This is an optimization exercise on Yosys and OpenROAD, whose aim is small area, a short achievable clock period and few clock cycles per item, not a production implementation.
Where RTL was checked, it was by simulation tests only, not by an equivalence proof against the original.
The series may have gaps, and a smaller design here may also do less where the tests do not look.
For runs 2 to 11, 14 and 15, only the layout was checked, not whether the RTL still works.

--- config.mk ---
export PLATFORM = sky130hd
export DESIGN_NAME = sampledec
export DESIGN_NICKNAME = sampledec
export VERILOG_FILES = /design/flow/design.v
export SDC_FILE = /design/flow/constraint.sdc
export NUM_CORES = 4
export LEC_CHECK = 0
export CAP_MARGIN = 20
export CORE_MARGIN = 2
export CORE_UTILIZATION = 40
export SLEW_MARGIN = 20
--- constraint.sdc ---
create_clock -name core_clock -period 7.0 [get_ports {clk}]
set_input_delay 1.4000 -clock core_clock [delete_from_list [all_inputs] [get_ports {clk}]]
set_output_delay 1.4000 -clock core_clock [all_outputs]
set_load 0.01 [all_outputs]
--- design.v ---
`timescale 1ns / 1ps
module sampledec(received,clk,start,ctrl,corrected,decodedOp,nerr,done);
	 input [14:0] received;
    input clk;
    input start;
	 input ctrl;
    output[7:0]corrected;
	 output[1:0]nerr;
	 output[14:0]decodedOp;
    reg [7:0]corrected;  
    reg [1:0]nerr;
	 reg [14:0]decodedOp;
	 output done;
	 reg done;
    reg[14:0]out;
    reg[14:0]temp;
	 reg[3:0]temp1,temp2,temp3,temp4,temp5;
	 reg[3:0]s1,s2,s3,s4;
	 reg[3:0]e1,e2;
	 reg[3:0]b,c,sum;
	 reg dout,eout;
    integer k,l,m,n,p;
	 always@(posedge clk)
	 begin
    if(start)
	 begin
	 temp=received;out=0;
	 b=0;c=0;sum=0;
	 s1=0;s2=0;s3=0;s4=0;
	 temp1=0;temp2=0;temp3=0;temp4=0;temp5=0;
	 e1=0;e2=0;
	 nerr=2'b00;
	 done=1'b0;
	 k=0;l=0;m=0;p=0;n=15;
	 end
	 else 
	 begin
	 p=p+1;
if(p<16)
begin 
	 dout=temp[0];
	 temp={temp[0],temp[14:1]};
	 b={b[0]^dout,b[0]^b[3],b[2],b[1]};
	 s1={b[3],b[2],b[1],b[0]};
	 s2={b[3]^b[1],b[1],b[2]^b[0],b[0]};
	 s4={b[3]^b[2]^b[1]^b[0],b[2]^b[0],b[1]^b[0],b[0]};
	 c={c[0]^dout,c[0]^c[3],c[2]^c[0],c[1]^c[0]};
	 s3={c[3],c[0],c[1],c[0]^c[1]^c[2]};
end
else if(p==16) 
begin
	 e1=s1;
	 temp1=mul2no(s1,s1);
	 temp2=mul2no(temp1,s1);
	 temp3=mul2no(temp2,temp2);
	 temp4=mul2no(temp3,temp3);
	 temp5=mul2no(temp4,temp1);
    sum=add(s3,temp2);
	 e2=mul2no(temp5,sum);
end
else if(p>16 && p<32) 
begin
    k=k+1;
	 eout=~((e1[0]^e2[0])|(e1[1]^e2[1])|(e1[2]^e2[2])|(e1[3]^e2[3]^1));
    e1={e1[0],e1[0]^e1[3],e1[2],e1[1]};
	 e2={e2[1],e2[0]^e2[1],e2[3]^e2[0],e2[2]};
	 if(eout)
	 begin 
	 nerr=nerr+2'b01;
	 l=k-1;
	 m=n-l;
	 if(m==15)
	 begin
	 temp[14]=~temp[14];
	 end
	 else 
	 begin
	 temp[14-m]=~temp[14-m];
	 out=temp;
	 end
	 end
	 else
	 out=temp;
end
       else if(p==32)
begin
out=temp;
case(ctrl)
1'd0:corrected=out[6:0];  
1'd1:corrected=out[14:7]; 
endcase
p=31;
decodedOp=out;
done=1'b1;
end
end
end
function[3:0]mul2no;
input [3:0]in1;
input [3:0]in2;
reg r1,r2,r3,r4;
begin
    r1=((in1[3]&in2[3])^(in1[2]&in2[0])^(in1[1]&in2[1])^(in1[0]&in2[2]));
    r2=((in1[3]&in2[2])^(in1[2]&in2[3])^(in1[2]&in2[0])^(in1[1]&in2[1])^(in1[1]&in2[0])^(in1[0]&in2[2])^(in1[0]&in2[1]));
    r3=((in1[3]&in2[1])^(in1[2]&in2[2])^(in1[1]&in2[3])^(in1[1]&in2[0])^(in1[0]&in2[1])^(in1[0]&in2[0]));
    r4=((in1[3]&in2[0])^(in1[2]&in2[1])^(in1[1]&in2[2])^(in1[0]&in2[3])^(in1[0]&in2[0]));
    mul2no={r1,r2,r3,r4};
end
endfunction
function [3:0]add;
input [3:0]in1;
input [3:0]in2;
begin
add={in1[3]^in2[3],in1[2]^in2[2],in1[1]^in2[1],in1[0]^in2[0]};	 
end
endfunction
endmodule
--- run.sh ---
#!/bin/bash
# synth_recipe.tcl (not shown) runs the flow's synth.tcl, then flattens the netlist and writes it again
# the make line also repeats each setting of config.mk as NAME=value (left out here)
make -C /OpenROAD-flow-scripts/flow DESIGN_CONFIG=/design/flow/config.mk WORK_HOME=/design/flow/orfs CLKGATE_MAP_FILE= SYNTH_SCRIPT=/design/flow/synth_recipe.tcl finish
### Power grid, run 1

Pins as bars on the die edge.
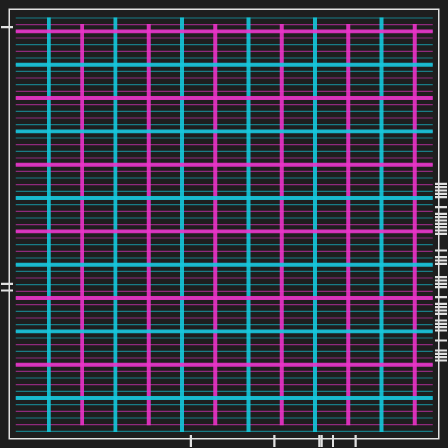
colour	net
magenta	VDD
cyan	VSS
signal pins	44
met4 straps	12
met1 rails	63
met5 straps	12

### Placed cells, one colour a class, run 1

Fill, decap, tap and diode cells in grey.
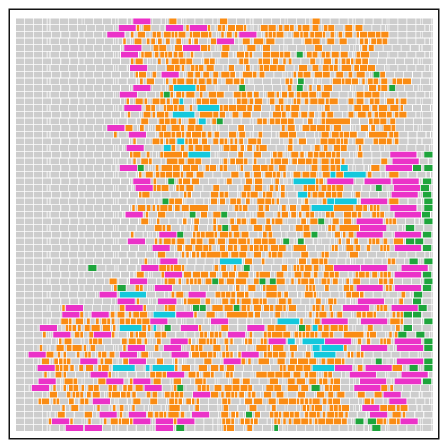
colour	class	cells	share of their area
magenta	flops	122	23%
cyan	clock drivers and dummy loads	32	4.6%
green	other buffers and delay cells	75	5.3%
orange	combinational and other logic	1315	67%

### Clock network drawn from the DEF, run 1

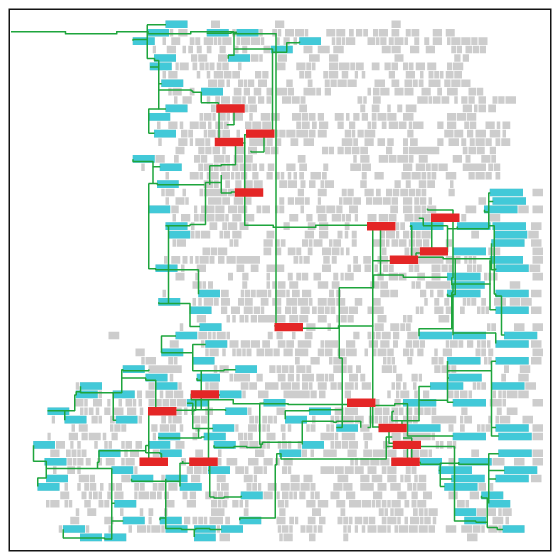
[green] clock wires | length: 2220 um
[red] clock drivers | count: 17
[cyan] flip-flops | count: 122
flops lie	widely spread
skew final: 0.0131 ns
Worst-Skew Late Latency: 0.43 ns

### Metal layers overlaid, run 1

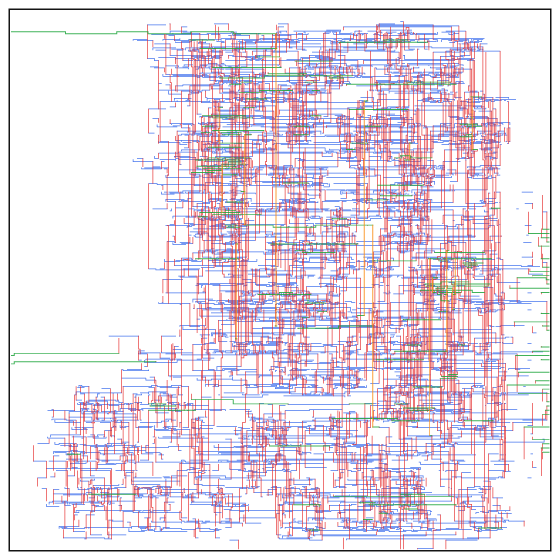
colour	layer	wire length
blue	metal 1	15400 um
green	metal 3	1600 um
orange	metal 4	452 um
red	metal 2	13700 um
Post-Route WL: 31200 um
DR WL/cell: 16.2 um
GRT Util Overall: 0.202
Via Count: 11058

==> metrics.md, run 1 <==
| Metric | Value |
|---|---|
| Final setup vio count | 0 |
| Clock Path Buffers | 2 |
| Crit path kind | reg -> reg |
| R2r setup slk | roughly 0.57 ns |
| Die Y | ~170 um |
| WP depth | 19 |
| Compound-Gate Fraction of Synth Area | 0.181 |
| Worst hold path type | reg -> reg |
| Drt pass-1 iters | 5 |
| N_diodes | 0 |
| Signal buffers | 75 |
| Hold_sp | done |
| Slew at the pin closest to its max-slew limit | slightly below 1 ns |
| Post-synth ARST share | 0 |
| Root buffer cell | clkbuf_16 |
| Cells after DPL | between 1500 and 2000 |
| Crit share post-route | 0.918 |
| Terminus of the critical flop-to-flop path | temp[1] |
| Slew Viols, Final | 0 |
| Critical Path Sink Type | flip-flop |
| Global-route wire length before repair | roughly 50000 um |
| Post-synthesis instance total | 1531 |
| Post-CTS Setup Bufs | 0 |
| Fin crit period | about 6.4 ns |
| Most frequent cells in the layout | nor2_1, xnor2_1, nand2_1, nand3_1, dfxtp_1 |
| Ys flop type | dfxtp_1 |
| Dpl cell area | around 12000 um2 |
| Status | no timing/DRC/antenna violations |
| Dominant cell by count in the synthesized netlist | nor2_1 |
Testbench counts for the RTL of run 1, summed over its fixed seeds: cycles 132,000, items 4,000.
==> run 2: a larger rewrite; changed files in full <==
==> design.v <==
module sampledec(received,clk,start,ctrl,corrected,decodedOp,nerr,done);
  input [14:0] received; input clk; input start; input ctrl;
  output [7:0] corrected; output [1:0] nerr; output [14:0] decodedOp; output done;
  reg done_q, ctrl_q;
  always @(posedge clk) begin ctrl_q <= ctrl; if (start) done_q <= 1'b1; end
  assign done = done_q;
  reg [14:0] r;
  always @(posedge clk) if (start) r <= received;
  wire n1; bx2 u_n1(.a(r[1]),.b(r[2]),.y(n1));
  wire n2; bx2 u_n2(.a(r[3]),.b(r[4]),.y(n2));
  wire n3; bx2 u_n3(.a(r[6]),.b(r[8]),.y(n3));
  wire n4; bx2 u_n4(.a(r[9]),.b(r[12]),.y(n4));
  wire n5; bx2 u_n5(.a(n1),.b(n2),.y(n5));
  wire n6; bx2 u_n6(.a(n3),.b(n4),.y(n6));
  wire x0; bx2 u_x0(.a(n5),.b(n6),.y(x0));
  wire n7; bx2 u_n7(.a(r[2]),.b(r[3]),.y(n7));
  wire n8; bx2 u_n8(.a(r[4]),.b(r[5]),.y(n8));
  wire n9; bx2 u_n9(.a(r[7]),.b(r[9]),.y(n9));
  wire n10; bx2 u_n10(.a(r[10]),.b(r[13]),.y(n10));
  wire n11; bx2 u_n11(.a(n7),.b(n8),.y(n11));
  wire n12; bx2 u_n12(.a(n9),.b(n10),.y(n12));
  wire x1; bx2 u_x1(.a(n11),.b(n12),.y(x1));
  wire n13; bx2 u_n13(.a(r[3]),.b(r[4]),.y(n13));
  wire n14; bx2 u_n14(.a(r[5]),.b(r[6]),.y(n14));
  wire n15; bx2 u_n15(.a(r[8]),.b(r[10]),.y(n15));
  wire n16; bx2 u_n16(.a(r[11]),.b(r[14]),.y(n16));
  wire n17; bx2 u_n17(.a(n13),.b(n14),.y(n17));
  wire n18; bx2 u_n18(.a(n15),.b(n16),.y(n18));
  wire x2; bx2 u_x2(.a(n17),.b(n18),.y(x2));
  wire n19; bx2 u_n19(.a(r[0]),.b(r[4]),.y(n19));
  wire n20; bx2 u_n20(.a(r[5]),.b(r[6]),.y(n20));
  wire n21; bx2 u_n21(.a(r[7]),.b(r[9]),.y(n21));
  wire n22; bx2 u_n22(.a(r[11]),.b(r[12]),.y(n22));
  wire n23; bx2 u_n23(.a(n19),.b(n20),.y(n23));
  wire n24; bx2 u_n24(.a(n21),.b(n22),.y(n24));
  wire x3; bx2 u_x3(.a(n23),.b(n24),.y(x3));
  wire n25; bx2 u_n25(.a(r[0]),.b(r[5]),.y(n25));
  wire u0; bx2 u_u0(.a(n25),.b(r[10]),.y(u0));
  wire n26; bx2 u_n26(.a(r[1]),.b(r[6]),.y(n26));
  wire u1; bx2 u_u1(.a(n26),.b(r[11]),.y(u1));
  wire n27; bx2 u_n27(.a(r[2]),.b(r[7]),.y(n27));
  wire u2; bx2 u_u2(.a(n27),.b(r[12]),.y(u2));
  wire n28; bx2 u_n28(.a(r[3]),.b(r[8]),.y(n28));
  wire u3; bx2 u_u3(.a(n28),.b(r[13]),.y(u3));
  wire n29; bx2 u_n29(.a(r[4]),.b(r[9]),.y(n29));
  wire u4; bx2 u_u4(.a(n29),.b(r[14]),.y(u4));
  wire n30; bx2 u_n30(.a(u0),.b(u1),.y(n30));
  wire n31; bx2 u_n31(.a(u2),.b(u3),.y(n31));
  wire n32; bx2 u_n32(.a(n30),.b(n31),.y(n32));
  wire n33; bx2 u_n33(.a(u2),.b(u4),.y(n33));
  wire n34; bx2 u_n34(.a(u3),.b(u4),.y(n34));
  wire n35; bx2 u_n35(.a(n30),.b(u4),.y(n35));
  wire n36; bx2 u_n36(.a(u2),.b(n34),.y(n36));
  wire n37; bx2 u_n37(.a(u1),.b(n36),.y(n37));
  wire n38; bx2 u_n38(.a(u2),.b(n34),.y(n38));
  wire n39; bx2 u_n39(.a(u0),.b(n38),.y(n39));
  wire n40; bx2 u_n40(.a(n35),.b(u3),.y(n40));
  wire n41; bx2 u_n41(.a(n35),.b(u2),.y(n41));
  wire zz = ~(x0|x1|x2|x3) & ~(n37|n39|n40|n41);
  reg [4:0] cc;
  always @(*) case ({x3,x2,x1,x0})
    4'd0: cc = 5'd0;
    4'd1: cc = 5'd29;
    4'd2: cc = 5'd23;
    4'd3: cc = 5'd27;
    4'd4: cc = 5'd15;
    4'd5: cc = 5'd23;
    4'd6: cc = 5'd30;
    4'd7: cc = 5'd23;
    4'd8: cc = 5'd30;
    4'd9: cc = 5'd27;
    4'd10: cc = 5'd27;
    4'd11: cc = 5'd15;
    4'd12: cc = 5'd29;
    4'd13: cc = 5'd29;
    4'd14: cc = 5'd30;
    4'd15: cc = 5'd15;
  endcase
  wire cz0 = cc[0];
  wire yv0; bx2 u_yv0(.a(n37),.b(cz0),.y(yv0));
  wire cz1 = (cc[1] ^ zz);
  wire yv1; bx2 u_yv1(.a(n39),.b(cz1),.y(yv1));
  wire cz2 = (cc[2] ^ zz);
  wire yv2; bx2 u_yv2(.a(n40),.b(cz2),.y(yv2));
  wire cz3 = (cc[3] ^ zz);
  wire yv3; bx2 u_yv3(.a(n41),.b(cz3),.y(yv3));
  wire cz4 = (cc[4] ^ zz);
  wire yv4; bx2 u_yv4(.a(n32),.b(cz4),.y(yv4));
  wire n0v = ~(yv0|yv1|yv2|yv3);
  wire xb4; bx2 u_xb4(.a(x0),.b(x1),.y(xb4));
  wire xb5; bx2 u_xb5(.a(x1),.b(x2),.y(xb5));
  wire xb6; bx2 u_xb6(.a(x2),.b(x3),.y(xb6));
  wire xb7; bx2 u_xb7(.a(x3),.b(xb4),.y(xb7));
  wire xb8; bx2 u_xb8(.a(x0),.b(x2),.y(xb8));
  wire xb9; bx2 u_xb9(.a(x0),.b(xb7),.y(xb9));
  wire xb10; bx2 u_xb10(.a(x0),.b(xb5),.y(xb10));
  wire xb11; bx2 u_xb11(.a(x1),.b(xb6),.y(xb11));
  wire xb12; bx2 u_xb12(.a(x0),.b(xb11),.y(xb12));
  wire xb13; bx2 u_xb13(.a(x0),.b(xb6),.y(xb13));
  wire xb14; bx2 u_xb14(.a(x0),.b(x3),.y(xb14));
  wire f0; bx2 u_f0(.a(x0),.b(yv0),.y(f0));
  wire f1; bx2 u_f1(.a(x1),.b(yv1),.y(f1));
  wire f2; bx2 u_f2(.a(x2),.b(yv2),.y(f2));
  wire f3; bx2 u_f3(.a(x3),.b(yv3),.y(f3));
  wire f4; bx2 u_f4(.a(xb4),.b(yv4),.y(f4));
  wire f5; bx2 u_f5(.a(xb5),.b(yv0),.y(f5));
  wire f6; bx2 u_f6(.a(xb6),.b(yv1),.y(f6));
  wire f7; bx2 u_f7(.a(xb7),.b(yv2),.y(f7));
  wire f8; bx2 u_f8(.a(xb8),.b(yv3),.y(f8));
  wire f9; bx2 u_f9(.a(xb9),.b(yv4),.y(f9));
  wire f10; bx2 u_f10(.a(xb10),.b(yv0),.y(f10));
  wire f11; bx2 u_f11(.a(xb11),.b(yv1),.y(f11));
  wire f12; bx2 u_f12(.a(xb12),.b(yv2),.y(f12));
  wire f13; bx2 u_f13(.a(xb13),.b(yv3),.y(f13));
  wire f14; bx2 u_f14(.a(xb14),.b(yv4),.y(f14));
  wire fl0; bnor4 u_fl0(.a(f8),.b(f4),.c(f2),.d(f1),.y(fl0));
  wire fl1; bnor4 u_fl1(.a(f9),.b(f5),.c(f3),.d(f2),.y(fl1));
  wire fl2; bnor4 u_fl2(.a(f10),.b(f6),.c(f4),.d(f3),.y(fl2));
  wire fl3; bnor4 u_fl3(.a(f11),.b(f7),.c(f5),.d(f4),.y(fl3));
  wire fl4; bnor4 u_fl4(.a(f12),.b(f8),.c(f6),.d(f5),.y(fl4));
  wire fl5; bnor4 u_fl5(.a(f13),.b(f9),.c(f7),.d(f6),.y(fl5));
  wire fl6; bnor4 u_fl6(.a(f14),.b(f10),.c(f8),.d(f7),.y(fl6));
  wire fl7; bnor4 u_fl7(.a(f0),.b(f11),.c(f9),.d(f8),.y(fl7));
  wire fl8; bnor4 u_fl8(.a(f1),.b(f12),.c(f10),.d(f9),.y(fl8));
  wire fl9; bnor4 u_fl9(.a(f2),.b(f13),.c(f11),.d(f10),.y(fl9));
  wire fl10; bnor4 u_fl10(.a(f3),.b(f14),.c(f12),.d(f11),.y(fl10));
  wire fl11; bnor4 u_fl11(.a(f4),.b(f0),.c(f13),.d(f12),.y(fl11));
  wire fl12; bnor4 u_fl12(.a(f5),.b(f1),.c(f14),.d(f13),.y(fl12));
  wire fl13; bnor4 u_fl13(.a(f6),.b(f2),.c(f0),.d(f14),.y(fl13));
  wire fl14; bnor4 u_fl14(.a(f7),.b(f3),.c(f1),.d(f0),.y(fl14));
  wire [14:0] flip = {fl14, fl13, fl12, fl11, fl10, fl9, fl8, fl7, fl6, fl5, fl4, fl3, fl2, fl1, fl0};
  assign decodedOp = r ^ flip;
  assign nerr = {(|flip) & ~n0v, n0v};
  assign corrected = ctrl_q ? decodedOp[14:7] : {1'b0, decodedOp[6:0]};
endmodule
module bx2(input a, input b, output y); assign y = a ^ b; endmodule
module bnor4(input a, input b, input c, input d, output y); assign y = ~(a|b|c|d); endmodule
==> config.mk <==
export PLATFORM = sky130hd
export DESIGN_NAME = sampledec
export DESIGN_NICKNAME = sampledec
export VERILOG_FILES = /design/flow/design.v
export SDC_FILE = /design/flow/constraint.sdc
export NUM_CORES = 4
export LEC_CHECK = 0
export CAP_MARGIN = 20
export CORE_MARGIN = 2
export CORE_UTILIZATION = 40
export SLEW_MARGIN = 20
export SYNTH_HIERARCHICAL = 1
==> metrics.md, run 2 <==
| Metric | Value |
|---|---|
| Dpl cell area | 2340 um2 (-81%) |
| Avg Synthesized Cell Area | approximately 11 um2 |
| Die Y | 72.1 um (-59%) |
| Post-synthesis instance total | 173 (-89%) |
| Signal buffers | 46 (-39%) |
| Area taken by multi-input logic gates | 1340 um2 |
| Final setup vio count | 0 (unchanged) |
| N_diodes | 0 (unchanged) |
| M1 WL | 1900 um |
| Most frequent cells in the layout | xor2_1, clkdlybuf4s50_1, nor4_2, edfxtp_1, mux2_2 |
| Fin crit period | 6.60 ns (+0.175 ns) |
| Crit share post-route | 0.943 (+0.0250) |
| Ys flop type | edfxtp_1 |
| Area contributors post-synth | xor2_1, edfxtp_1, nor4_2, mux2_2, ha_1 |
| Worst hold path type | in -> reg |
| Clock Path Buffers | 2 (unchanged) |
| Root buffer cell | clkbuf_8 |
| # rows | 24 |
| Hold_sp | ctrl |
| Global-route wire length before repair | 7020 um (-86%) |
| Pre-CTS setup slack | 0.692 ns |
| WP depth | 15 (-4) |
| Compound-Gate Fraction of Synth Area | 0.0223 (-0.159) |
| Post-CTS Setup Bufs | 0 (unchanged) |
| Hold Path Stages | 1 |
| Top post-synthesis cells by count | xor2_1, nor4_2, edfxtp_1, mux2_2, nor2_1 |
| Post-synth ARST share | 0 (unchanged) |
| GRT Util Overall | 0.172 (-0.0298) |
| Die area | a little over 5000 um2 |
| Status | no timing/DRC/antenna violations |
| Crit path kind | reg -> out |
| Hold_ws | ~1.6 ns |
| Dominant cell by count in the synthesized netlist | xor2_1 |
| Met3 Usage GRT | 0.0153 |
| Critical Path Sink Type | primary output |
| Slew Viols, Final | 0 (unchanged) |
### Power grid, run 2

Pins as bars on the die edge.
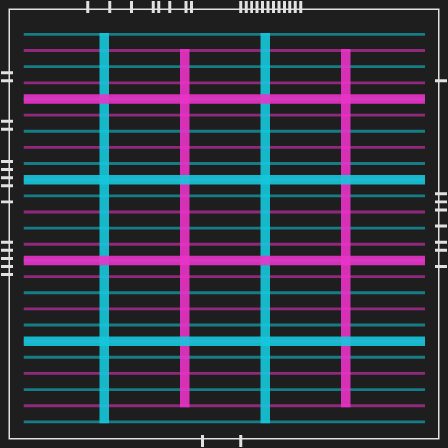
colour	net
magenta	VDD
cyan	VSS
signal pins	44
rows	24

### Metal layers overlaid, run 2

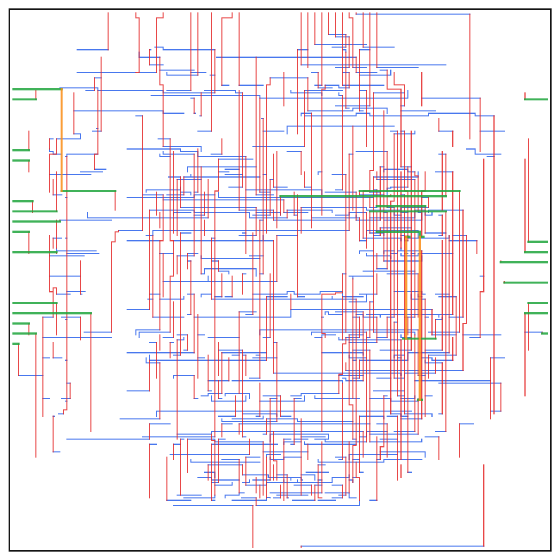
colour	layer	wire length
blue	metal 1	1900 um
red	metal 2	2330 um
orange	metal 4	49.0 um
green	metal 3	154 um
DR WL/cell: 16.4 um
Via Count: 1415

==> run 3: changes to the inputs <==
--- a/config.mk
+++ b/config.mk
@@ -9,4 +9,5 @@
 export CORE_MARGIN = 2
 export CORE_UTILIZATION = 40
+export SETUP_SLACK_MARGIN = 3.0
 export SLEW_MARGIN = 20
 export SYNTH_HIERARCHICAL = 1
==> metrics.md, run 3 <==
| Metric | Value |
|---|---|
| Global-route wire length before repair | 9950 um (+42%) |
| Fin crit period | 5.76 ns (-0.839 ns) |
| CTS tree | yes |
| GRT Util Overall | 0.251 (+0.0790) |
| M1 WL | 2780 um (+46%) |
| Post-synthesis instance total | 173 (unchanged) |
| Most frequent cells in the layout | buf_4, xor2_1, xor2_2, buf_6, nor4_4 |
| Via Count | 1806 (+28%) |
| Slew Viols, Final | 0 (unchanged) |
| Status | no timing/DRC/antenna violations |
| DR WL/cell | 21.6 um (+32%) |
| Area taken by multi-input logic gates | 2100 um2 (+56%) |
| Hold_sp | ctrl |
| Compound-Gate Fraction of Synth Area | 0.0223 (unchanged) |
| Ys flop type | edfxtp_1 |
| Top post-synthesis cells by count | xor2_1, nor4_2, edfxtp_1, mux2_2, nor2_1 |
| Crit path kind | reg -> out |
| Critical Path Sink Type | primary output |
| Post-Syn Area | about 1900 um2 |
| Signal buffers | 121 (+160%) |
| Pre-CTS setup slack | 0.693 ns (+0.000976 ns) |
| N_diodes | 0 (unchanged) |
| Root buffer cell | clkbuf_8 |
| Die area | 5200 um2 (unchanged) |
| Avg Synthesized Cell Area | 10.7 um2 (unchanged) |
| Post-CTS Setup Bufs | 53 (+53) |
| # rows | 24 (unchanged) |
| Met3 Usage GRT | 0.0306 (+0.0153) |
| Hold Path Stages | 1 (unchanged) |
| Dominant cell by count in the synthesized netlist | xor2_1 |
| Worst hold path type | in -> reg |
| Area contributors post-synth | xor2_1, edfxtp_1, nor4_2, mux2_2, ha_1 |
| Die Y | 72.1 um (unchanged) |
| Post-synth ARST share | 0 (unchanged) |
| GRT busiest layer | met2 |
| Dpl cell area | 2510 um2 (+7.3%) |
| Crit share post-route | 0.823 (-0.120) |
### Clock network drawn from the DEF, run 3

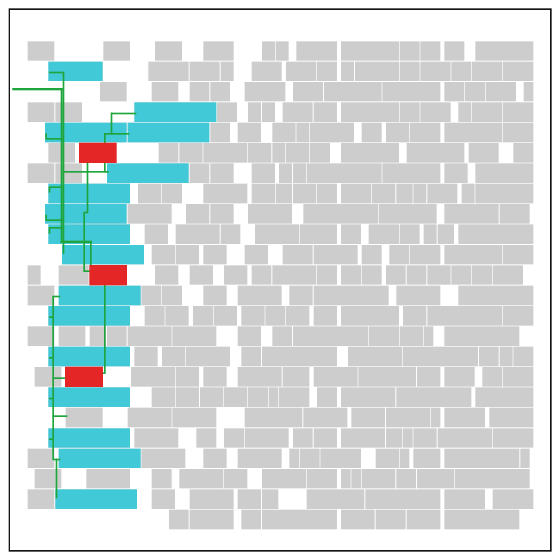
[cyan] flip-flops | count: 16
[red] clock drivers | count: 3
[green] clock wires | length: 171 um
routed clock nets	4

### Power grid, run 3

Pins as bars on the die edge.
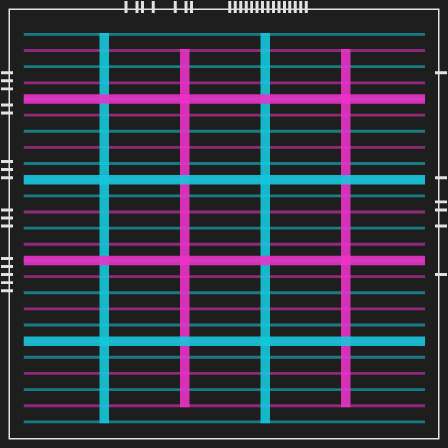
colour	net
cyan	VSS
magenta	VDD
signal pins	44
met4 straps	4
met1 rails	25
met5 straps	4

--- run 4 (changed files replaced; the others as in run 3) ---
==> design.v <==
module sampledec(received,clk,start,ctrl,corrected,decodedOp,nerr,done);
  input [14:0] received; input clk; input start; input ctrl;
  output [7:0] corrected; output [1:0] nerr; output [14:0] decodedOp; output done;
  reg done_q, ctrl_q;
  always @(posedge clk) begin ctrl_q <= ctrl; if (start) done_q <= 1'b1; end
  assign done = done_q;
  reg [14:0] r; reg [3:0] xq; reg [4:0] yq; reg n0q;
  wire n1; bx2 u_n1(.a(received[1]),.b(received[2]),.y(n1));
  wire n2; bx2 u_n2(.a(received[3]),.b(received[4]),.y(n2));
  wire n3; bx2 u_n3(.a(received[6]),.b(received[8]),.y(n3));
  wire n4; bx2 u_n4(.a(received[9]),.b(received[12]),.y(n4));
  wire n5; bx2 u_n5(.a(n1),.b(n2),.y(n5));
  wire n6; bx2 u_n6(.a(n3),.b(n4),.y(n6));
  wire x0; bx2 u_x0(.a(n5),.b(n6),.y(x0));
  wire n7; bx2 u_n7(.a(received[2]),.b(received[3]),.y(n7));
  wire n8; bx2 u_n8(.a(received[4]),.b(received[5]),.y(n8));
  wire n9; bx2 u_n9(.a(received[7]),.b(received[9]),.y(n9));
  wire n10; bx2 u_n10(.a(received[10]),.b(received[13]),.y(n10));
  wire n11; bx2 u_n11(.a(n7),.b(n8),.y(n11));
  wire n12; bx2 u_n12(.a(n9),.b(n10),.y(n12));
  wire x1; bx2 u_x1(.a(n11),.b(n12),.y(x1));
  wire n13; bx2 u_n13(.a(received[3]),.b(received[4]),.y(n13));
  wire n14; bx2 u_n14(.a(received[5]),.b(received[6]),.y(n14));
  wire n15; bx2 u_n15(.a(received[8]),.b(received[10]),.y(n15));
  wire n16; bx2 u_n16(.a(received[11]),.b(received[14]),.y(n16));
  wire n17; bx2 u_n17(.a(n13),.b(n14),.y(n17));
  wire n18; bx2 u_n18(.a(n15),.b(n16),.y(n18));
  wire x2; bx2 u_x2(.a(n17),.b(n18),.y(x2));
  wire n19; bx2 u_n19(.a(received[0]),.b(received[4]),.y(n19));
  wire n20; bx2 u_n20(.a(received[5]),.b(received[6]),.y(n20));
  wire n21; bx2 u_n21(.a(received[7]),.b(received[9]),.y(n21));
  wire n22; bx2 u_n22(.a(received[11]),.b(received[12]),.y(n22));
  wire n23; bx2 u_n23(.a(n19),.b(n20),.y(n23));
  wire n24; bx2 u_n24(.a(n21),.b(n22),.y(n24));
  wire x3; bx2 u_x3(.a(n23),.b(n24),.y(x3));
  wire n25; bx2 u_n25(.a(received[0]),.b(received[5]),.y(n25));
  wire u0; bx2 u_u0(.a(n25),.b(received[10]),.y(u0));
  wire n26; bx2 u_n26(.a(received[1]),.b(received[6]),.y(n26));
  wire u1; bx2 u_u1(.a(n26),.b(received[11]),.y(u1));
  wire n27; bx2 u_n27(.a(received[2]),.b(received[7]),.y(n27));
  wire u2; bx2 u_u2(.a(n27),.b(received[12]),.y(u2));
  wire n28; bx2 u_n28(.a(received[3]),.b(received[8]),.y(n28));
  wire u3; bx2 u_u3(.a(n28),.b(received[13]),.y(u3));
  wire n29; bx2 u_n29(.a(received[4]),.b(received[9]),.y(n29));
  wire u4; bx2 u_u4(.a(n29),.b(received[14]),.y(u4));
  wire n30; bx2 u_n30(.a(u0),.b(u1),.y(n30));
  wire n31; bx2 u_n31(.a(u2),.b(u3),.y(n31));
  wire n32; bx2 u_n32(.a(n30),.b(n31),.y(n32));
  wire n33; bx2 u_n33(.a(u2),.b(u4),.y(n33));
  wire n34; bx2 u_n34(.a(u3),.b(u4),.y(n34));
  wire n35; bx2 u_n35(.a(n30),.b(u4),.y(n35));
  wire n36; bx2 u_n36(.a(u2),.b(n34),.y(n36));
  wire n37; bx2 u_n37(.a(u1),.b(n36),.y(n37));
  wire n38; bx2 u_n38(.a(u2),.b(n34),.y(n38));
  wire n39; bx2 u_n39(.a(u0),.b(n38),.y(n39));
  wire n40; bx2 u_n40(.a(n35),.b(u3),.y(n40));
  wire n41; bx2 u_n41(.a(n35),.b(u2),.y(n41));
  wire zz = ~(x0|x1|x2|x3) & ~(n37|n39|n40|n41);
  reg [4:0] cc;
  always @(*) case ({x3,x2,x1,x0})
    4'd0: cc = 5'd0;
    4'd1: cc = 5'd29;
    4'd2: cc = 5'd23;
    4'd3: cc = 5'd27;
    4'd4: cc = 5'd15;
    4'd5: cc = 5'd23;
    4'd6: cc = 5'd30;
    4'd7: cc = 5'd23;
    4'd8: cc = 5'd30;
    4'd9: cc = 5'd27;
    4'd10: cc = 5'd27;
    4'd11: cc = 5'd15;
    4'd12: cc = 5'd29;
    4'd13: cc = 5'd29;
    4'd14: cc = 5'd30;
    4'd15: cc = 5'd15;
  endcase
  wire cz0 = cc[0];
  wire yv0; bx2 u_yv0(.a(n37),.b(cz0),.y(yv0));
  wire cz1 = (cc[1] ^ zz);
  wire yv1; bx2 u_yv1(.a(n39),.b(cz1),.y(yv1));
  wire cz2 = (cc[2] ^ zz);
  wire yv2; bx2 u_yv2(.a(n40),.b(cz2),.y(yv2));
  wire cz3 = (cc[3] ^ zz);
  wire yv3; bx2 u_yv3(.a(n41),.b(cz3),.y(yv3));
  wire cz4 = (cc[4] ^ zz);
  wire yv4; bx2 u_yv4(.a(n32),.b(cz4),.y(yv4));
  wire n0v = ~(yv0|yv1|yv2|yv3);
  always @(posedge clk) if (start) begin r <= received; xq <= {x3,x2,x1,x0}; yq <= {yv4, yv3, yv2, yv1, yv0}; n0q <= n0v; end
  wire xb4; bx2 u_xb4(.a(xq[0]),.b(xq[1]),.y(xb4));
  wire xb5; bx2 u_xb5(.a(xq[1]),.b(xq[2]),.y(xb5));
  wire xb6; bx2 u_xb6(.a(xq[2]),.b(xq[3]),.y(xb6));
  wire xb7; bx2 u_xb7(.a(xq[3]),.b(xb4),.y(xb7));
  wire xb8; bx2 u_xb8(.a(xq[0]),.b(xq[2]),.y(xb8));
  wire xb9; bx2 u_xb9(.a(xq[0]),.b(xb7),.y(xb9));
  wire xb10; bx2 u_xb10(.a(xq[0]),.b(xb5),.y(xb10));
  wire xb11; bx2 u_xb11(.a(xq[1]),.b(xb6),.y(xb11));
  wire xb12; bx2 u_xb12(.a(xq[0]),.b(xb11),.y(xb12));
  wire xb13; bx2 u_xb13(.a(xq[0]),.b(xb6),.y(xb13));
  wire xb14; bx2 u_xb14(.a(xq[0]),.b(xq[3]),.y(xb14));
  wire f0; bx2 u_f0(.a(xq[0]),.b(yq[0]),.y(f0));
  wire f1; bx2 u_f1(.a(xq[1]),.b(yq[1]),.y(f1));
  wire f2; bx2 u_f2(.a(xq[2]),.b(yq[2]),.y(f2));
  wire f3; bx2 u_f3(.a(xq[3]),.b(yq[3]),.y(f3));
  wire f4; bx2 u_f4(.a(xb4),.b(yq[4]),.y(f4));
  wire f5; bx2 u_f5(.a(xb5),.b(yq[0]),.y(f5));
  wire f6; bx2 u_f6(.a(xb6),.b(yq[1]),.y(f6));
  wire f7; bx2 u_f7(.a(xb7),.b(yq[2]),.y(f7));
  wire f8; bx2 u_f8(.a(xb8),.b(yq[3]),.y(f8));
  wire f9; bx2 u_f9(.a(xb9),.b(yq[4]),.y(f9));
  wire f10; bx2 u_f10(.a(xb10),.b(yq[0]),.y(f10));
  wire f11; bx2 u_f11(.a(xb11),.b(yq[1]),.y(f11));
  wire f12; bx2 u_f12(.a(xb12),.b(yq[2]),.y(f12));
  wire f13; bx2 u_f13(.a(xb13),.b(yq[3]),.y(f13));
  wire f14; bx2 u_f14(.a(xb14),.b(yq[4]),.y(f14));
  wire fl0; bnor4 u_fl0(.a(f8),.b(f4),.c(f2),.d(f1),.y(fl0));
  wire fl1; bnor4 u_fl1(.a(f9),.b(f5),.c(f3),.d(f2),.y(fl1));
  wire fl2; bnor4 u_fl2(.a(f10),.b(f6),.c(f4),.d(f3),.y(fl2));
  wire fl3; bnor4 u_fl3(.a(f11),.b(f7),.c(f5),.d(f4),.y(fl3));
  wire fl4; bnor4 u_fl4(.a(f12),.b(f8),.c(f6),.d(f5),.y(fl4));
  wire fl5; bnor4 u_fl5(.a(f13),.b(f9),.c(f7),.d(f6),.y(fl5));
  wire fl6; bnor4 u_fl6(.a(f14),.b(f10),.c(f8),.d(f7),.y(fl6));
  wire fl7; bnor4 u_fl7(.a(f0),.b(f11),.c(f9),.d(f8),.y(fl7));
  wire fl8; bnor4 u_fl8(.a(f1),.b(f12),.c(f10),.d(f9),.y(fl8));
  wire fl9; bnor4 u_fl9(.a(f2),.b(f13),.c(f11),.d(f10),.y(fl9));
  wire fl10; bnor4 u_fl10(.a(f3),.b(f14),.c(f12),.d(f11),.y(fl10));
  wire fl11; bnor4 u_fl11(.a(f4),.b(f0),.c(f13),.d(f12),.y(fl11));
  wire fl12; bnor4 u_fl12(.a(f5),.b(f1),.c(f14),.d(f13),.y(fl12));
  wire fl13; bnor4 u_fl13(.a(f6),.b(f2),.c(f0),.d(f14),.y(fl13));
  wire fl14; bnor4 u_fl14(.a(f7),.b(f3),.c(f1),.d(f0),.y(fl14));
  wire [14:0] flip = {fl14, fl13, fl12, fl11, fl10, fl9, fl8, fl7, fl6, fl5, fl4, fl3, fl2, fl1, fl0};
  assign decodedOp = r ^ flip;
  assign nerr = {(|flip) & ~n0q, n0q};
  assign corrected = ctrl_q ? decodedOp[14:7] : {1'b0, decodedOp[6:0]};
endmodule
module bx2(input a, input b, output y); assign y = a ^ b; endmodule
module bnor4(input a, input b, input c, input d, output y); assign y = ~(a|b|c|d); endmodule
==> config.mk <==
export PLATFORM = sky130hd
export DESIGN_NAME = sampledec
export DESIGN_NICKNAME = sampledec
export VERILOG_FILES = /design/flow/design.v
export SDC_FILE = /design/flow/constraint.sdc
export NUM_CORES = 4
export LEC_CHECK = 0
export CAP_MARGIN = 20
export CORE_MARGIN = 2
export CORE_UTILIZATION = 40
export SLEW_MARGIN = 20
export SYNTH_HIERARCHICAL = 1
==> metrics.md, run 4 <==
| Metric | Value |
|---|---|
| Status | no timing/DRC/antenna violations |
| Dominant cell by count in the synthesized netlist | xor2_1 |
| Pre-CTS setup slack | 2.06 ns (+1.37 ns) |
| Most frequent cells in the layout | xor2_1, clkdlybuf4s50_1, edfxtp_1, nor4_2, mux2_2 |
| Fin crit period | 4.67 ns (-1.09 ns) |
| Global-route wire length before repair | 7890 um (-21%) |
| Post-synth ARST share | 0 (unchanged) |
| Avg Synthesized Cell Area | 11.8 um2 (+10%) |
| Slew Viols, Final | 0 (unchanged) |
| Critical Path Sink Type | flip-flop |
| Dpl cell area | 2640 um2 (+5.0%) |
| Ys flop type | edfxtp_1 |
| Post-CTS Setup Bufs | 0 (-100%) |
| Post-synthesis instance total | 182 (+5.2%) |
| Area contributors post-synth | xor2_1, edfxtp_1, nor4_2, mux2_2, ha_1 |
| Crit share post-route | 0.667 (-0.156) |
| Hold_sp | ctrl |
| CTS tree | yes |
| Crit path kind | in -> reg |
### Routing congestion, run 4

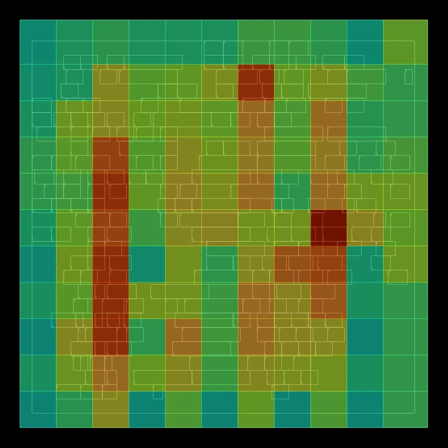
met3 Usage GRT: 0.0105
met1 Use GR: 0.204
met2 usage: 0.307
DR WL/cell: 16.5 um
Util after Layout: 0.527

### Power grid, run 4

Pins as bars on the die edge.
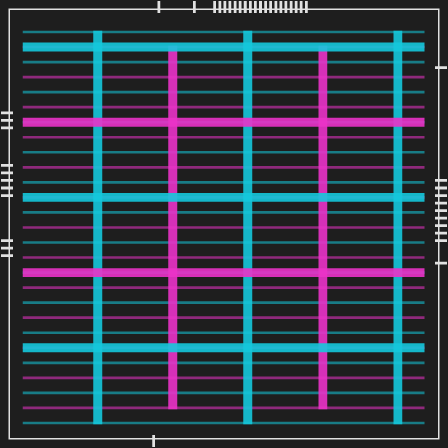
colour	net
cyan	VSS
magenta	VDD
rows	26
met4 straps	5
met5 straps	5

==> run 5: changes to the inputs <==
--- a/config.mk
+++ b/config.mk
@@ -9,4 +9,5 @@
 export CORE_MARGIN = 2
 export CORE_UTILIZATION = 40
+export SETUP_SLACK_MARGIN = 3.5
 export SLEW_MARGIN = 20
 export SYNTH_HIERARCHICAL = 1
==> metrics.md, run 5 <==
| Metric | Value |
|---|---|
| Status | no timing/DRC/antenna violations |
| DR WL/cell | 19.7 um (+19%) |
| Area delta synth->final | 87.9% |
| IO buf count | 42 |
| Ys flop type | edfxtp_1 |
| Met3 Usage GRT | 0.0128 (+0.00233) |
| Global-route wire length before repair | 10200 um (+29%) |
| Dpl cell area | 2690 um2 (+1.8%) |
| Most common cell after layout, fill and taps aside | buf_4 |
| Fin crit period | 4.18 ns (-0.490 ns) |
| Post-synth ARST share | 0 (unchanged) |
| PnR worst setup slack | about 2.8 ns |
| Util after Layout | 0.788 (+0.261) |
| Crit share post-route | 0.597 (-0.0700) |
| Met2 usage | 0.419 (+0.112) |
| Dominant cell by count in the synthesized netlist | xor2_1 |
| Hold_sp | received[6] |
| TritonCTS Buffers | 3 |
| Met1 Use GR | 0.267 (+0.0626) |
| CTS tree | yes |
| Post-synthesis instance total | 182 (unchanged) |
| Critical Path Sink Type | primary output |
| Avg Synthesized Cell Area | 11.8 um2 (unchanged) |
| Max reg flops | 15 |
| Metal2 WL | between 3000 and 4000 um |
| # fillers | 298 |
| Slew Viols, Final | 0 (unchanged) |
| Count of multi-input gates | 149 |
| Critical Path RT | ~5.6 ns |
| Most frequent cells in the layout | buf_4, xor2_1, xor2_2, buf_6, edfxtp_1 |
| Pre-CTS setup slack | 2.10 ns (+0.0402 ns) |
| Area contributors post-synth | xor2_1, edfxtp_1, nor4_2, mux2_2, ha_1 |
| Post-CTS Setup Bufs | 52 (+52) |
### Placed cells, one colour a class, run 5

Fill, decap, tap and diode cells in grey.
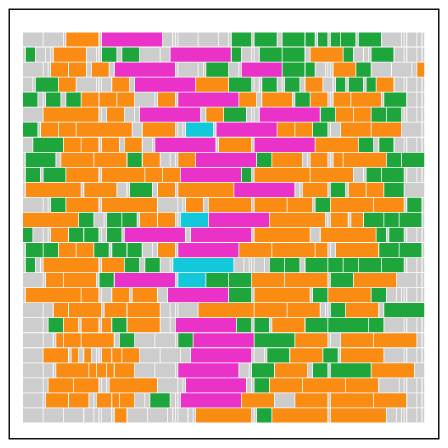
colour	class	cells	share of their area
orange	combinational and other logic	152	53%
cyan	clock drivers and dummy loads	4	1.8%
green	other buffers and delay cells	113	25%
magenta	flops	26	19%

### Routing congestion, run 5

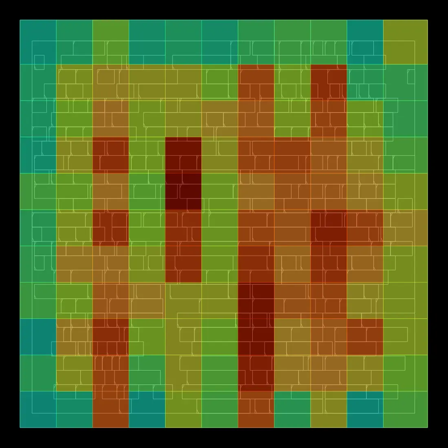
GRT Util Overall: 0.223
GRT busiest layer: met2

==> run 6: a larger rewrite; changed files in full <==
removed: run.sh
==> design.v <==
module sampledec(received,clk,start,ctrl,corrected,decodedOp,nerr,done);
  input [14:0] received; input clk; input start; input ctrl;
  output [7:0] corrected; output [1:0] nerr; output [14:0] decodedOp; output done;
  reg done_q, ctrl_q;
  always @(posedge clk) begin ctrl_q <= ctrl; if (start) done_q <= 1'b1; end
  assign done = done_q;
  wire t_1; bx2 u_t_1(.a(received[1]),.b(received[2]),.y(t_1));
  wire t_2; bx2 u_t_2(.a(received[3]),.b(received[4]),.y(t_2));
  wire t_3; bx2 u_t_3(.a(received[6]),.b(received[8]),.y(t_3));
  wire t_4; bx2 u_t_4(.a(received[9]),.b(received[12]),.y(t_4));
  wire t_5; bx2 u_t_5(.a(t_1),.b(t_2),.y(t_5));
  wire t_6; bx2 u_t_6(.a(t_3),.b(t_4),.y(t_6));
  wire x0; bx2 u_x0(.a(t_5),.b(t_6),.y(x0));
  wire t_7; bx2 u_t_7(.a(received[2]),.b(received[3]),.y(t_7));
  wire t_8; bx2 u_t_8(.a(received[4]),.b(received[5]),.y(t_8));
  wire t_9; bx2 u_t_9(.a(received[7]),.b(received[9]),.y(t_9));
  wire t_10; bx2 u_t_10(.a(received[10]),.b(received[13]),.y(t_10));
  wire t_11; bx2 u_t_11(.a(t_7),.b(t_8),.y(t_11));
  wire t_12; bx2 u_t_12(.a(t_9),.b(t_10),.y(t_12));
  wire x1; bx2 u_x1(.a(t_11),.b(t_12),.y(x1));
  wire t_13; bx2 u_t_13(.a(received[3]),.b(received[4]),.y(t_13));
  wire t_14; bx2 u_t_14(.a(received[5]),.b(received[6]),.y(t_14));
  wire t_15; bx2 u_t_15(.a(received[8]),.b(received[10]),.y(t_15));
  wire t_16; bx2 u_t_16(.a(received[11]),.b(received[14]),.y(t_16));
  wire t_17; bx2 u_t_17(.a(t_13),.b(t_14),.y(t_17));
  wire t_18; bx2 u_t_18(.a(t_15),.b(t_16),.y(t_18));
  wire x2; bx2 u_x2(.a(t_17),.b(t_18),.y(x2));
  wire t_19; bx2 u_t_19(.a(received[0]),.b(received[4]),.y(t_19));
  wire t_20; bx2 u_t_20(.a(received[5]),.b(received[6]),.y(t_20));
  wire t_21; bx2 u_t_21(.a(received[7]),.b(received[9]),.y(t_21));
  wire t_22; bx2 u_t_22(.a(received[11]),.b(received[12]),.y(t_22));
  wire t_23; bx2 u_t_23(.a(t_19),.b(t_20),.y(t_23));
  wire t_24; bx2 u_t_24(.a(t_21),.b(t_22),.y(t_24));
  wire x3; bx2 u_x3(.a(t_23),.b(t_24),.y(x3));
  wire t_25; bx2 u_t_25(.a(received[0]),.b(received[5]),.y(t_25));
  wire u0; bx2 u_u0(.a(t_25),.b(received[10]),.y(u0));
  wire t_26; bx2 u_t_26(.a(received[1]),.b(received[6]),.y(t_26));
  wire u1; bx2 u_u1(.a(t_26),.b(received[11]),.y(u1));
  wire t_27; bx2 u_t_27(.a(received[2]),.b(received[7]),.y(t_27));
  wire u2; bx2 u_u2(.a(t_27),.b(received[12]),.y(u2));
  wire t_28; bx2 u_t_28(.a(received[3]),.b(received[8]),.y(t_28));
  wire u3; bx2 u_u3(.a(t_28),.b(received[13]),.y(u3));
  wire t_29; bx2 u_t_29(.a(received[4]),.b(received[9]),.y(t_29));
  wire u4; bx2 u_u4(.a(t_29),.b(received[14]),.y(u4));
  wire t_30; bx2 u_t_30(.a(u0),.b(u1),.y(t_30));
  wire t_31; bx2 u_t_31(.a(u2),.b(u3),.y(t_31));
  wire t_32; bx2 u_t_32(.a(u3),.b(u4),.y(t_32));
  wire t_33; bx2 u_t_33(.a(u1),.b(u2),.y(t_33));
  wire t_34; bx2 u_t_34(.a(u0),.b(u4),.y(t_34));
  wire w0; bx2 u_w0(.a(t_33),.b(t_32),.y(w0));
  wire w1; bx2 u_w1(.a(t_34),.b(t_31),.y(w1));
  wire w2; bx2 u_w2(.a(t_30),.b(t_32),.y(w2));
  wire w3; bx2 u_w3(.a(t_33),.b(t_34),.y(w3));
  wire w4; bx2 u_w4(.a(t_30),.b(t_31),.y(w4));
  wire [4:0] cc; bcube u_cube(.x({x3,x2,x1,x0}), .u({u4,u3,u2,u1,u0}), .c(cc));
  wire y0; bx2 u_y0(.a(w0),.b(cc[0]),.y(y0));
  wire y1; bx2 u_y1(.a(w1),.b(cc[1]),.y(y1));
  wire y2; bx2 u_y2(.a(w2),.b(cc[2]),.y(y2));
  wire y3; bx2 u_y3(.a(w3),.b(cc[3]),.y(y3));
  wire y4; bx2 u_y4(.a(w4),.b(cc[4]),.y(y4));
  reg [14:0] r; reg [3:0] xq; reg [4:0] yq;
  wire dm0; bmux u_dm0(.s(start),.a(r[0]),.b(received[0]),.y(dm0));
  always @(posedge clk) r[0] <= dm0;
  wire dm1; bmux u_dm1(.s(start),.a(r[1]),.b(received[1]),.y(dm1));
  always @(posedge clk) r[1] <= dm1;
  wire dm2; bmux u_dm2(.s(start),.a(r[2]),.b(received[2]),.y(dm2));
  always @(posedge clk) r[2] <= dm2;
  wire dm3; bmux u_dm3(.s(start),.a(r[3]),.b(received[3]),.y(dm3));
  always @(posedge clk) r[3] <= dm3;
  wire dm4; bmux u_dm4(.s(start),.a(r[4]),.b(received[4]),.y(dm4));
  always @(posedge clk) r[4] <= dm4;
  wire dm5; bmux u_dm5(.s(start),.a(r[5]),.b(received[5]),.y(dm5));
  always @(posedge clk) r[5] <= dm5;
  wire dm6; bmux u_dm6(.s(start),.a(r[6]),.b(received[6]),.y(dm6));
  always @(posedge clk) r[6] <= dm6;
  wire dm7; bmux u_dm7(.s(start),.a(r[7]),.b(received[7]),.y(dm7));
  always @(posedge clk) r[7] <= dm7;
  wire dm8; bmux u_dm8(.s(start),.a(r[8]),.b(received[8]),.y(dm8));
  always @(posedge clk) r[8] <= dm8;
  wire dm9; bmux u_dm9(.s(start),.a(r[9]),.b(received[9]),.y(dm9));
  always @(posedge clk) r[9] <= dm9;
  wire dm10; bmux u_dm10(.s(start),.a(r[10]),.b(received[10]),.y(dm10));
  always @(posedge clk) r[10] <= dm10;
  wire dm11; bmux u_dm11(.s(start),.a(r[11]),.b(received[11]),.y(dm11));
  always @(posedge clk) r[11] <= dm11;
  wire dm12; bmux u_dm12(.s(start),.a(r[12]),.b(received[12]),.y(dm12));
  always @(posedge clk) r[12] <= dm12;
  wire dm13; bmux u_dm13(.s(start),.a(r[13]),.b(received[13]),.y(dm13));
  always @(posedge clk) r[13] <= dm13;
  wire dm14; bmux u_dm14(.s(start),.a(r[14]),.b(received[14]),.y(dm14));
  always @(posedge clk) r[14] <= dm14;
  wire dm15; bmux u_dm15(.s(start),.a(xq[0]),.b(x0),.y(dm15));
  always @(posedge clk) xq[0] <= dm15;
  wire dm16; bmux u_dm16(.s(start),.a(xq[1]),.b(x1),.y(dm16));
  always @(posedge clk) xq[1] <= dm16;
  wire dm17; bmux u_dm17(.s(start),.a(xq[2]),.b(x2),.y(dm17));
  always @(posedge clk) xq[2] <= dm17;
  wire dm18; bmux u_dm18(.s(start),.a(xq[3]),.b(x3),.y(dm18));
  always @(posedge clk) xq[3] <= dm18;
  wire dm19; bmux u_dm19(.s(start),.a(yq[0]),.b(y0),.y(dm19));
  always @(posedge clk) yq[0] <= dm19;
  wire dm20; bmux u_dm20(.s(start),.a(yq[1]),.b(y1),.y(dm20));
  always @(posedge clk) yq[1] <= dm20;
  wire dm21; bmux u_dm21(.s(start),.a(yq[2]),.b(y2),.y(dm21));
  always @(posedge clk) yq[2] <= dm21;
  wire dm22; bmux u_dm22(.s(start),.a(yq[3]),.b(y3),.y(dm22));
  always @(posedge clk) yq[3] <= dm22;
  wire dm23; bmux u_dm23(.s(start),.a(yq[4]),.b(y4),.y(dm23));
  always @(posedge clk) yq[4] <= dm23;
  wire f0; bx2 u_f0(.a(xq[0]),.b(yq[0]),.y(f0));
  wire f1; bx2 u_f1(.a(xq[1]),.b(yq[1]),.y(f1));
  wire f2; bx2 u_f2(.a(xq[2]),.b(yq[2]),.y(f2));
  wire f3; bx2 u_f3(.a(xq[3]),.b(yq[3]),.y(f3));
  wire t_35; bx2 u_t_35(.a(xq[0]),.b(xq[1]),.y(t_35));
  wire f4; bx2 u_f4(.a(t_35),.b(yq[4]),.y(f4));
  wire t_36; bx2 u_t_36(.a(xq[1]),.b(xq[2]),.y(t_36));
  wire f5; bx2 u_f5(.a(t_36),.b(yq[0]),.y(f5));
  wire t_37; bx2 u_t_37(.a(xq[2]),.b(xq[3]),.y(t_37));
  wire f6; bx2 u_f6(.a(t_37),.b(yq[1]),.y(f6));
  wire t_38; bx2 u_t_38(.a(xq[3]),.b(yq[2]),.y(t_38));
  wire f7; bx2 u_f7(.a(t_35),.b(t_38),.y(f7));
  wire t_39; bx2 u_t_39(.a(xq[0]),.b(xq[2]),.y(t_39));
  wire f8; bx2 u_f8(.a(t_39),.b(yq[3]),.y(f8));
  wire t_40; bx2 u_t_40(.a(xq[1]),.b(xq[3]),.y(t_40));
  wire f9; bx2 u_f9(.a(t_40),.b(yq[4]),.y(f9));
  wire t_41; bx2 u_t_41(.a(xq[2]),.b(yq[0]),.y(t_41));
  wire f10; bx2 u_f10(.a(t_35),.b(t_41),.y(f10));
  wire t_42; bx2 u_t_42(.a(xq[3]),.b(yq[1]),.y(t_42));
  wire f11; bx2 u_f11(.a(t_36),.b(t_42),.y(f11));
  wire t_43; bx2 u_t_43(.a(t_37),.b(yq[2]),.y(t_43));
  wire f12; bx2 u_f12(.a(t_35),.b(t_43),.y(f12));
  wire t_44; bx2 u_t_44(.a(xq[3]),.b(yq[3]),.y(t_44));
  wire f13; bx2 u_f13(.a(t_39),.b(t_44),.y(f13));
  wire t_45; bx2 u_t_45(.a(xq[0]),.b(xq[3]),.y(t_45));
  wire f14; bx2 u_f14(.a(t_45),.b(yq[4]),.y(f14));
  wire fl0; bnor4 u_fl0(.a(f8),.b(f4),.c(f2),.d(f1),.y(fl0));
  wire fl1; bnor4 u_fl1(.a(f9),.b(f5),.c(f3),.d(f2),.y(fl1));
  wire fl2; bnor4 u_fl2(.a(f10),.b(f6),.c(f4),.d(f3),.y(fl2));
  wire fl3; bnor4 u_fl3(.a(f11),.b(f7),.c(f5),.d(f4),.y(fl3));
  wire fl4; bnor4 u_fl4(.a(f12),.b(f8),.c(f6),.d(f5),.y(fl4));
  wire fl5; bnor4 u_fl5(.a(f13),.b(f9),.c(f7),.d(f6),.y(fl5));
  wire fl6; bnor4 u_fl6(.a(f14),.b(f10),.c(f8),.d(f7),.y(fl6));
  wire fl7; bnor4 u_fl7(.a(f0),.b(f11),.c(f9),.d(f8),.y(fl7));
  wire fl8; bnor4 u_fl8(.a(f1),.b(f12),.c(f10),.d(f9),.y(fl8));
  wire fl9; bnor4 u_fl9(.a(f2),.b(f13),.c(f11),.d(f10),.y(fl9));
  wire fl10; bnor4 u_fl10(.a(f3),.b(f14),.c(f12),.d(f11),.y(fl10));
  wire fl11; bnor4 u_fl11(.a(f4),.b(f0),.c(f13),.d(f12),.y(fl11));
  wire fl12; bnor4 u_fl12(.a(f5),.b(f1),.c(f14),.d(f13),.y(fl12));
  wire fl13; bnor4 u_fl13(.a(f6),.b(f2),.c(f0),.d(f14),.y(fl13));
  wire fl14; bnor4 u_fl14(.a(f7),.b(f3),.c(f1),.d(f0),.y(fl14));
  wire d0; bx2 u_d0(.a(r[0]),.b(fl0),.y(d0));
  wire d1; bx2 u_d1(.a(r[1]),.b(fl1),.y(d1));
  wire d2; bx2 u_d2(.a(r[2]),.b(fl2),.y(d2));
  wire d3; bx2 u_d3(.a(r[3]),.b(fl3),.y(d3));
  wire d4; bx2 u_d4(.a(r[4]),.b(fl4),.y(d4));
  wire d5; bx2 u_d5(.a(r[5]),.b(fl5),.y(d5));
  wire d6; bx2 u_d6(.a(r[6]),.b(fl6),.y(d6));
  wire d7; bx2 u_d7(.a(r[7]),.b(fl7),.y(d7));
  wire d8; bx2 u_d8(.a(r[8]),.b(fl8),.y(d8));
  wire d9; bx2 u_d9(.a(r[9]),.b(fl9),.y(d9));
  wire d10; bx2 u_d10(.a(r[10]),.b(fl10),.y(d10));
  wire d11; bx2 u_d11(.a(r[11]),.b(fl11),.y(d11));
  wire d12; bx2 u_d12(.a(r[12]),.b(fl12),.y(d12));
  wire d13; bx2 u_d13(.a(r[13]),.b(fl13),.y(d13));
  wire d14; bx2 u_d14(.a(r[14]),.b(fl14),.y(d14));
  assign decodedOp = {d14, d13, d12, d11, d10, d9, d8, d7, d6, d5, d4, d3, d2, d1, d0};
  wire n0; bnor4 u_n0(.a(yq[0]),.b(yq[1]),.c(yq[2]),.d(yq[3]),.y(n0));
  wire n1; bn1 u_n1(.f({fl14, fl13, fl12, fl11, fl10, fl9, fl8, fl7, fl6, fl5, fl4, fl3, fl2, fl1, fl0}),.n0(n0),.y(n1));
  assign nerr = {n1, n0};
  wire co0; bmux u_co0(.s(ctrl_q),.a(d0),.b(d7),.y(co0));
  wire co1; bmux u_co1(.s(ctrl_q),.a(d1),.b(d8),.y(co1));
  wire co2; bmux u_co2(.s(ctrl_q),.a(d2),.b(d9),.y(co2));
  wire co3; bmux u_co3(.s(ctrl_q),.a(d3),.b(d10),.y(co3));
  wire co4; bmux u_co4(.s(ctrl_q),.a(d4),.b(d11),.y(co4));
  wire co5; bmux u_co5(.s(ctrl_q),.a(d5),.b(d12),.y(co5));
  wire co6; bmux u_co6(.s(ctrl_q),.a(d6),.b(d13),.y(co6));
  assign corrected = {decodedOp[14] & ctrl_q, co6, co5, co4, co3, co2, co1, co0};
endmodule
module bx2(input a, input b, output y); assign y = a ^ b; endmodule
module bnor4(input a, input b, input c, input d, output y); assign y = ~(a|b|c|d); endmodule
module bmux(input s, input a, input b, output y); assign y = s ? b : a; endmodule
module bn1(input [14:0] f, input n0, output y); assign y = (|f) & ~n0; endmodule
module bcube(input [3:0] x, input [4:0] u, output reg [4:0] c);
  wire z = (x == 4'd0) & ((u == 5'd0) | (u == 5'd31));
  reg [4:0] t;
  always @(*) begin case (x)
    4'd0: t = 5'd0;
    4'd1: t = 5'd29;
    4'd2: t = 5'd23;
    4'd3: t = 5'd27;
    4'd4: t = 5'd15;
    4'd5: t = 5'd23;
    4'd6: t = 5'd30;
    4'd7: t = 5'd23;
    4'd8: t = 5'd30;
    4'd9: t = 5'd27;
    4'd10: t = 5'd27;
    4'd11: t = 5'd15;
    4'd12: t = 5'd29;
    4'd13: t = 5'd29;
    4'd14: t = 5'd30;
    4'd15: t = 5'd15;
  endcase
  c = t | {3'b000, z, z};
  end
endmodule
==> flow/run.sh <==
#!/bin/bash
# The standard layout (standard.sh), with every port buffered by a fixed cell type.
export BUFFER_PORTS_ARGS="-buffer_cell sky130_fd_sc_hd__buf_2"
bash standard.sh > standard.log 2>&1
==> standard.sh <==
#!/bin/bash
# synth_recipe.tcl (not shown) runs the flow's synth.tcl, then flattens the netlist and writes it again
# the make line also repeats each setting of config.mk as NAME=value (left out here)
make -C /OpenROAD-flow-scripts/flow DESIGN_CONFIG=/design/flow/config.mk WORK_HOME=/design/flow/orfs CLKGATE_MAP_FILE= SYNTH_SCRIPT=/design/flow/synth_recipe.tcl "${@:-finish}"
==> config.mk <==
export PLATFORM = sky130hd
export DESIGN_NAME = sampledec
export DESIGN_NICKNAME = sampledec
export VERILOG_FILES = /design/flow/design.v
export SDC_FILE = /design/flow/constraint.sdc
export NUM_CORES = 4
export LEC_CHECK = 0
export CAP_MARGIN = 20
export CORE_MARGIN = 2
export CORE_UTILIZATION = 40
export SLEW_MARGIN = 20
export SYNTH_HIERARCHICAL = 1
==> metrics.md, run 6 <==
| Metric | Value |
|---|---|
| IO buf count | 42 (unchanged) |
| Post-CTS Setup Bufs | 0 (-100%) |
| DR WL/cell | 15.1 um (-23%) |
| Post-synth ARST share | 0 (unchanged) |
| Area contributors post-synth | xor2_1, dfxtp_1, mux2_4, nor4_2, buf_4 |
| # fillers | 574 (+93%) |
| Critical Path Sink Type | primary output |
| Hold_sp | r[0] |
| FF+latch count, synth | 25 |
| Post-synthesis instance total | 219 (+20%) |
| Status | no timing/DRC/antenna violations |
| Slew Viols, Final | 0 (unchanged) |
| Count of multi-input gates | 165 (+11%) |
| Dpl cell area | 2500 um2 (-6.9%) |
| Drt pass-1 iters | 4 |
| Avg Synthesized Cell Area | 11.0 um2 (-7.4%) |
| Critical Path RT | 5.60 ns (about the same) |
| Signal buffers | 42 |
| Critical path origin | xq[3] |
| Die area | about 6600 um2 |
| Dominant cell by count in the synthesized netlist | xor2_1 |
| Ys flop type | dfxtp_1 |
| Most frequent cells in the layout | xor2_1, buf_2, mux2_4, dfxtp_1, nor4_2 |
| Max reg flops | 15 (unchanged) |
| PnR worst setup slack | 3.03 ns (+0.214 ns) |
| Metal2 WL | 2180 um (-45%) |
| CTS tree | yes |
| Global-route wire length before repair | 7180 um (-29%) |
| Met3 Usage GRT | 0.00659 (-0.00620) |
| Area delta synth->final | 6.09% |
| Met1 Use GR | 0.208 (-0.0587) |
| Crit share post-route | 0.567 (-0.0305) |
| Layout clock area frac | 0.0182 |
| Met2 usage | 0.224 (-0.195) |
| Compound-Gate Fraction of Synth Area | 0.0146 |
| Pre-CTS setup slack | 3.29 ns (+1.18 ns) |
| R2r setup slk | between 6 and 7 ns |
### Metal layers overlaid, run 6

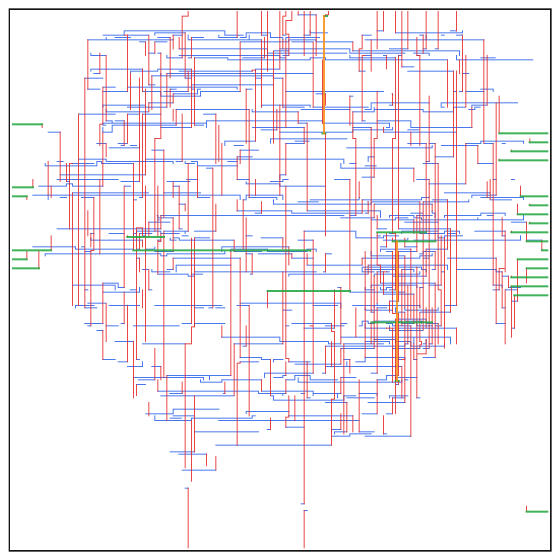
colour	layer	wire length
red	metal 2	2180 um
green	metal 3	162 um
blue	metal 1	2350 um
orange	metal 4	38.8 um

### Placed cells, one colour a class, run 6

Fill, decap, tap and diode cells in grey.
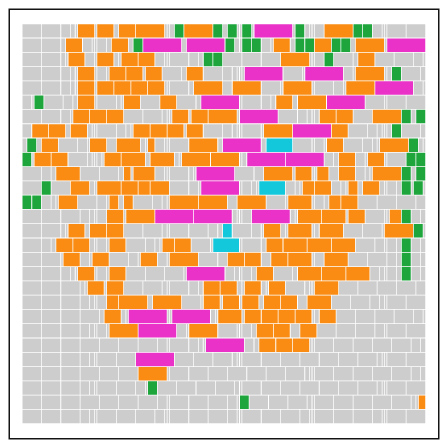
colour	class	cells	share of their area
magenta	flops	25	20%
cyan	clock drivers and dummy loads	4	1.9%
green	other buffers and delay cells	42	8.6%
orange	combinational and other logic	167	69%
sequential share of cell area: 0.196
Util after Layout: 0.436
design area: 2550 um2
# rows: 28
Core Footprint: 5850 um2

==> run 7: changes to the inputs <==
==> flow/run.sh (replaced) <==
#!/bin/bash
# The standard layout (standard.sh) with: every port buffered by one fixed cell type,
# power recovery (downsizing of non-critical cells) after global routing, and optional
# extra ORFS settings. Each tool's output goes to standard.log in this folder.
export BUFFER_PORTS_ARGS="-buffer_cell sky130_fd_sc_hd__buf_2"
export RECOVER_POWER=100

bash standard.sh > standard.log 2>&1
==> metrics.md, run 7 <==
| Metric | Value |
|---|---|
| Count of multi-input gates | 165 (unchanged) |
| Status | no timing/DRC/antenna violations |
| Most frequent cells in the layout | xor2_1, buf_2, mux2_1, dfxtp_1, nor4_1 |
| Compound-Gate Fraction of Synth Area | 0.0146 (unchanged) |
| Metal2 WL | 2150 um (-1.5%) |
| Util after Layout | 0.402 (-0.0336) |
| Critical Path Sink Type | primary output |
| Area contributors post-synth | xor2_1, dfxtp_1, mux2_4, nor4_2, buf_4 |
| IO buf count | 42 (unchanged) |
| Global-route wire length before repair | 7180 um (unchanged) |
| Core Footprint | 5850 um2 (unchanged) |
| Ys flop type | dfxtp_1 |
| R2r setup slk | 6.13 ns (about the same) |
| PnR worst setup slack | 2.88 ns (-0.148 ns) |
| Slew Viols, Final | 0 (unchanged) |
| Crit share post-route | 0.588 (+0.0212) |
| Met3 Usage GRT | 0.00659 (unchanged) |
### Clock network drawn from the DEF, run 7

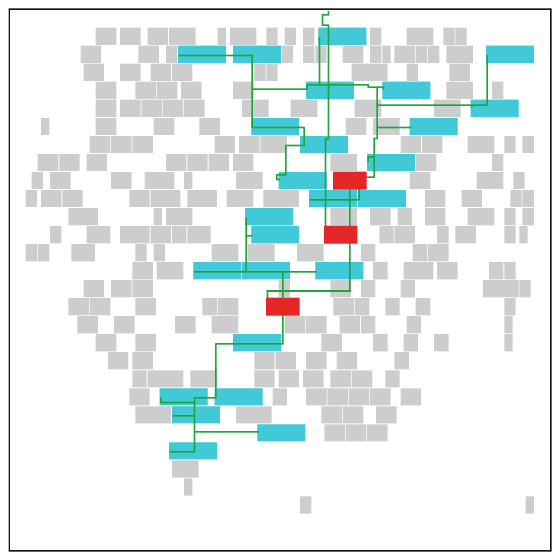
[red] clock drivers | count: 3
[green] clock wires | length: 289 um
[cyan] flip-flops | count: 25
routed clock nets	4

### Metal layers overlaid, run 7

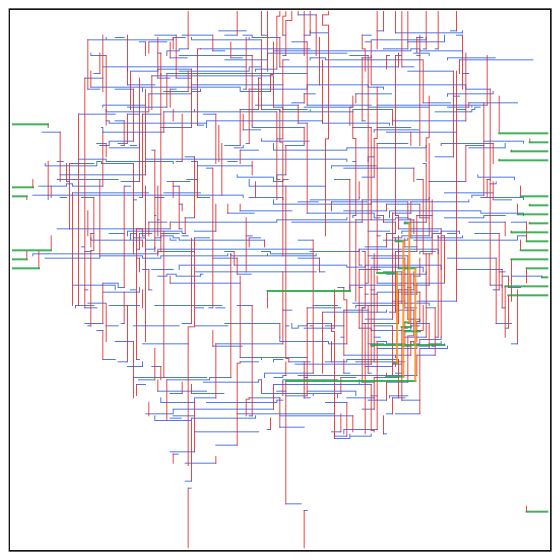
colour	layer	wire length
blue	metal 1	2400 um
green	metal 3	153 um
orange	metal 4	66.0 um
red	metal 2	2150 um
Post-Route WL: 4770 um
DR WL/cell: 15.2 um

==> run 8: changes to the inputs <==
--- a/design.v
+++ b/design.v
@@ -60,34 +60,19 @@
   wire y4; bx2 u_y4(.a(w4),.b(cc[4]),.y(y4));
   reg [14:0] r; reg [3:0] xq; reg [4:0] yq;
-  wire dm0; bmux u_dm0(.s(start),.a(r[0]),.b(received[0]),.y(dm0));
-  always @(posedge clk) r[0] <= dm0;
-  wire dm1; bmux u_dm1(.s(start),.a(r[1]),.b(received[1]),.y(dm1));
-  always @(posedge clk) r[1] <= dm1;
-  wire dm2; bmux u_dm2(.s(start),.a(r[2]),.b(received[2]),.y(dm2));
-  always @(posedge clk) r[2] <= dm2;
-  wire dm3; bmux u_dm3(.s(start),.a(r[3]),.b(received[3]),.y(dm3));
-  always @(posedge clk) r[3] <= dm3;
-  wire dm4; bmux u_dm4(.s(start),.a(r[4]),.b(received[4]),.y(dm4));
-  always @(posedge clk) r[4] <= dm4;
-  wire dm5; bmux u_dm5(.s(start),.a(r[5]),.b(received[5]),.y(dm5));
-  always @(posedge clk) r[5] <= dm5;
-  wire dm6; bmux u_dm6(.s(start),.a(r[6]),.b(received[6]),.y(dm6));
-  always @(posedge clk) r[6] <= dm6;
-  wire dm7; bmux u_dm7(.s(start),.a(r[7]),.b(received[7]),.y(dm7));
-  always @(posedge clk) r[7] <= dm7;
-  wire dm8; bmux u_dm8(.s(start),.a(r[8]),.b(received[8]),.y(dm8));
-  always @(posedge clk) r[8] <= dm8;
-  wire dm9; bmux u_dm9(.s(start),.a(r[9]),.b(received[9]),.y(dm9));
-  always @(posedge clk) r[9] <= dm9;
-  wire dm10; bmux u_dm10(.s(start),.a(r[10]),.b(received[10]),.y(dm10));
-  always @(posedge clk) r[10] <= dm10;
-  wire dm11; bmux u_dm11(.s(start),.a(r[11]),.b(received[11]),.y(dm11));
-  always @(posedge clk) r[11] <= dm11;
-  wire dm12; bmux u_dm12(.s(start),.a(r[12]),.b(received[12]),.y(dm12));
-  always @(posedge clk) r[12] <= dm12;
-  wire dm13; bmux u_dm13(.s(start),.a(r[13]),.b(received[13]),.y(dm13));
-  always @(posedge clk) r[13] <= dm13;
-  wire dm14; bmux u_dm14(.s(start),.a(r[14]),.b(received[14]),.y(dm14));
-  always @(posedge clk) r[14] <= dm14;
+  always @(posedge clk) if (start) r[0] <= received[0];
+  always @(posedge clk) if (start) r[1] <= received[1];
+  always @(posedge clk) if (start) r[2] <= received[2];
+  always @(posedge clk) if (start) r[3] <= received[3];
+  always @(posedge clk) if (start) r[4] <= received[4];
+  always @(posedge clk) if (start) r[5] <= received[5];
+  always @(posedge clk) if (start) r[6] <= received[6];
+  always @(posedge clk) if (start) r[7] <= received[7];
+  always @(posedge clk) if (start) r[8] <= received[8];
+  always @(posedge clk) if (start) r[9] <= received[9];
+  always @(posedge clk) if (start) r[10] <= received[10];
+  always @(posedge clk) if (start) r[11] <= received[11];
+  always @(posedge clk) if (start) r[12] <= received[12];
+  always @(posedge clk) if (start) r[13] <= received[13];
+  always @(posedge clk) if (start) r[14] <= received[14];
   wire dm15; bmux u_dm15(.s(start),.a(xq[0]),.b(x0),.y(dm15));
   always @(posedge clk) xq[0] <= dm15;
==> metrics.md, run 8 <==
| Metric | Value |
|---|---|
| Ys flop type | edfxtp_1 |
| IO buf count | 42 (unchanged) |
| Mux cell area share after synthesis | 0.112 |
| Non-clk invs | 2 |
| Crit share post-route | 0.569 (-0.0192) |
| Count of multi-input gates | 154 (-6.7%) |
| Most frequent cells in the layout | xor2_1, clkbuf_1, buf_2, nor4_1, edfxtp_1 |
| DR WL met3 | about 150 um |
| Area contributors post-synth | xor2_1, edfxtp_1, mux2_4, nor4_2, dfxtp_1 |
| Design area | around 2300 um2 |
| Core Footprint | 5540 um2 (-5.3%) |
| Post-synth ARST share | 0 |
| Compound-Gate Fraction of Synth Area | 0.0140 (-0.000544) |
| Setup TNS | 0 ns |
| Clock transition at path regs | 0.08 ns |
| Slew Viols, Final | 0 (unchanged) |
| Util after Layout | 0.418 (+0.0155) |
| Metal2 WL | 2160 um (+0.70%) |
| Status | no timing/DRC/antenna violations |
### Routing congestion, run 8

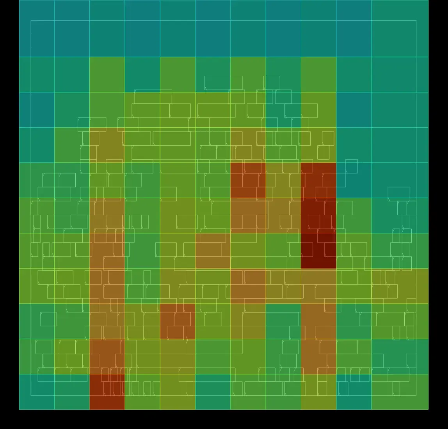
DR WL/cell: 15.5 um
met3 Usage GRT: 0.0191
GRT Util Overall: 0.149
met2 usage: 0.243
met1 Use GR: 0.211

### Metal layers overlaid, run 8

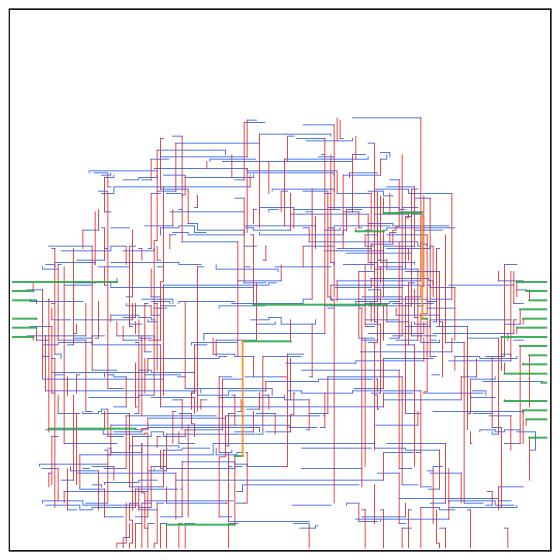
colour	layer	wire length
blue	metal 1	2300 um
green	metal 3	154 um
orange	metal 4	32.6 um
red	metal 2	2160 um
Via Count: 1439
Post-Route WL: 4650 um

==> run 9: changes to the inputs <==
--- a/design.v
+++ b/design.v
@@ -75,22 +75,13 @@
   always @(posedge clk) if (start) r[13] <= received[13];
   always @(posedge clk) if (start) r[14] <= received[14];
-  wire dm15; bmux u_dm15(.s(start),.a(xq[0]),.b(x0),.y(dm15));
-  always @(posedge clk) xq[0] <= dm15;
-  wire dm16; bmux u_dm16(.s(start),.a(xq[1]),.b(x1),.y(dm16));
-  always @(posedge clk) xq[1] <= dm16;
-  wire dm17; bmux u_dm17(.s(start),.a(xq[2]),.b(x2),.y(dm17));
-  always @(posedge clk) xq[2] <= dm17;
-  wire dm18; bmux u_dm18(.s(start),.a(xq[3]),.b(x3),.y(dm18));
-  always @(posedge clk) xq[3] <= dm18;
-  wire dm19; bmux u_dm19(.s(start),.a(yq[0]),.b(y0),.y(dm19));
-  always @(posedge clk) yq[0] <= dm19;
-  wire dm20; bmux u_dm20(.s(start),.a(yq[1]),.b(y1),.y(dm20));
-  always @(posedge clk) yq[1] <= dm20;
-  wire dm21; bmux u_dm21(.s(start),.a(yq[2]),.b(y2),.y(dm21));
-  always @(posedge clk) yq[2] <= dm21;
-  wire dm22; bmux u_dm22(.s(start),.a(yq[3]),.b(y3),.y(dm22));
-  always @(posedge clk) yq[3] <= dm22;
-  wire dm23; bmux u_dm23(.s(start),.a(yq[4]),.b(y4),.y(dm23));
-  always @(posedge clk) yq[4] <= dm23;
+  always @(posedge clk) if (start) xq[0] <= x0;
+  always @(posedge clk) if (start) xq[1] <= x1;
+  always @(posedge clk) if (start) xq[2] <= x2;
+  always @(posedge clk) if (start) xq[3] <= x3;
+  always @(posedge clk) if (start) yq[0] <= y0;
+  always @(posedge clk) if (start) yq[1] <= y1;
+  always @(posedge clk) if (start) yq[2] <= y2;
+  always @(posedge clk) if (start) yq[3] <= y3;
+  always @(posedge clk) if (start) yq[4] <= y4;
   wire f0; bx2 u_f0(.a(xq[0]),.b(yq[0]),.y(f0));
   wire f1; bx2 u_f1(.a(xq[1]),.b(yq[1]),.y(f1));
==> metrics.md, run 9 <==
| Metric | Value |
|---|---|
| Mux cell area share after synthesis | 0.0551 (-0.0572) |
| Core Footprint | 5510 um2 (-0.61%) |
| Non-clk invs | 2 (unchanged) |
| Compound-Gate Fraction of Synth Area | 0.0143 (+0.000278) |
| Status | no timing/DRC/antenna violations |
| Final cell count without fillers | between 200 and 300 |
| Count of multi-input gates | 145 (-5.8%) |
| IO buf count | 42 (unchanged) |
| Setup TNS | 0 ns (unchanged) |
| EDFF count, synth | 24 |
| DR WL/cell | 15.2 um (-2.2%) |
| DR WL met3 | 167 um (+9.2%) |
| Via Count | 1386 (-3.7%) |
| Area contributors post-synth | xor2_1, edfxtp_1, nor4_2, buf_4, mux2_4 |
| Post-synth ARST share | 0 (unchanged) |
| Design area | 2290 um2 (-0.87%) |
| Crit share post-route | 0.575 (+0.00662) |
| Slew Viols, Final | 0 (unchanged) |
| Ys flop type | edfxtp_1 |
| Syn Nets | roughly 220 |
### Power grid, run 9

Pins as bars on the die edge.
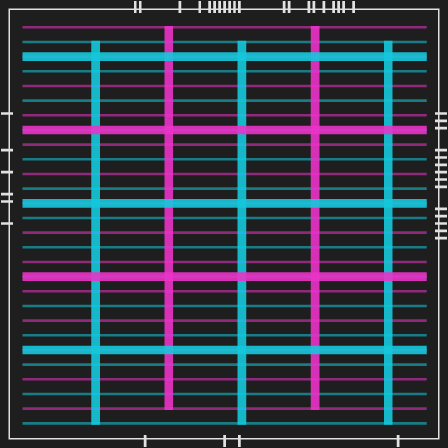
colour	net
magenta	VDD
cyan	VSS
met5 straps	5
met4 straps	5
met1 rails	28
signal pins	44
rows	27

### Routing congestion, run 9

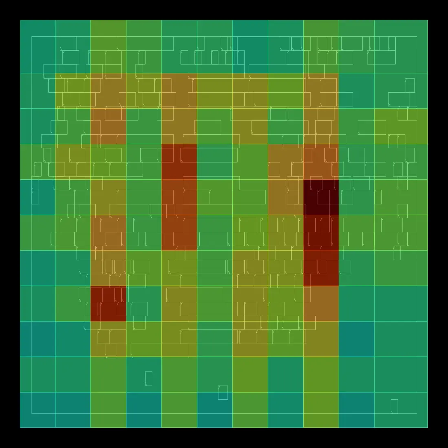
met2 usage: 0.231
met3 Usage GRT: 0.0170
met1 Use GR: 0.192
GRT Util Overall: 0.141
Util after Layout: 0.416

==> run 10: changes to the inputs <==
--- a/flow/run.sh
+++ b/flow/run.sh
@@ -5,4 +5,4 @@
 export BUFFER_PORTS_ARGS="-buffer_cell sky130_fd_sc_hd__buf_2"
 export RECOVER_POWER=100
-
+export SETUP_SLACK_MARGIN=3.0
 bash standard.sh > standard.log 2>&1
==> metrics.md, run 10 <==
| Metric | Value |
|---|---|
| WP depth | 6 |
| Data buffer area share | 0.0850 |
| Core Footprint | 5510 um2 (unchanged) |
| DR WL met3 | 151 um (-9.6%) |
| EDFF count, synth | 24 (unchanged) |
| Setup TNS | 0 ns (unchanged) |
| Count of multi-input gates | 145 (unchanged) |
| Ys flop type | edfxtp_1 |
| Mux cell area share after synthesis | 0.0551 (unchanged) |
| Non-clk invs | 2 (unchanged) |
| Final cell count without fillers | 291 (+0.34%) |
| Status | no timing/DRC/antenna violations |
| Met2 usage | 0.232 (+0.00169) |
| Post-synthesis sequential area ratio | 0.326 |
| M1 WL | 2060 um |
| Met1 Use GR | 0.191 (-0.00116) |
| Met3 Usage GRT | 0.0181 (+0.00113) |
| CP delay by family, top | XOR/XNOR gates |
| TritonCTS Buffers | 3 |
| Crit share post-route | 0.569 (-0.00675) |
| Maximum clock frequency | about 250 MHz |
| Post-synth ARST share | 0 (unchanged) |
| Slew Viols, Final | 0 (unchanged) |
### Metal layers overlaid, run 10

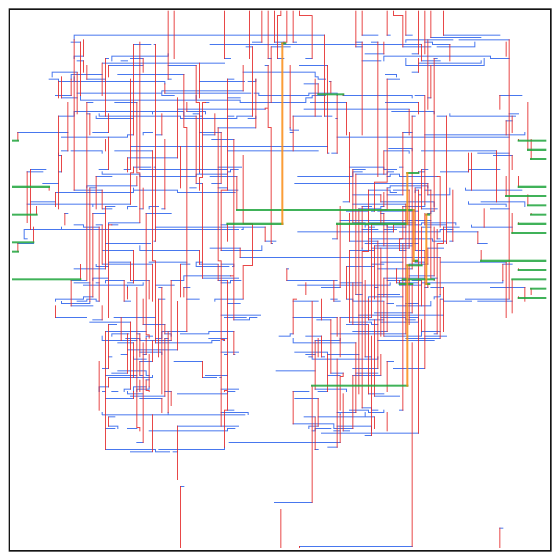
colour	layer	wire length
green	metal 3	152 um
blue	metal 1	2060 um
orange	metal 4	69.4 um
red	metal 2	2150 um
GRT Util Overall: 0.142
DR WL/cell: 15.2 um
Post-Route WL: 4430 um
Via Count: 1392

### Placed cells, one colour a class, run 10

Fill, decap, tap and diode cells in grey.
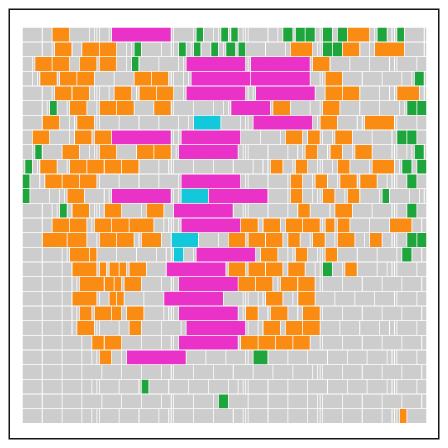
colour	class	cells	share of their area
cyan	clock drivers and dummy loads	4	2.1%
magenta	flops	25	34%
orange	combinational and other logic	147	55%
green	other buffers and delay cells	43	8.8%
Util after Layout: 0.417
design area: 2300 um2
sequential share of cell area: 0.322

==> run 11: changes to the inputs <==
==> flow/run.sh (replaced) <==
#!/bin/bash
# The standard layout (standard.sh), with every port buffered by a fixed cell type.
export BUFFER_PORTS_ARGS="-buffer_cell sky130_fd_sc_hd__buf_2"
bash standard.sh > standard.log 2>&1
==> metrics.md, run 11 <==
| Metric | Value |
|---|---|
| Via Count | 1390 (-0.14%) |
| Post-Route WL | 4370 um (-1.5%) |
| GRT busiest layer | met2 |
| Count of multi-input gates | 145 (unchanged) |
| WP depth | 7 (+1) |
| Dominant cell by count in the synthesized netlist | xor2_1 |
| Met3 Usage GRT | 0.0170 (-0.00113) |
| Most frequent cells in the layout | xor2_1, buf_2, edfxtp_1, nor4_2, mux2_4 |
| Post-synthesis sequential area ratio | 0.326 (unchanged) |
| GRT Util Overall | 0.141 (-0.000550) |
| Post-synthesis instance total | 197 |
| Ports | 44 |
| Cells after DPL | ~290 |
| Met1 Use GR | 0.192 (+0.00116) |
| Dpl cell area | 2380 um2 |
| Pre-CTS setup slack | about 3.3 ns |
| Data buffer area share | 0.0865 (+0.00150) |
| Status | no timing/DRC/antenna violations |
| Unrepaired setup endpoints after global routing | no |
| Ys flop type | edfxtp_1 |
| Metal2 WL | 2180 um |
| M1 WL | 2010 um (-2.5%) |
| Signal buffers | 42 |
| CP delay by family, top | XOR/XNOR gates |
| Final cell count without fillers | 290 (-0.34%) |
| Slowest cell delay on critical path | ~0.55 ns |
| HPWL after DPL | ~3700 um |
| Initial Utilization | 0.413 |
| Crit share post-route | 0.569 (+0.000704) |
| Arrival @ worst endpoint | between 2 and 3 ns |
| Setup TNS | 0 ns (unchanged) |
| Maximum clock frequency | 251 MHz (-0.12%) |
| Multi-input gate share of the layout cell area | 0.550 |
| Synth Area in Adders | 0.0220 |
| EDFF count, synth | 24 (unchanged) |
| Mux cell area share after synthesis | 0.0551 (unchanged) |
| TritonCTS Buffers | 3 (unchanged) |
| Non-clk invs | 2 (unchanged) |
| Post-synth ARST share | 0 (unchanged) |
| Post-route DRC | 0 |
| DR WL/cell | 15.1 um (-1.1%) |
| Slew Viols, Final | 0 (unchanged) |
| DR WL met3 | 157 um (+4.0%) |
| Antenna Nets Post-Route | 0 |
| Congestion Overflow GR | 0 |
| Die Y | 79.4 um |
### Clock network drawn from the DEF, run 11

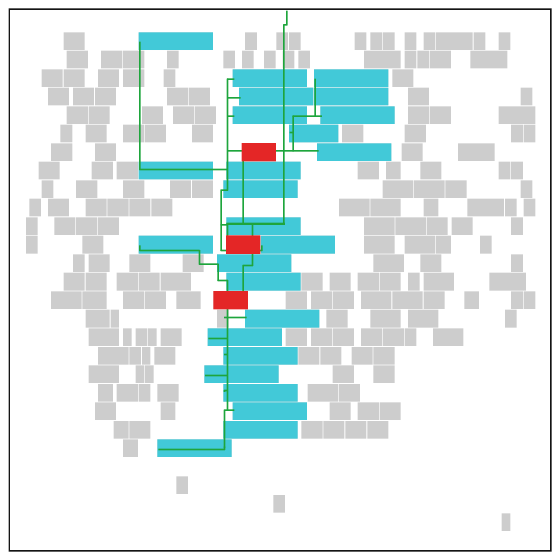
[green] clock wires | length: 234 um
[cyan] flip-flops | count: 25
[red] clock drivers | count: 3
routed clock nets	4

### Placed cells, one colour a class, run 11

Fill, decap, tap and diode cells in grey.
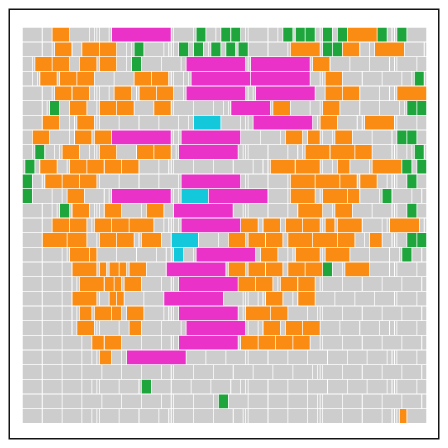
colour	class	cells	share of their area
green	other buffers and delay cells	42	9.0%
orange	combinational and other logic	147	57%
cyan	clock drivers and dummy loads	4	2.0%
magenta	flops	25	32%
Core Footprint: 5510 um2
Util after Layout: 0.441
design area: 2430 um2
sequential share of cell area: 0.305
# rows: 27

==> run 12: changes to the inputs <==
--- a/design.v
+++ b/design.v
@@ -53,10 +53,23 @@
   wire w3; bx2 u_w3(.a(t_33),.b(t_34),.y(w3));
   wire w4; bx2 u_w4(.a(t_30),.b(t_31),.y(w4));
-  wire [4:0] cc; bcube u_cube(.x({x3,x2,x1,x0}), .u({u4,u3,u2,u1,u0}), .c(cc));
-  wire y0; bx2 u_y0(.a(w0),.b(cc[0]),.y(y0));
-  wire y1; bx2 u_y1(.a(w1),.b(cc[1]),.y(y1));
-  wire y2; bx2 u_y2(.a(w2),.b(cc[2]),.y(y2));
-  wire y3; bx2 u_y3(.a(w3),.b(cc[3]),.y(y3));
-  wire y4; bx2 u_y4(.a(w4),.b(cc[4]),.y(y4));
+  wire xi4; bx2 u_xi4(.a(x0),.b(x1),.y(xi4));
+  wire xi5; bx2 u_xi5(.a(x1),.b(x2),.y(xi5));
+  wire xi6; bx2 u_xi6(.a(x2),.b(x3),.y(xi6));
+  wire xi8; bx2 u_xi8(.a(x0),.b(x2),.y(xi8));
+  wire xi9; bx2 u_xi9(.a(x1),.b(x3),.y(xi9));
+  wire xi7; bx2 u_xi7(.a(x0),.b(xi9),.y(xi7));
+  wire s1z = ~(x0|x1|x2|x3);
+  wire s3z = (u0==u1) & (u1==u2) & (u2==u3) & (u3==u4);
+  wire zz = s1z & s3z;
+  wire cc0 = x0 | xi5 | zz;
+  wire cc1 = x1 | xi6 | zz;
+  wire cc2 = x2 | xi7;
+  wire cc3 = x3 | xi8;
+  wire cc4 = xi4 | xi9;
+  wire y0; bx2 u_y0(.a(w0),.b(cc0),.y(y0));
+  wire y1; bx2 u_y1(.a(w1),.b(cc1),.y(y1));
+  wire y2; bx2 u_y2(.a(w2),.b(cc2),.y(y2));
+  wire y3; bx2 u_y3(.a(w3),.b(cc3),.y(y3));
+  wire y4; bx2 u_y4(.a(w4),.b(cc4),.y(y4));
   reg [14:0] r; reg [3:0] xq; reg [4:0] yq;
   always @(posedge clk) if (start) r[0] <= received[0];
@@ -157,26 +170,2 @@
 module bmux(input s, input a, input b, output y); assign y = s ? b : a; endmodule
 module bn1(input [14:0] f, input n0, output y); assign y = (|f) & ~n0; endmodule
-module bcube(input [3:0] x, input [4:0] u, output reg [4:0] c);
-  wire z = (x == 4'd0) & ((u == 5'd0) | (u == 5'd31));
-  reg [4:0] t;
-  always @(*) begin case (x)
-    4'd0: t = 5'd0;
-    4'd1: t = 5'd29;
-    4'd2: t = 5'd23;
-    4'd3: t = 5'd27;
-    4'd4: t = 5'd15;
-    4'd5: t = 5'd23;
-    4'd6: t = 5'd30;
-    4'd7: t = 5'd23;
-    4'd8: t = 5'd30;
-    4'd9: t = 5'd27;
-    4'd10: t = 5'd27;
-    4'd11: t = 5'd15;
-    4'd12: t = 5'd29;
-    4'd13: t = 5'd29;
-    4'd14: t = 5'd30;
-    4'd15: t = 5'd15;
-  endcase
-  c = t | {3'b000, z, z};
-  end
-endmodule
==> run.sh (new file) <==
#!/bin/bash
# synth_recipe.tcl (not shown) runs the flow's synth.tcl, then flattens the netlist and writes it again
# the make line also repeats each setting of config.mk as NAME=value (left out here)
make -C /OpenROAD-flow-scripts/flow DESIGN_CONFIG=/design/flow/config.mk WORK_HOME=/design/flow/orfs CLKGATE_MAP_FILE= SYNTH_SCRIPT=/design/flow/synth_recipe.tcl finish
removed: flow/run.sh
removed: standard.sh
==> metrics.md, run 12 <==
| Metric | Value |
|---|---|
| Status | no timing/DRC/antenna violations |
| Post-synth ARST share | 0 (unchanged) |
| Met1 Use GR | 0.187 (-0.00572) |
| Cells after DPL | 282 (-1.4%) |
| Congestion Overflow GR | 0 (unchanged) |
| Dominant cell by count in the synthesized netlist | xor2_1 |
| Crit share post-route | 0.621 (+0.0513) |
| GRT busiest layer | met2 |
| WP depth | 7 (unchanged) |
| Final cell count without fillers | 286 (-1.4%) |
| Count of multi-input gates | 143 (-1.4%) |
| EDFF count, synth | 24 (unchanged) |
| TritonCTS Buffers | 3 (unchanged) |
| Data buffer area share | 0.160 (+0.0739) |
| Slowest cell delay on critical path | 0.55 ns (about the same) |
| Maximum clock frequency | 230 MHz (-8.3%) |
| Antenna Nets Post-Route | 0 (unchanged) |
| M1 WL | 1910 um (-4.8%) |
| Unrepaired setup endpoints after global routing | no |
| Non-clk invs | 0 (-2) |
| Ports | 44 (unchanged) |
| Setup TNS | 0 ns (unchanged) |
| Signal buffers | 42 (unchanged) |
| Post-Route WL | 4520 um (+3.6%) |
| Metal2 WL | 2290 um (+5.2%) |
| Arrival @ worst endpoint | 2.95 ns (+0.36 ns) |
Testbench counts for the RTL of run 12, summed over its fixed seeds: cycles 4,000, items 4,000.
### Placed cells, one colour a class, run 12

Fill, decap, tap and diode cells in grey.
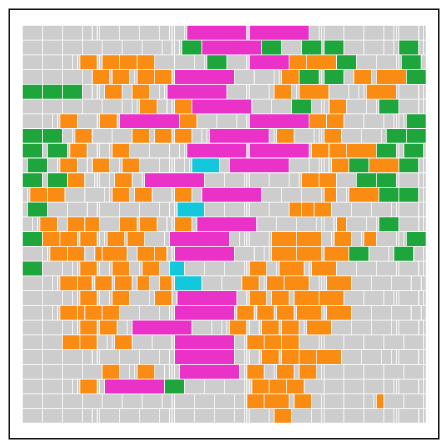
colour	class	cells	share of their area
cyan	clock drivers and dummy loads	4	1.9%
green	other buffers and delay cells	42	17%
magenta	flops	25	29%
orange	combinational and other logic	143	52%
design area: 2620 um2
Core Footprint: 5470 um2
Util after Layout: 0.479
sequential share of cell area: 0.283

### Metal layers overlaid, run 12

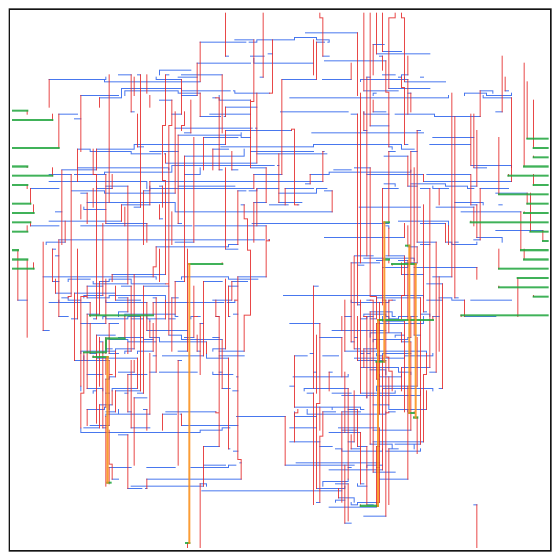
colour	layer	wire length
blue	metal 1	1910 um
orange	metal 4	154 um
green	metal 3	170 um
red	metal 2	2290 um
DR WL/cell: 15.8 um
GRT Util Overall: 0.153
Via Count: 1422

==> run 13: changes to the inputs <==
==> flow/run.sh (new file) <==
#!/bin/bash
# The standard layout (standard.sh) with: every port buffered by one fixed cell type,
# power recovery (downsizing of non-critical cells) after global routing, and optional
# extra ORFS settings. Each tool's output goes to standard.log in this folder.
export BUFFER_PORTS_ARGS="-buffer_cell sky130_fd_sc_hd__buf_2"
export RECOVER_POWER=100

bash standard.sh > standard.log 2>&1
==> standard.sh (new file) <==
#!/bin/bash
# synth_recipe.tcl (not shown) runs the flow's synth.tcl, then flattens the netlist and writes it again
# the make line also repeats each setting of config.mk as NAME=value (left out here)
make -C /OpenROAD-flow-scripts/flow DESIGN_CONFIG=/design/flow/config.mk WORK_HOME=/design/flow/orfs CLKGATE_MAP_FILE= SYNTH_SCRIPT=/design/flow/synth_recipe.tcl "${@:-finish}"
removed: run.sh
==> metrics.md, run 13 <==
| Metric | Value |
|---|---|
| Final cell count without fillers | 286 (unchanged) |
| Data buffer area share | 0.0810 (-0.0793) |
| Sequential share of cell area | 0.326 (+0.0438) |
| Non-clk invs | 0 (unchanged) |
| Congestion Overflow GR | 0 (unchanged) |
| Crit share post-route | 0.582 (-0.0384) |
| Util after Layout | 0.415 (-0.0642) |
| Post-Route WL | 4220 um (-6.6%) |
| Met1 Use GR | 0.194 (+0.00729) |
| Simple logic cell fraction of the synthesized area | 0.138 |
| Met2 usage | 0.231 |
| Arrival @ worst endpoint | 2.68 ns (-0.27 ns) |
| Count of multi-input gates | 143 (unchanged) |
| Post-synth ARST share | 0 (unchanged) |
| GRT busiest layer | met2 |
| EDFF count, synth | 24 (unchanged) |
| Dominant cell by count in the synthesized netlist | xor2_1 |
| Slowest cell delay on critical path | 0.58 ns (+0.03 ns) |
| Critical Path Sink Type | primary output |
| Signal buffers | 42 (unchanged) |
| Ports | 44 (unchanged) |
| Cells after DPL | 282 (unchanged) |
| Design area | 2270 um2 (-13%) |
| Metal2 WL | 1950 um (-15%) |
| GRT Util Overall | 0.141 (-0.0123) |
| Core Footprint | 5470 um2 (unchanged) |
| Area taken by multi-input logic gates | approximately 1200 um2 |
| DR WL/cell | 14.8 um (-6.6%) |
| Via Count | 1368 (-3.8%) |
| Unrepaired setup endpoints after global routing | no |
| Antenna Nets Post-Route | 0 (unchanged) |
| WP depth | 7 (unchanged) |
| Status | no timing/DRC/antenna violations |
### Clock network drawn from the DEF, run 13

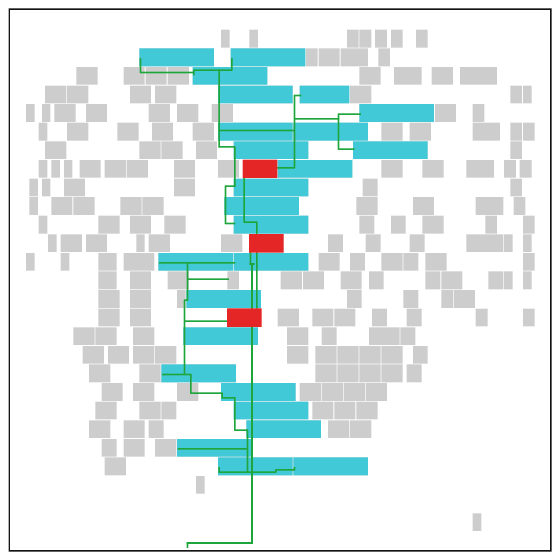
[green] clock wires | length: 266 um
[cyan] flip-flops | count: 25
[red] clock drivers | count: 3
routed clock nets	4

### Power grid, run 13

Pins as bars on the die edge.
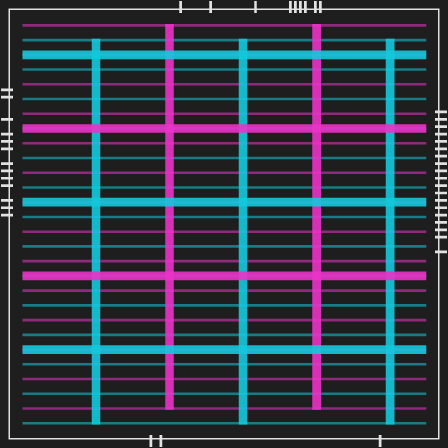
colour	net
magenta	VDD
cyan	VSS
met5 straps	5
rows	27
signal pins	44

--- run 14 (changed files replaced; the others as in run 13) ---
==> design.v <==
module sampledec(received,clk,start,ctrl,corrected,decodedOp,nerr,done);
  input [14:0] received; input clk; input start; input ctrl;
  output [7:0] corrected; output [1:0] nerr; output [14:0] decodedOp; output done;
  reg done_q, ctrl_q;
  always @(posedge clk) begin ctrl_q <= ctrl; if (start) done_q <= 1'b1; end
  assign done = done_q;
  wire t_1; bx2 u_t_1(.a(received[2]),.b(received[6]),.y(t_1));
  wire t_2; bx2 u_t_2(.a(received[7]),.b(received[8]),.y(t_2));
  wire t_3; bx2 u_t_3(.a(received[9]),.b(received[11]),.y(t_3));
  wire t_4; bx2 u_t_4(.a(received[13]),.b(received[14]),.y(t_4));
  wire t_5; bx2 u_t_5(.a(t_1),.b(t_2),.y(t_5));
  wire t_6; bx2 u_t_6(.a(t_3),.b(t_4),.y(t_6));
  wire x5; bx2 u_x5(.a(t_5),.b(t_6),.y(x5));
  wire t_7; bx2 u_t_7(.a(received[0]),.b(received[2]),.y(t_7));
  wire t_8; bx2 u_t_8(.a(received[3]),.b(received[6]),.y(t_8));
  wire t_9; bx2 u_t_9(.a(received[10]),.b(received[11]),.y(t_9));
  wire t_10; bx2 u_t_10(.a(received[12]),.b(received[13]),.y(t_10));
  wire t_11; bx2 u_t_11(.a(t_7),.b(t_8),.y(t_11));
  wire t_12; bx2 u_t_12(.a(t_9),.b(t_10),.y(t_12));
  wire x9; bx2 u_x9(.a(t_11),.b(t_12),.y(x9));
  wire t_13; bx2 u_t_13(.a(received[0]),.b(received[2]),.y(t_13));
  wire t_14; bx2 u_t_14(.a(received[4]),.b(received[5]),.y(t_14));
  wire t_15; bx2 u_t_15(.a(received[8]),.b(received[12]),.y(t_15));
  wire t_16; bx2 u_t_16(.a(received[13]),.b(received[14]),.y(t_16));
  wire t_17; bx2 u_t_17(.a(t_13),.b(t_14),.y(t_17));
  wire t_18; bx2 u_t_18(.a(t_15),.b(t_16),.y(t_18));
  wire x11; bx2 u_x11(.a(t_17),.b(t_18),.y(x11));
  wire t_19; bx2 u_t_19(.a(received[0]),.b(received[1]),.y(t_19));
  wire t_20; bx2 u_t_20(.a(received[2]),.b(received[4]),.y(t_20));
  wire t_21; bx2 u_t_21(.a(received[6]),.b(received[7]),.y(t_21));
  wire t_22; bx2 u_t_22(.a(received[10]),.b(received[14]),.y(t_22));
  wire t_23; bx2 u_t_23(.a(t_19),.b(t_20),.y(t_23));
  wire t_24; bx2 u_t_24(.a(t_21),.b(t_22),.y(t_24));
  wire x13; bx2 u_x13(.a(t_23),.b(t_24),.y(x13));
  wire x6; bx2 u_x6(.a(x5),.b(x9),.y(x6));
  wire x3; bx2 u_x3(.a(x5),.b(x11),.y(x3));
  wire x7; bx2 u_x7(.a(x5),.b(x13),.y(x7));
  wire x2; bx2 u_x2(.a(x9),.b(x11),.y(x2));
  wire x10; bx2 u_x10(.a(x9),.b(x13),.y(x10));
  wire x4; bx2 u_x4(.a(x11),.b(x13),.y(x4));
  wire x0; bx2 u_x0(.a(x5),.b(x10),.y(x0));
  wire x1; bx2 u_x1(.a(x5),.b(x2),.y(x1));
  wire x8; bx2 u_x8(.a(x5),.b(x4),.y(x8));
  wire x12; bx2 u_x12(.a(x9),.b(x8),.y(x12));
  wire x14; bx2 u_x14(.a(x5),.b(x12),.y(x14));
  wire t_25; bx2 u_t_25(.a(received[0]),.b(received[5]),.y(t_25));
  wire u0; bx2 u_u0(.a(t_25),.b(received[10]),.y(u0));
  wire t_26; bx2 u_t_26(.a(received[1]),.b(received[6]),.y(t_26));
  wire u1; bx2 u_u1(.a(t_26),.b(received[11]),.y(u1));
  wire t_27; bx2 u_t_27(.a(received[2]),.b(received[7]),.y(t_27));
  wire u2; bx2 u_u2(.a(t_27),.b(received[12]),.y(u2));
  wire t_28; bx2 u_t_28(.a(received[3]),.b(received[8]),.y(t_28));
  wire u3; bx2 u_u3(.a(t_28),.b(received[13]),.y(u3));
  wire t_29; bx2 u_t_29(.a(received[4]),.b(received[9]),.y(t_29));
  wire u4; bx2 u_u4(.a(t_29),.b(received[14]),.y(u4));
  wire t_30; bx2 u_t_30(.a(u0),.b(u1),.y(t_30));
  wire t_31; bx2 u_t_31(.a(u2),.b(u3),.y(t_31));
  wire t_32; bx2 u_t_32(.a(u3),.b(u4),.y(t_32));
  wire t_33; bx2 u_t_33(.a(u1),.b(u2),.y(t_33));
  wire t_34; bx2 u_t_34(.a(u0),.b(u4),.y(t_34));
  wire w0; bx2 u_w0(.a(t_33),.b(t_32),.y(w0));
  wire w1; bx2 u_w1(.a(t_34),.b(t_31),.y(w1));
  wire w2; bx2 u_w2(.a(t_30),.b(t_32),.y(w2));
  wire w3; bx2 u_w3(.a(t_33),.b(t_34),.y(w3));
  wire w4; bx2 u_w4(.a(t_30),.b(t_31),.y(w4));
  wire s1z = ~(x5 | x9 | x11 | x13);
  wire s3z = (u0==u1) & (u1==u2) & (u2==u3) & (u3==u4);
  wire zz = s1z & s3z;
  wire c0 = x5 | x10;
  wire c1 = x6 | x11;
  wire c2 = x2 | x7;
  wire c3 = x3 | x13;
  wire c4 = x4 | x9;
  wire t_35; bx2 u_t_35(.a(x7),.b(w0),.y(t_35));
  wire t_36; bx2 u_t_36(.a(t_35),.b(c0),.y(t_36));
  wire t_37; bx2 u_t_37(.a(x1),.b(w1),.y(t_37));
  wire t_38; bx2 u_t_38(.a(t_37),.b(c1),.y(t_38));
  wire sz1 = t_38 | zz;
  wire sz4 = x13 | zz;
  wire t_39; bx2 u_t_39(.a(x6),.b(w0),.y(t_39));
  wire t_40; bx2 u_t_40(.a(t_39),.b(c0),.y(t_40));
  wire t_41; bx2 u_t_41(.a(x2),.b(w4),.y(t_41));
  wire t_42; bx2 u_t_42(.a(t_41),.b(c4),.y(t_42));
  wire t_43; bx2 u_t_43(.a(x4),.b(w2),.y(t_43));
  wire t_44; bx2 u_t_44(.a(t_43),.b(c2),.y(t_44));
  wire t_45; bx2 u_t_45(.a(x8),.b(w3),.y(t_45));
  wire t_46; bx2 u_t_46(.a(t_45),.b(c3),.y(t_46));
  reg [14:0] r; reg [10:0] sq;
  always @(posedge clk) if (start) begin r <= received; sq <= {t_46, x10, t_44, t_42, t_40, x6, sz4, x11, x3, sz1, t_36}; end
  wire f0; bx2 u_f0(.a(sq[4]),.b(sq[6]),.y(f0));
  wire f2; bx2 u_f2(.a(sq[8]),.b(sq[9]),.y(f2));
  wire f3; bx2 u_f3(.a(sq[4]),.b(sq[10]),.y(f3));
  wire f4; bx2 u_f4(.a(sq[7]),.b(sq[9]),.y(f4));
  wire f5; bx2 u_f5(.a(sq[0]),.b(sq[4]),.y(f5));
  wire f6; bx2 u_f6(.a(sq[1]),.b(sq[3]),.y(f6));
  wire f7; bx2 u_f7(.a(sq[2]),.b(sq[8]),.y(f7));
  wire f9; bx2 u_f9(.a(sq[3]),.b(sq[7]),.y(f9));
  wire f10; bx2 u_f10(.a(sq[0]),.b(sq[5]),.y(f10));
  wire f11; bx2 u_f11(.a(sq[1]),.b(sq[5]),.y(f11));
  wire f12; bx2 u_f12(.a(sq[5]),.b(sq[8]),.y(f12));
  wire f13; bx2 u_f13(.a(sq[2]),.b(sq[10]),.y(f13));
  wire f14; bx2 u_f14(.a(sq[4]),.b(sq[7]),.y(f14));
  wire fl0; bnor4 u_fl0(.a(sq[10]),.b(f4),.c(f2),.d(sq[1]),.y(fl0));
  wire fl1; bnor4 u_fl1(.a(f9),.b(f5),.c(f3),.d(f2),.y(fl1));
  wire fl2; bnor4 u_fl2(.a(f10),.b(f6),.c(f4),.d(f3),.y(fl2));
  wire fl3; bnor4 u_fl3(.a(f11),.b(f7),.c(f5),.d(f4),.y(fl3));
  wire fl4; bnor4 u_fl4(.a(f12),.b(sq[10]),.c(f6),.d(f5),.y(fl4));
  wire fl5; bnor4 u_fl5(.a(f13),.b(f9),.c(f7),.d(f6),.y(fl5));
  wire fl6; bnor4 u_fl6(.a(f14),.b(f10),.c(sq[10]),.d(f7),.y(fl6));
  wire fl7; bnor4 u_fl7(.a(f0),.b(f11),.c(f9),.d(sq[10]),.y(fl7));
  wire fl8; bnor4 u_fl8(.a(sq[1]),.b(f12),.c(f10),.d(f9),.y(fl8));
  wire fl9; bnor4 u_fl9(.a(f2),.b(f13),.c(f11),.d(f10),.y(fl9));
  wire fl10; bnor4 u_fl10(.a(f3),.b(f14),.c(f12),.d(f11),.y(fl10));
  wire fl11; bnor4 u_fl11(.a(f4),.b(f0),.c(f13),.d(f12),.y(fl11));
  wire fl12; bnor4 u_fl12(.a(f5),.b(sq[1]),.c(f14),.d(f13),.y(fl12));
  wire fl13; bnor4 u_fl13(.a(f6),.b(f2),.c(f0),.d(f14),.y(fl13));
  wire fl14; bnor4 u_fl14(.a(f7),.b(f3),.c(sq[1]),.d(f0),.y(fl14));
  wire d0; bx2 u_d0(.a(r[0]),.b(fl0),.y(d0));
  wire d1; bx2 u_d1(.a(r[1]),.b(fl1),.y(d1));
  wire d2; bx2 u_d2(.a(r[2]),.b(fl2),.y(d2));
  wire d3; bx2 u_d3(.a(r[3]),.b(fl3),.y(d3));
  wire d4; bx2 u_d4(.a(r[4]),.b(fl4),.y(d4));
  wire d5; bx2 u_d5(.a(r[5]),.b(fl5),.y(d5));
  wire d6; bx2 u_d6(.a(r[6]),.b(fl6),.y(d6));
  wire d7; bx2 u_d7(.a(r[7]),.b(fl7),.y(d7));
  wire d8; bx2 u_d8(.a(r[8]),.b(fl8),.y(d8));
  wire d9; bx2 u_d9(.a(r[9]),.b(fl9),.y(d9));
  wire d10; bx2 u_d10(.a(r[10]),.b(fl10),.y(d10));
  wire d11; bx2 u_d11(.a(r[11]),.b(fl11),.y(d11));
  wire d12; bx2 u_d12(.a(r[12]),.b(fl12),.y(d12));
  wire d13; bx2 u_d13(.a(r[13]),.b(fl13),.y(d13));
  wire d14; bx2 u_d14(.a(r[14]),.b(fl14),.y(d14));
  assign decodedOp = {d14, d13, d12, d11, d10, d9, d8, d7, d6, d5, d4, d3, d2, d1, d0};
  wire ty0; bx2 u_ty0(.a(sq[5]),.b(sq[6]),.y(ty0));
  wire t_47; bx2 u_t_47(.a(sq[1]),.b(sq[3]),.y(t_47));
  wire ty1; bx2 u_ty1(.a(t_47),.b(sq[5]),.y(ty1));
  wire t_48; bx2 u_t_48(.a(sq[3]),.b(sq[4]),.y(t_48));
  wire ty2; bx2 u_ty2(.a(t_48),.b(sq[8]),.y(ty2));
  wire t_49; bx2 u_t_49(.a(sq[2]),.b(sq[4]),.y(t_49));
  wire ty3; bx2 u_ty3(.a(t_49),.b(sq[10]),.y(ty3));
  wire n0; bnor4 u_n0(.a(ty0),.b(ty1),.c(ty2),.d(ty3),.y(n0));
  wire n1; bn1 u_n1(.f({fl14, fl13, fl12, fl11, fl10, fl9, fl8, fl7, fl6, fl5, fl4, fl3, fl2, fl1, fl0}),.n0(n0),.y(n1));
  assign nerr = {n1, n0};
  wire co0; bmux u_co0(.s(ctrl_q),.a(d0),.b(d7),.y(co0));
  wire co1; bmux u_co1(.s(ctrl_q),.a(d1),.b(d8),.y(co1));
  wire co2; bmux u_co2(.s(ctrl_q),.a(d2),.b(d9),.y(co2));
  wire co3; bmux u_co3(.s(ctrl_q),.a(d3),.b(d10),.y(co3));
  wire co4; bmux u_co4(.s(ctrl_q),.a(d4),.b(d11),.y(co4));
  wire co5; bmux u_co5(.s(ctrl_q),.a(d5),.b(d12),.y(co5));
  wire co6; bmux u_co6(.s(ctrl_q),.a(d6),.b(d13),.y(co6));
  assign corrected = {decodedOp[14] & ctrl_q, co6, co5, co4, co3, co2, co1, co0};
endmodule
module bx2(input a, input b, output y); assign y = a ^ b; endmodule
module bnor4(input a, input b, input c, input d, output y); assign y = ~(a|b|c|d); endmodule
module bmux(input s, input a, input b, output y); assign y = s ? b : a; endmodule
module bn1(input [14:0] f, input n0, output y); assign y = (|f) & ~n0; endmodule
==> metrics.md, run 14 <==
| Metric | Value |
|---|---|
| Status | no timing/DRC/antenna violations |
| Signal buffers | 42 (unchanged) |
| Met2 usage | 0.224 (-0.00719) |
| Util after Layout | 0.423 (+0.00817) |
| Share of the synthesized area in the top cell type | 0.387 |
| Antenna Nets Post-Route | 0 (unchanged) |
| Final cell count without fillers | 290 (+1.4%) |
| WP depth | 5 (-2) |
| Data buffer area share | 0.0770 (-0.00407) |
| EDFF count, synth | 26 (+8.3%) |
| Area taken by multi-input logic gates | 1230 um2 (+2.0%) |
| GRT busiest layer | met2 |
| Ports | 44 (unchanged) |
| Arrival @ worst endpoint | 2.27 ns (-0.41 ns) |
| Dominant cell by count in the synthesized netlist | xor2_1 |
| Post-synth ARST share | 0 (unchanged) |
| Yosys Warn Count | 7 |
| Non-clk invs | 1 (+1) |
| Crit share post-route | 0.525 (-0.0576) |
| Core Footprint | 5570 um2 (+1.9%) |
| Cells after DPL | 286 (+1.4%) |
| Sequential share of cell area | 0.340 (+0.0134) |
| Design area | 2360 um2 (+3.9%) |
| Critical Path Sink Type | primary output |
| Simple logic cell fraction of the synthesized area | 0.125 (-0.0133) |
| Count of multi-input gates | 144 (+0.70%) |
| Unrepaired setup endpoints after global routing | no |
| Slowest cell delay on critical path | 0.63 ns (+0.05 ns) |
| Met1 Use GR | 0.185 (-0.00885) |
| Congestion Overflow GR | 0 (unchanged) |
### Placed cells, one colour a class, run 14

Fill, decap, tap and diode cells in grey.
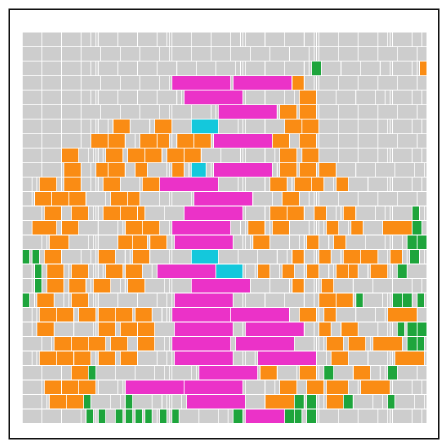
colour	class	cells	share of their area
orange	combinational and other logic	145	55%
green	other buffers and delay cells	42	8.0%
cyan	clock drivers and dummy loads	4	2.2%
magenta	flops	27	35%

### Metal layers overlaid, run 14

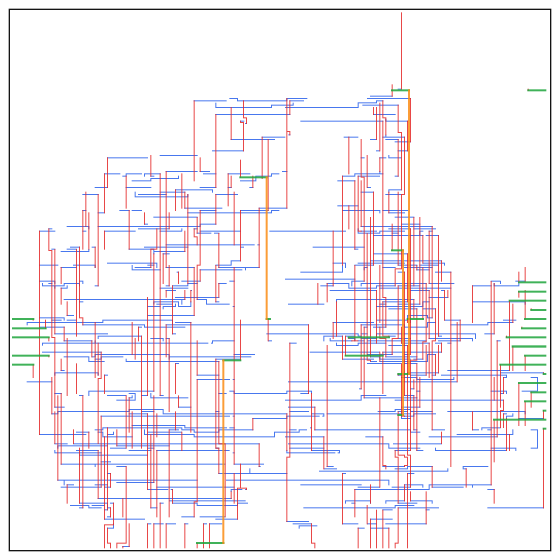
colour	layer	wire length
red	metal 2	1970 um
blue	metal 1	2080 um
orange	metal 4	115 um
green	metal 3	114 um
Post-Route WL: 4270 um
DR WL/cell: 14.7 um
Via Count: 1383

==> run 15: changes to the inputs <==
==> flow/run.sh (replaced) <==
#!/bin/bash
# The standard layout (standard.sh) with: every port buffered by one fixed cell type,
# power recovery (downsizing of non-critical cells) after global routing, and optional
# extra ORFS settings. The flow's full output goes to standard.log in this folder.
export BUFFER_PORTS_ARGS="-buffer_cell sky130_fd_sc_hd__buf_2"
export RECOVER_POWER=100
export SETUP_SLACK_MARGIN=3.8
bash standard.sh > standard.log 2>&1
==> metrics.md, run 15 <==
| Metric | Value |
|---|---|
| GRT busiest layer | met2 |
| Area taken by multi-input logic gates | 1630 um2 (+32%) |
| Slowest cell delay on critical path | 0.65 ns (+0.02 ns) |
| WP depth | 6 (+1) |
| DR WL/cell | 16.4 um (+12%) |
| Dominant cell by count in the synthesized netlist | xor2_1 |
| Count of multi-input gates | 144 (unchanged) |
| Cells after DPL | 286 (unchanged) |
| Critical Path Sink Type | primary output |
| Post-synth ARST share | 0 (unchanged) |
| Share of the synthesized area in the top cell type | 0.387 (unchanged) |
| Met1 Use GR | 0.206 (+0.0212) |
| Status | no timing/DRC/antenna violations |
| Congestion Overflow GR | 0 (unchanged) |
| Crit share post-route | 0.565 (+0.0407) |
| Final cell count without fillers | 322 (+11%) |
| EDFF count, synth | 26 (unchanged) |
| Arrival @ worst endpoint | 2.56 ns (+0.29 ns) |
| Ports | 44 (unchanged) |
| Post-Route WL | 5290 um (+24%) |
| Non-clk invs | 1 (unchanged) |
| Data buffer area share | 0.161 (+0.0839) |
| Yosys Warn Count | 7 (unchanged) |
| Antenna Nets Post-Route | 0 (unchanged) |
| Simple logic cell fraction of the synthesized area | 0.125 (unchanged) |
### Power grid, run 15

Pins as bars on the die edge.
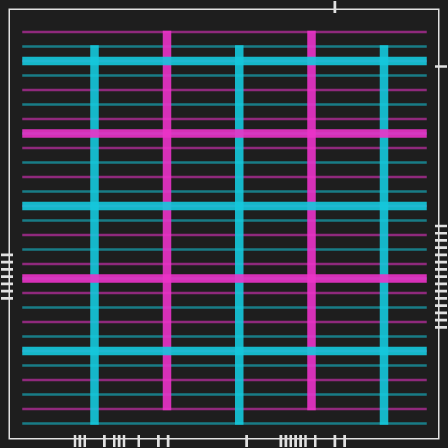
colour	net
magenta	VDD
cyan	VSS
met5 straps	5
met1 rails	28
rows	27
signal pins	44
Die Width: 80.3 um
Die Y: 80.3 um
Core Footprint: 5570 um2

### Placed cells, one colour a class, run 15

Fill, decap, tap and diode cells in grey.
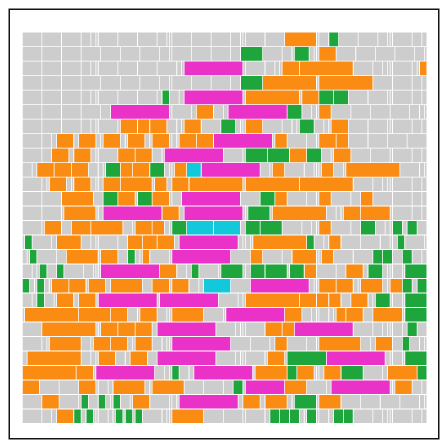
colour	class	cells	share of their area
magenta	flops	27	27%
green	other buffers and delay cells	74	17%
cyan	clock drivers and dummy loads	4	1.6%
orange	combinational and other logic	145	55%
Util after Layout: 0.550
sequential share of cell area: 0.261
design area: 3070 um2


==> layout pictures side by side <==
Routing congestion.
(a)
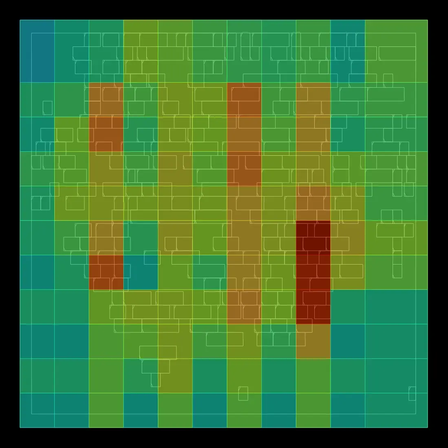
(b)
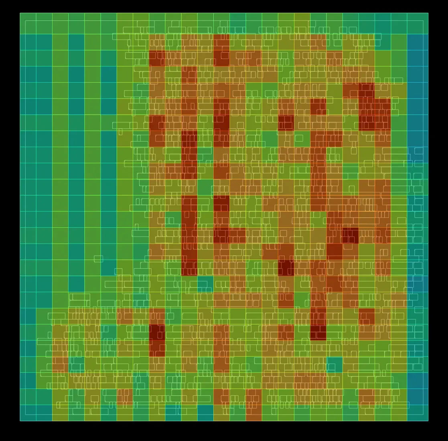
(c)
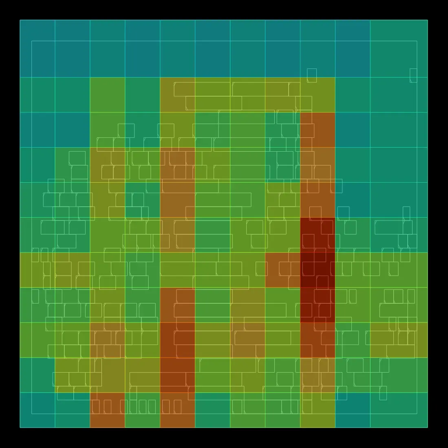
(d)
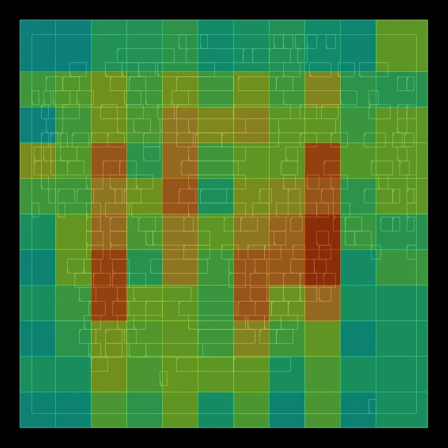
(e)
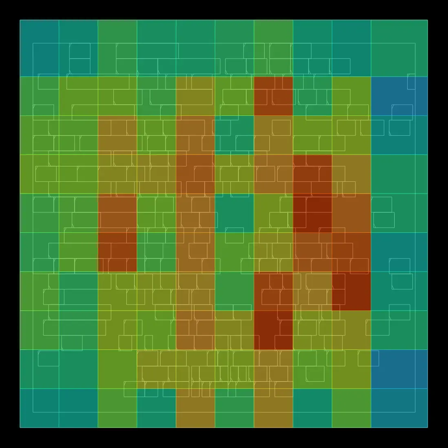
(f)
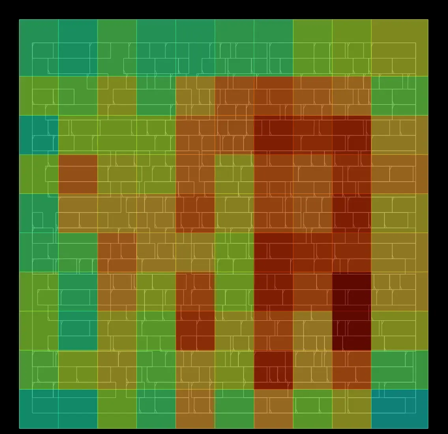
| from | picture |
|---|---|
| run 2 | (e) |
| run 1 | (b) |
| run 14 | (c) |
| run 13 | (d) |
| run 6 | (a) |
| run 3 | (f) |
Of these, highest track usage: (f)


## Gallery

Placed cells, one colour a class.
Fill, decap, tap and diode cells in grey.
image #1
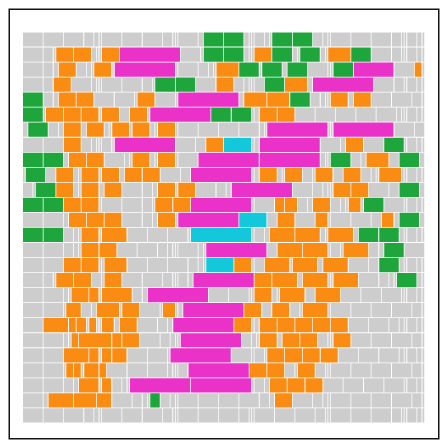
image #2
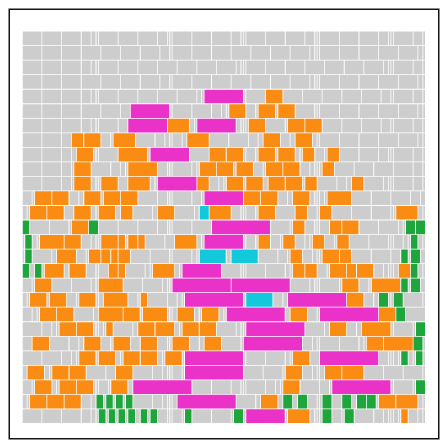
image #3
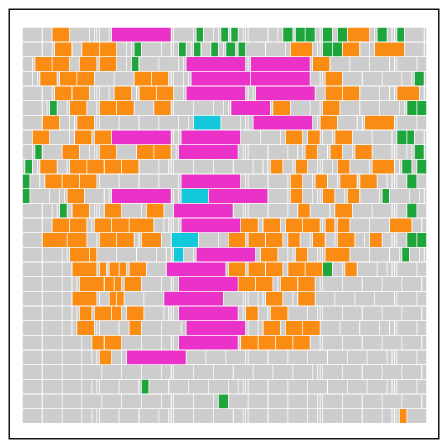
image #4
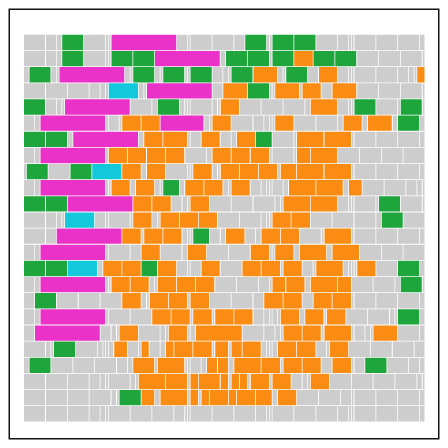
image #5
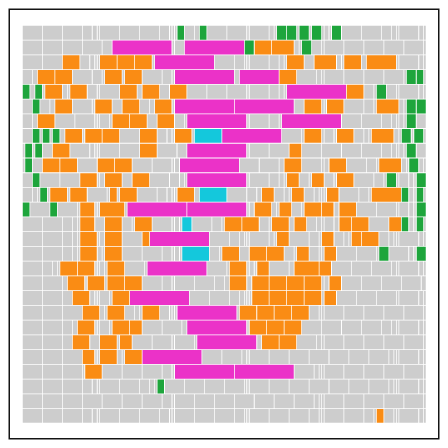
image #6
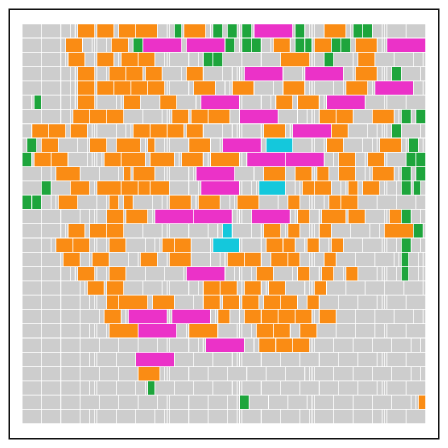
The one with the fewest sequential cells is image #4.
image #5: run 13
image #6: run 7
image #4: run 2
image #3: run 9
image #1: run 4
image #2: run 8

Key to image #4:
colour	class	cells	share of their area
green	other buffers and delay cells	46	19%
magenta	flops	16	20%
cyan	clock drivers and dummy loads	4	2.4%
orange	combinational and other logic	152	58%

-- separate check: timing with driven ports --
The results above use ideal ports. As a check the final layouts listed here were re-extracted and re-timed, cells and wires unchanged. Step 1 assumes that a clkbuf_16 drives the clock port and a buf_2 every other input. Step 2 times the ports against the registers' clock, not the clock port: input delays grow and output delays shrink by t, the midpoint of the rising clock arrivals with the driver on. Three values: ideal ports, drivers, drivers and shift; two values: the first two.
run | shift t [ns] | slack for setup (ns) | worst data-port slew with drivers (ns)
run 1 | 0.480 | 0.574 / 0.574 / 0.574 | 0.04
run 2 | 0.262 | 0.398 / 0.378 / 0.639 | 0.03
run 3 | 0.264 | 1.237 / 1.214 / 1.478 | 0.04
run 4 | 0.286 | 2.328 / 2.329 / 2.042 | 0.04
run 5 | 0.290 | 2.818 / 2.793 / 2.773 | 0.05
run 6 | 0.284 | 3.032 / 3.010 / 3.270 | 0.03
run 7 | 0.284 | 2.884 / 2.863 / 3.111 | 0.03
run 8 | 0.282 | 3.018 / 2.993 / 3.088 | 0.03
run 9 | 0.279 | 2.972 / 2.948 / 3.202 | 0.03
run 10 | 0.279 | 3.019 / 2.996 / 3.203 | 0.03
run 11 | 0.279 | 3.014 / 2.992 / 3.270 | 0.03
run 12 | 0.284 | 2.655 / 2.631 / 2.843 | 0.03
run 13 | 0.282 | 2.923 / 2.899 / 3.181 | 0.03
run 14 | 0.285 | 3.327 / 3.304 / 3.081 | 0.03
run 15 | 0.295 | 3.042 / 3.016 / 3.106 | 0.03
After both steps every run listed still meets setup and hold. For run 4, which loses most, drivers alone change the setup slack by +0.001 ns; drivers and shift together by -0.286 ns.
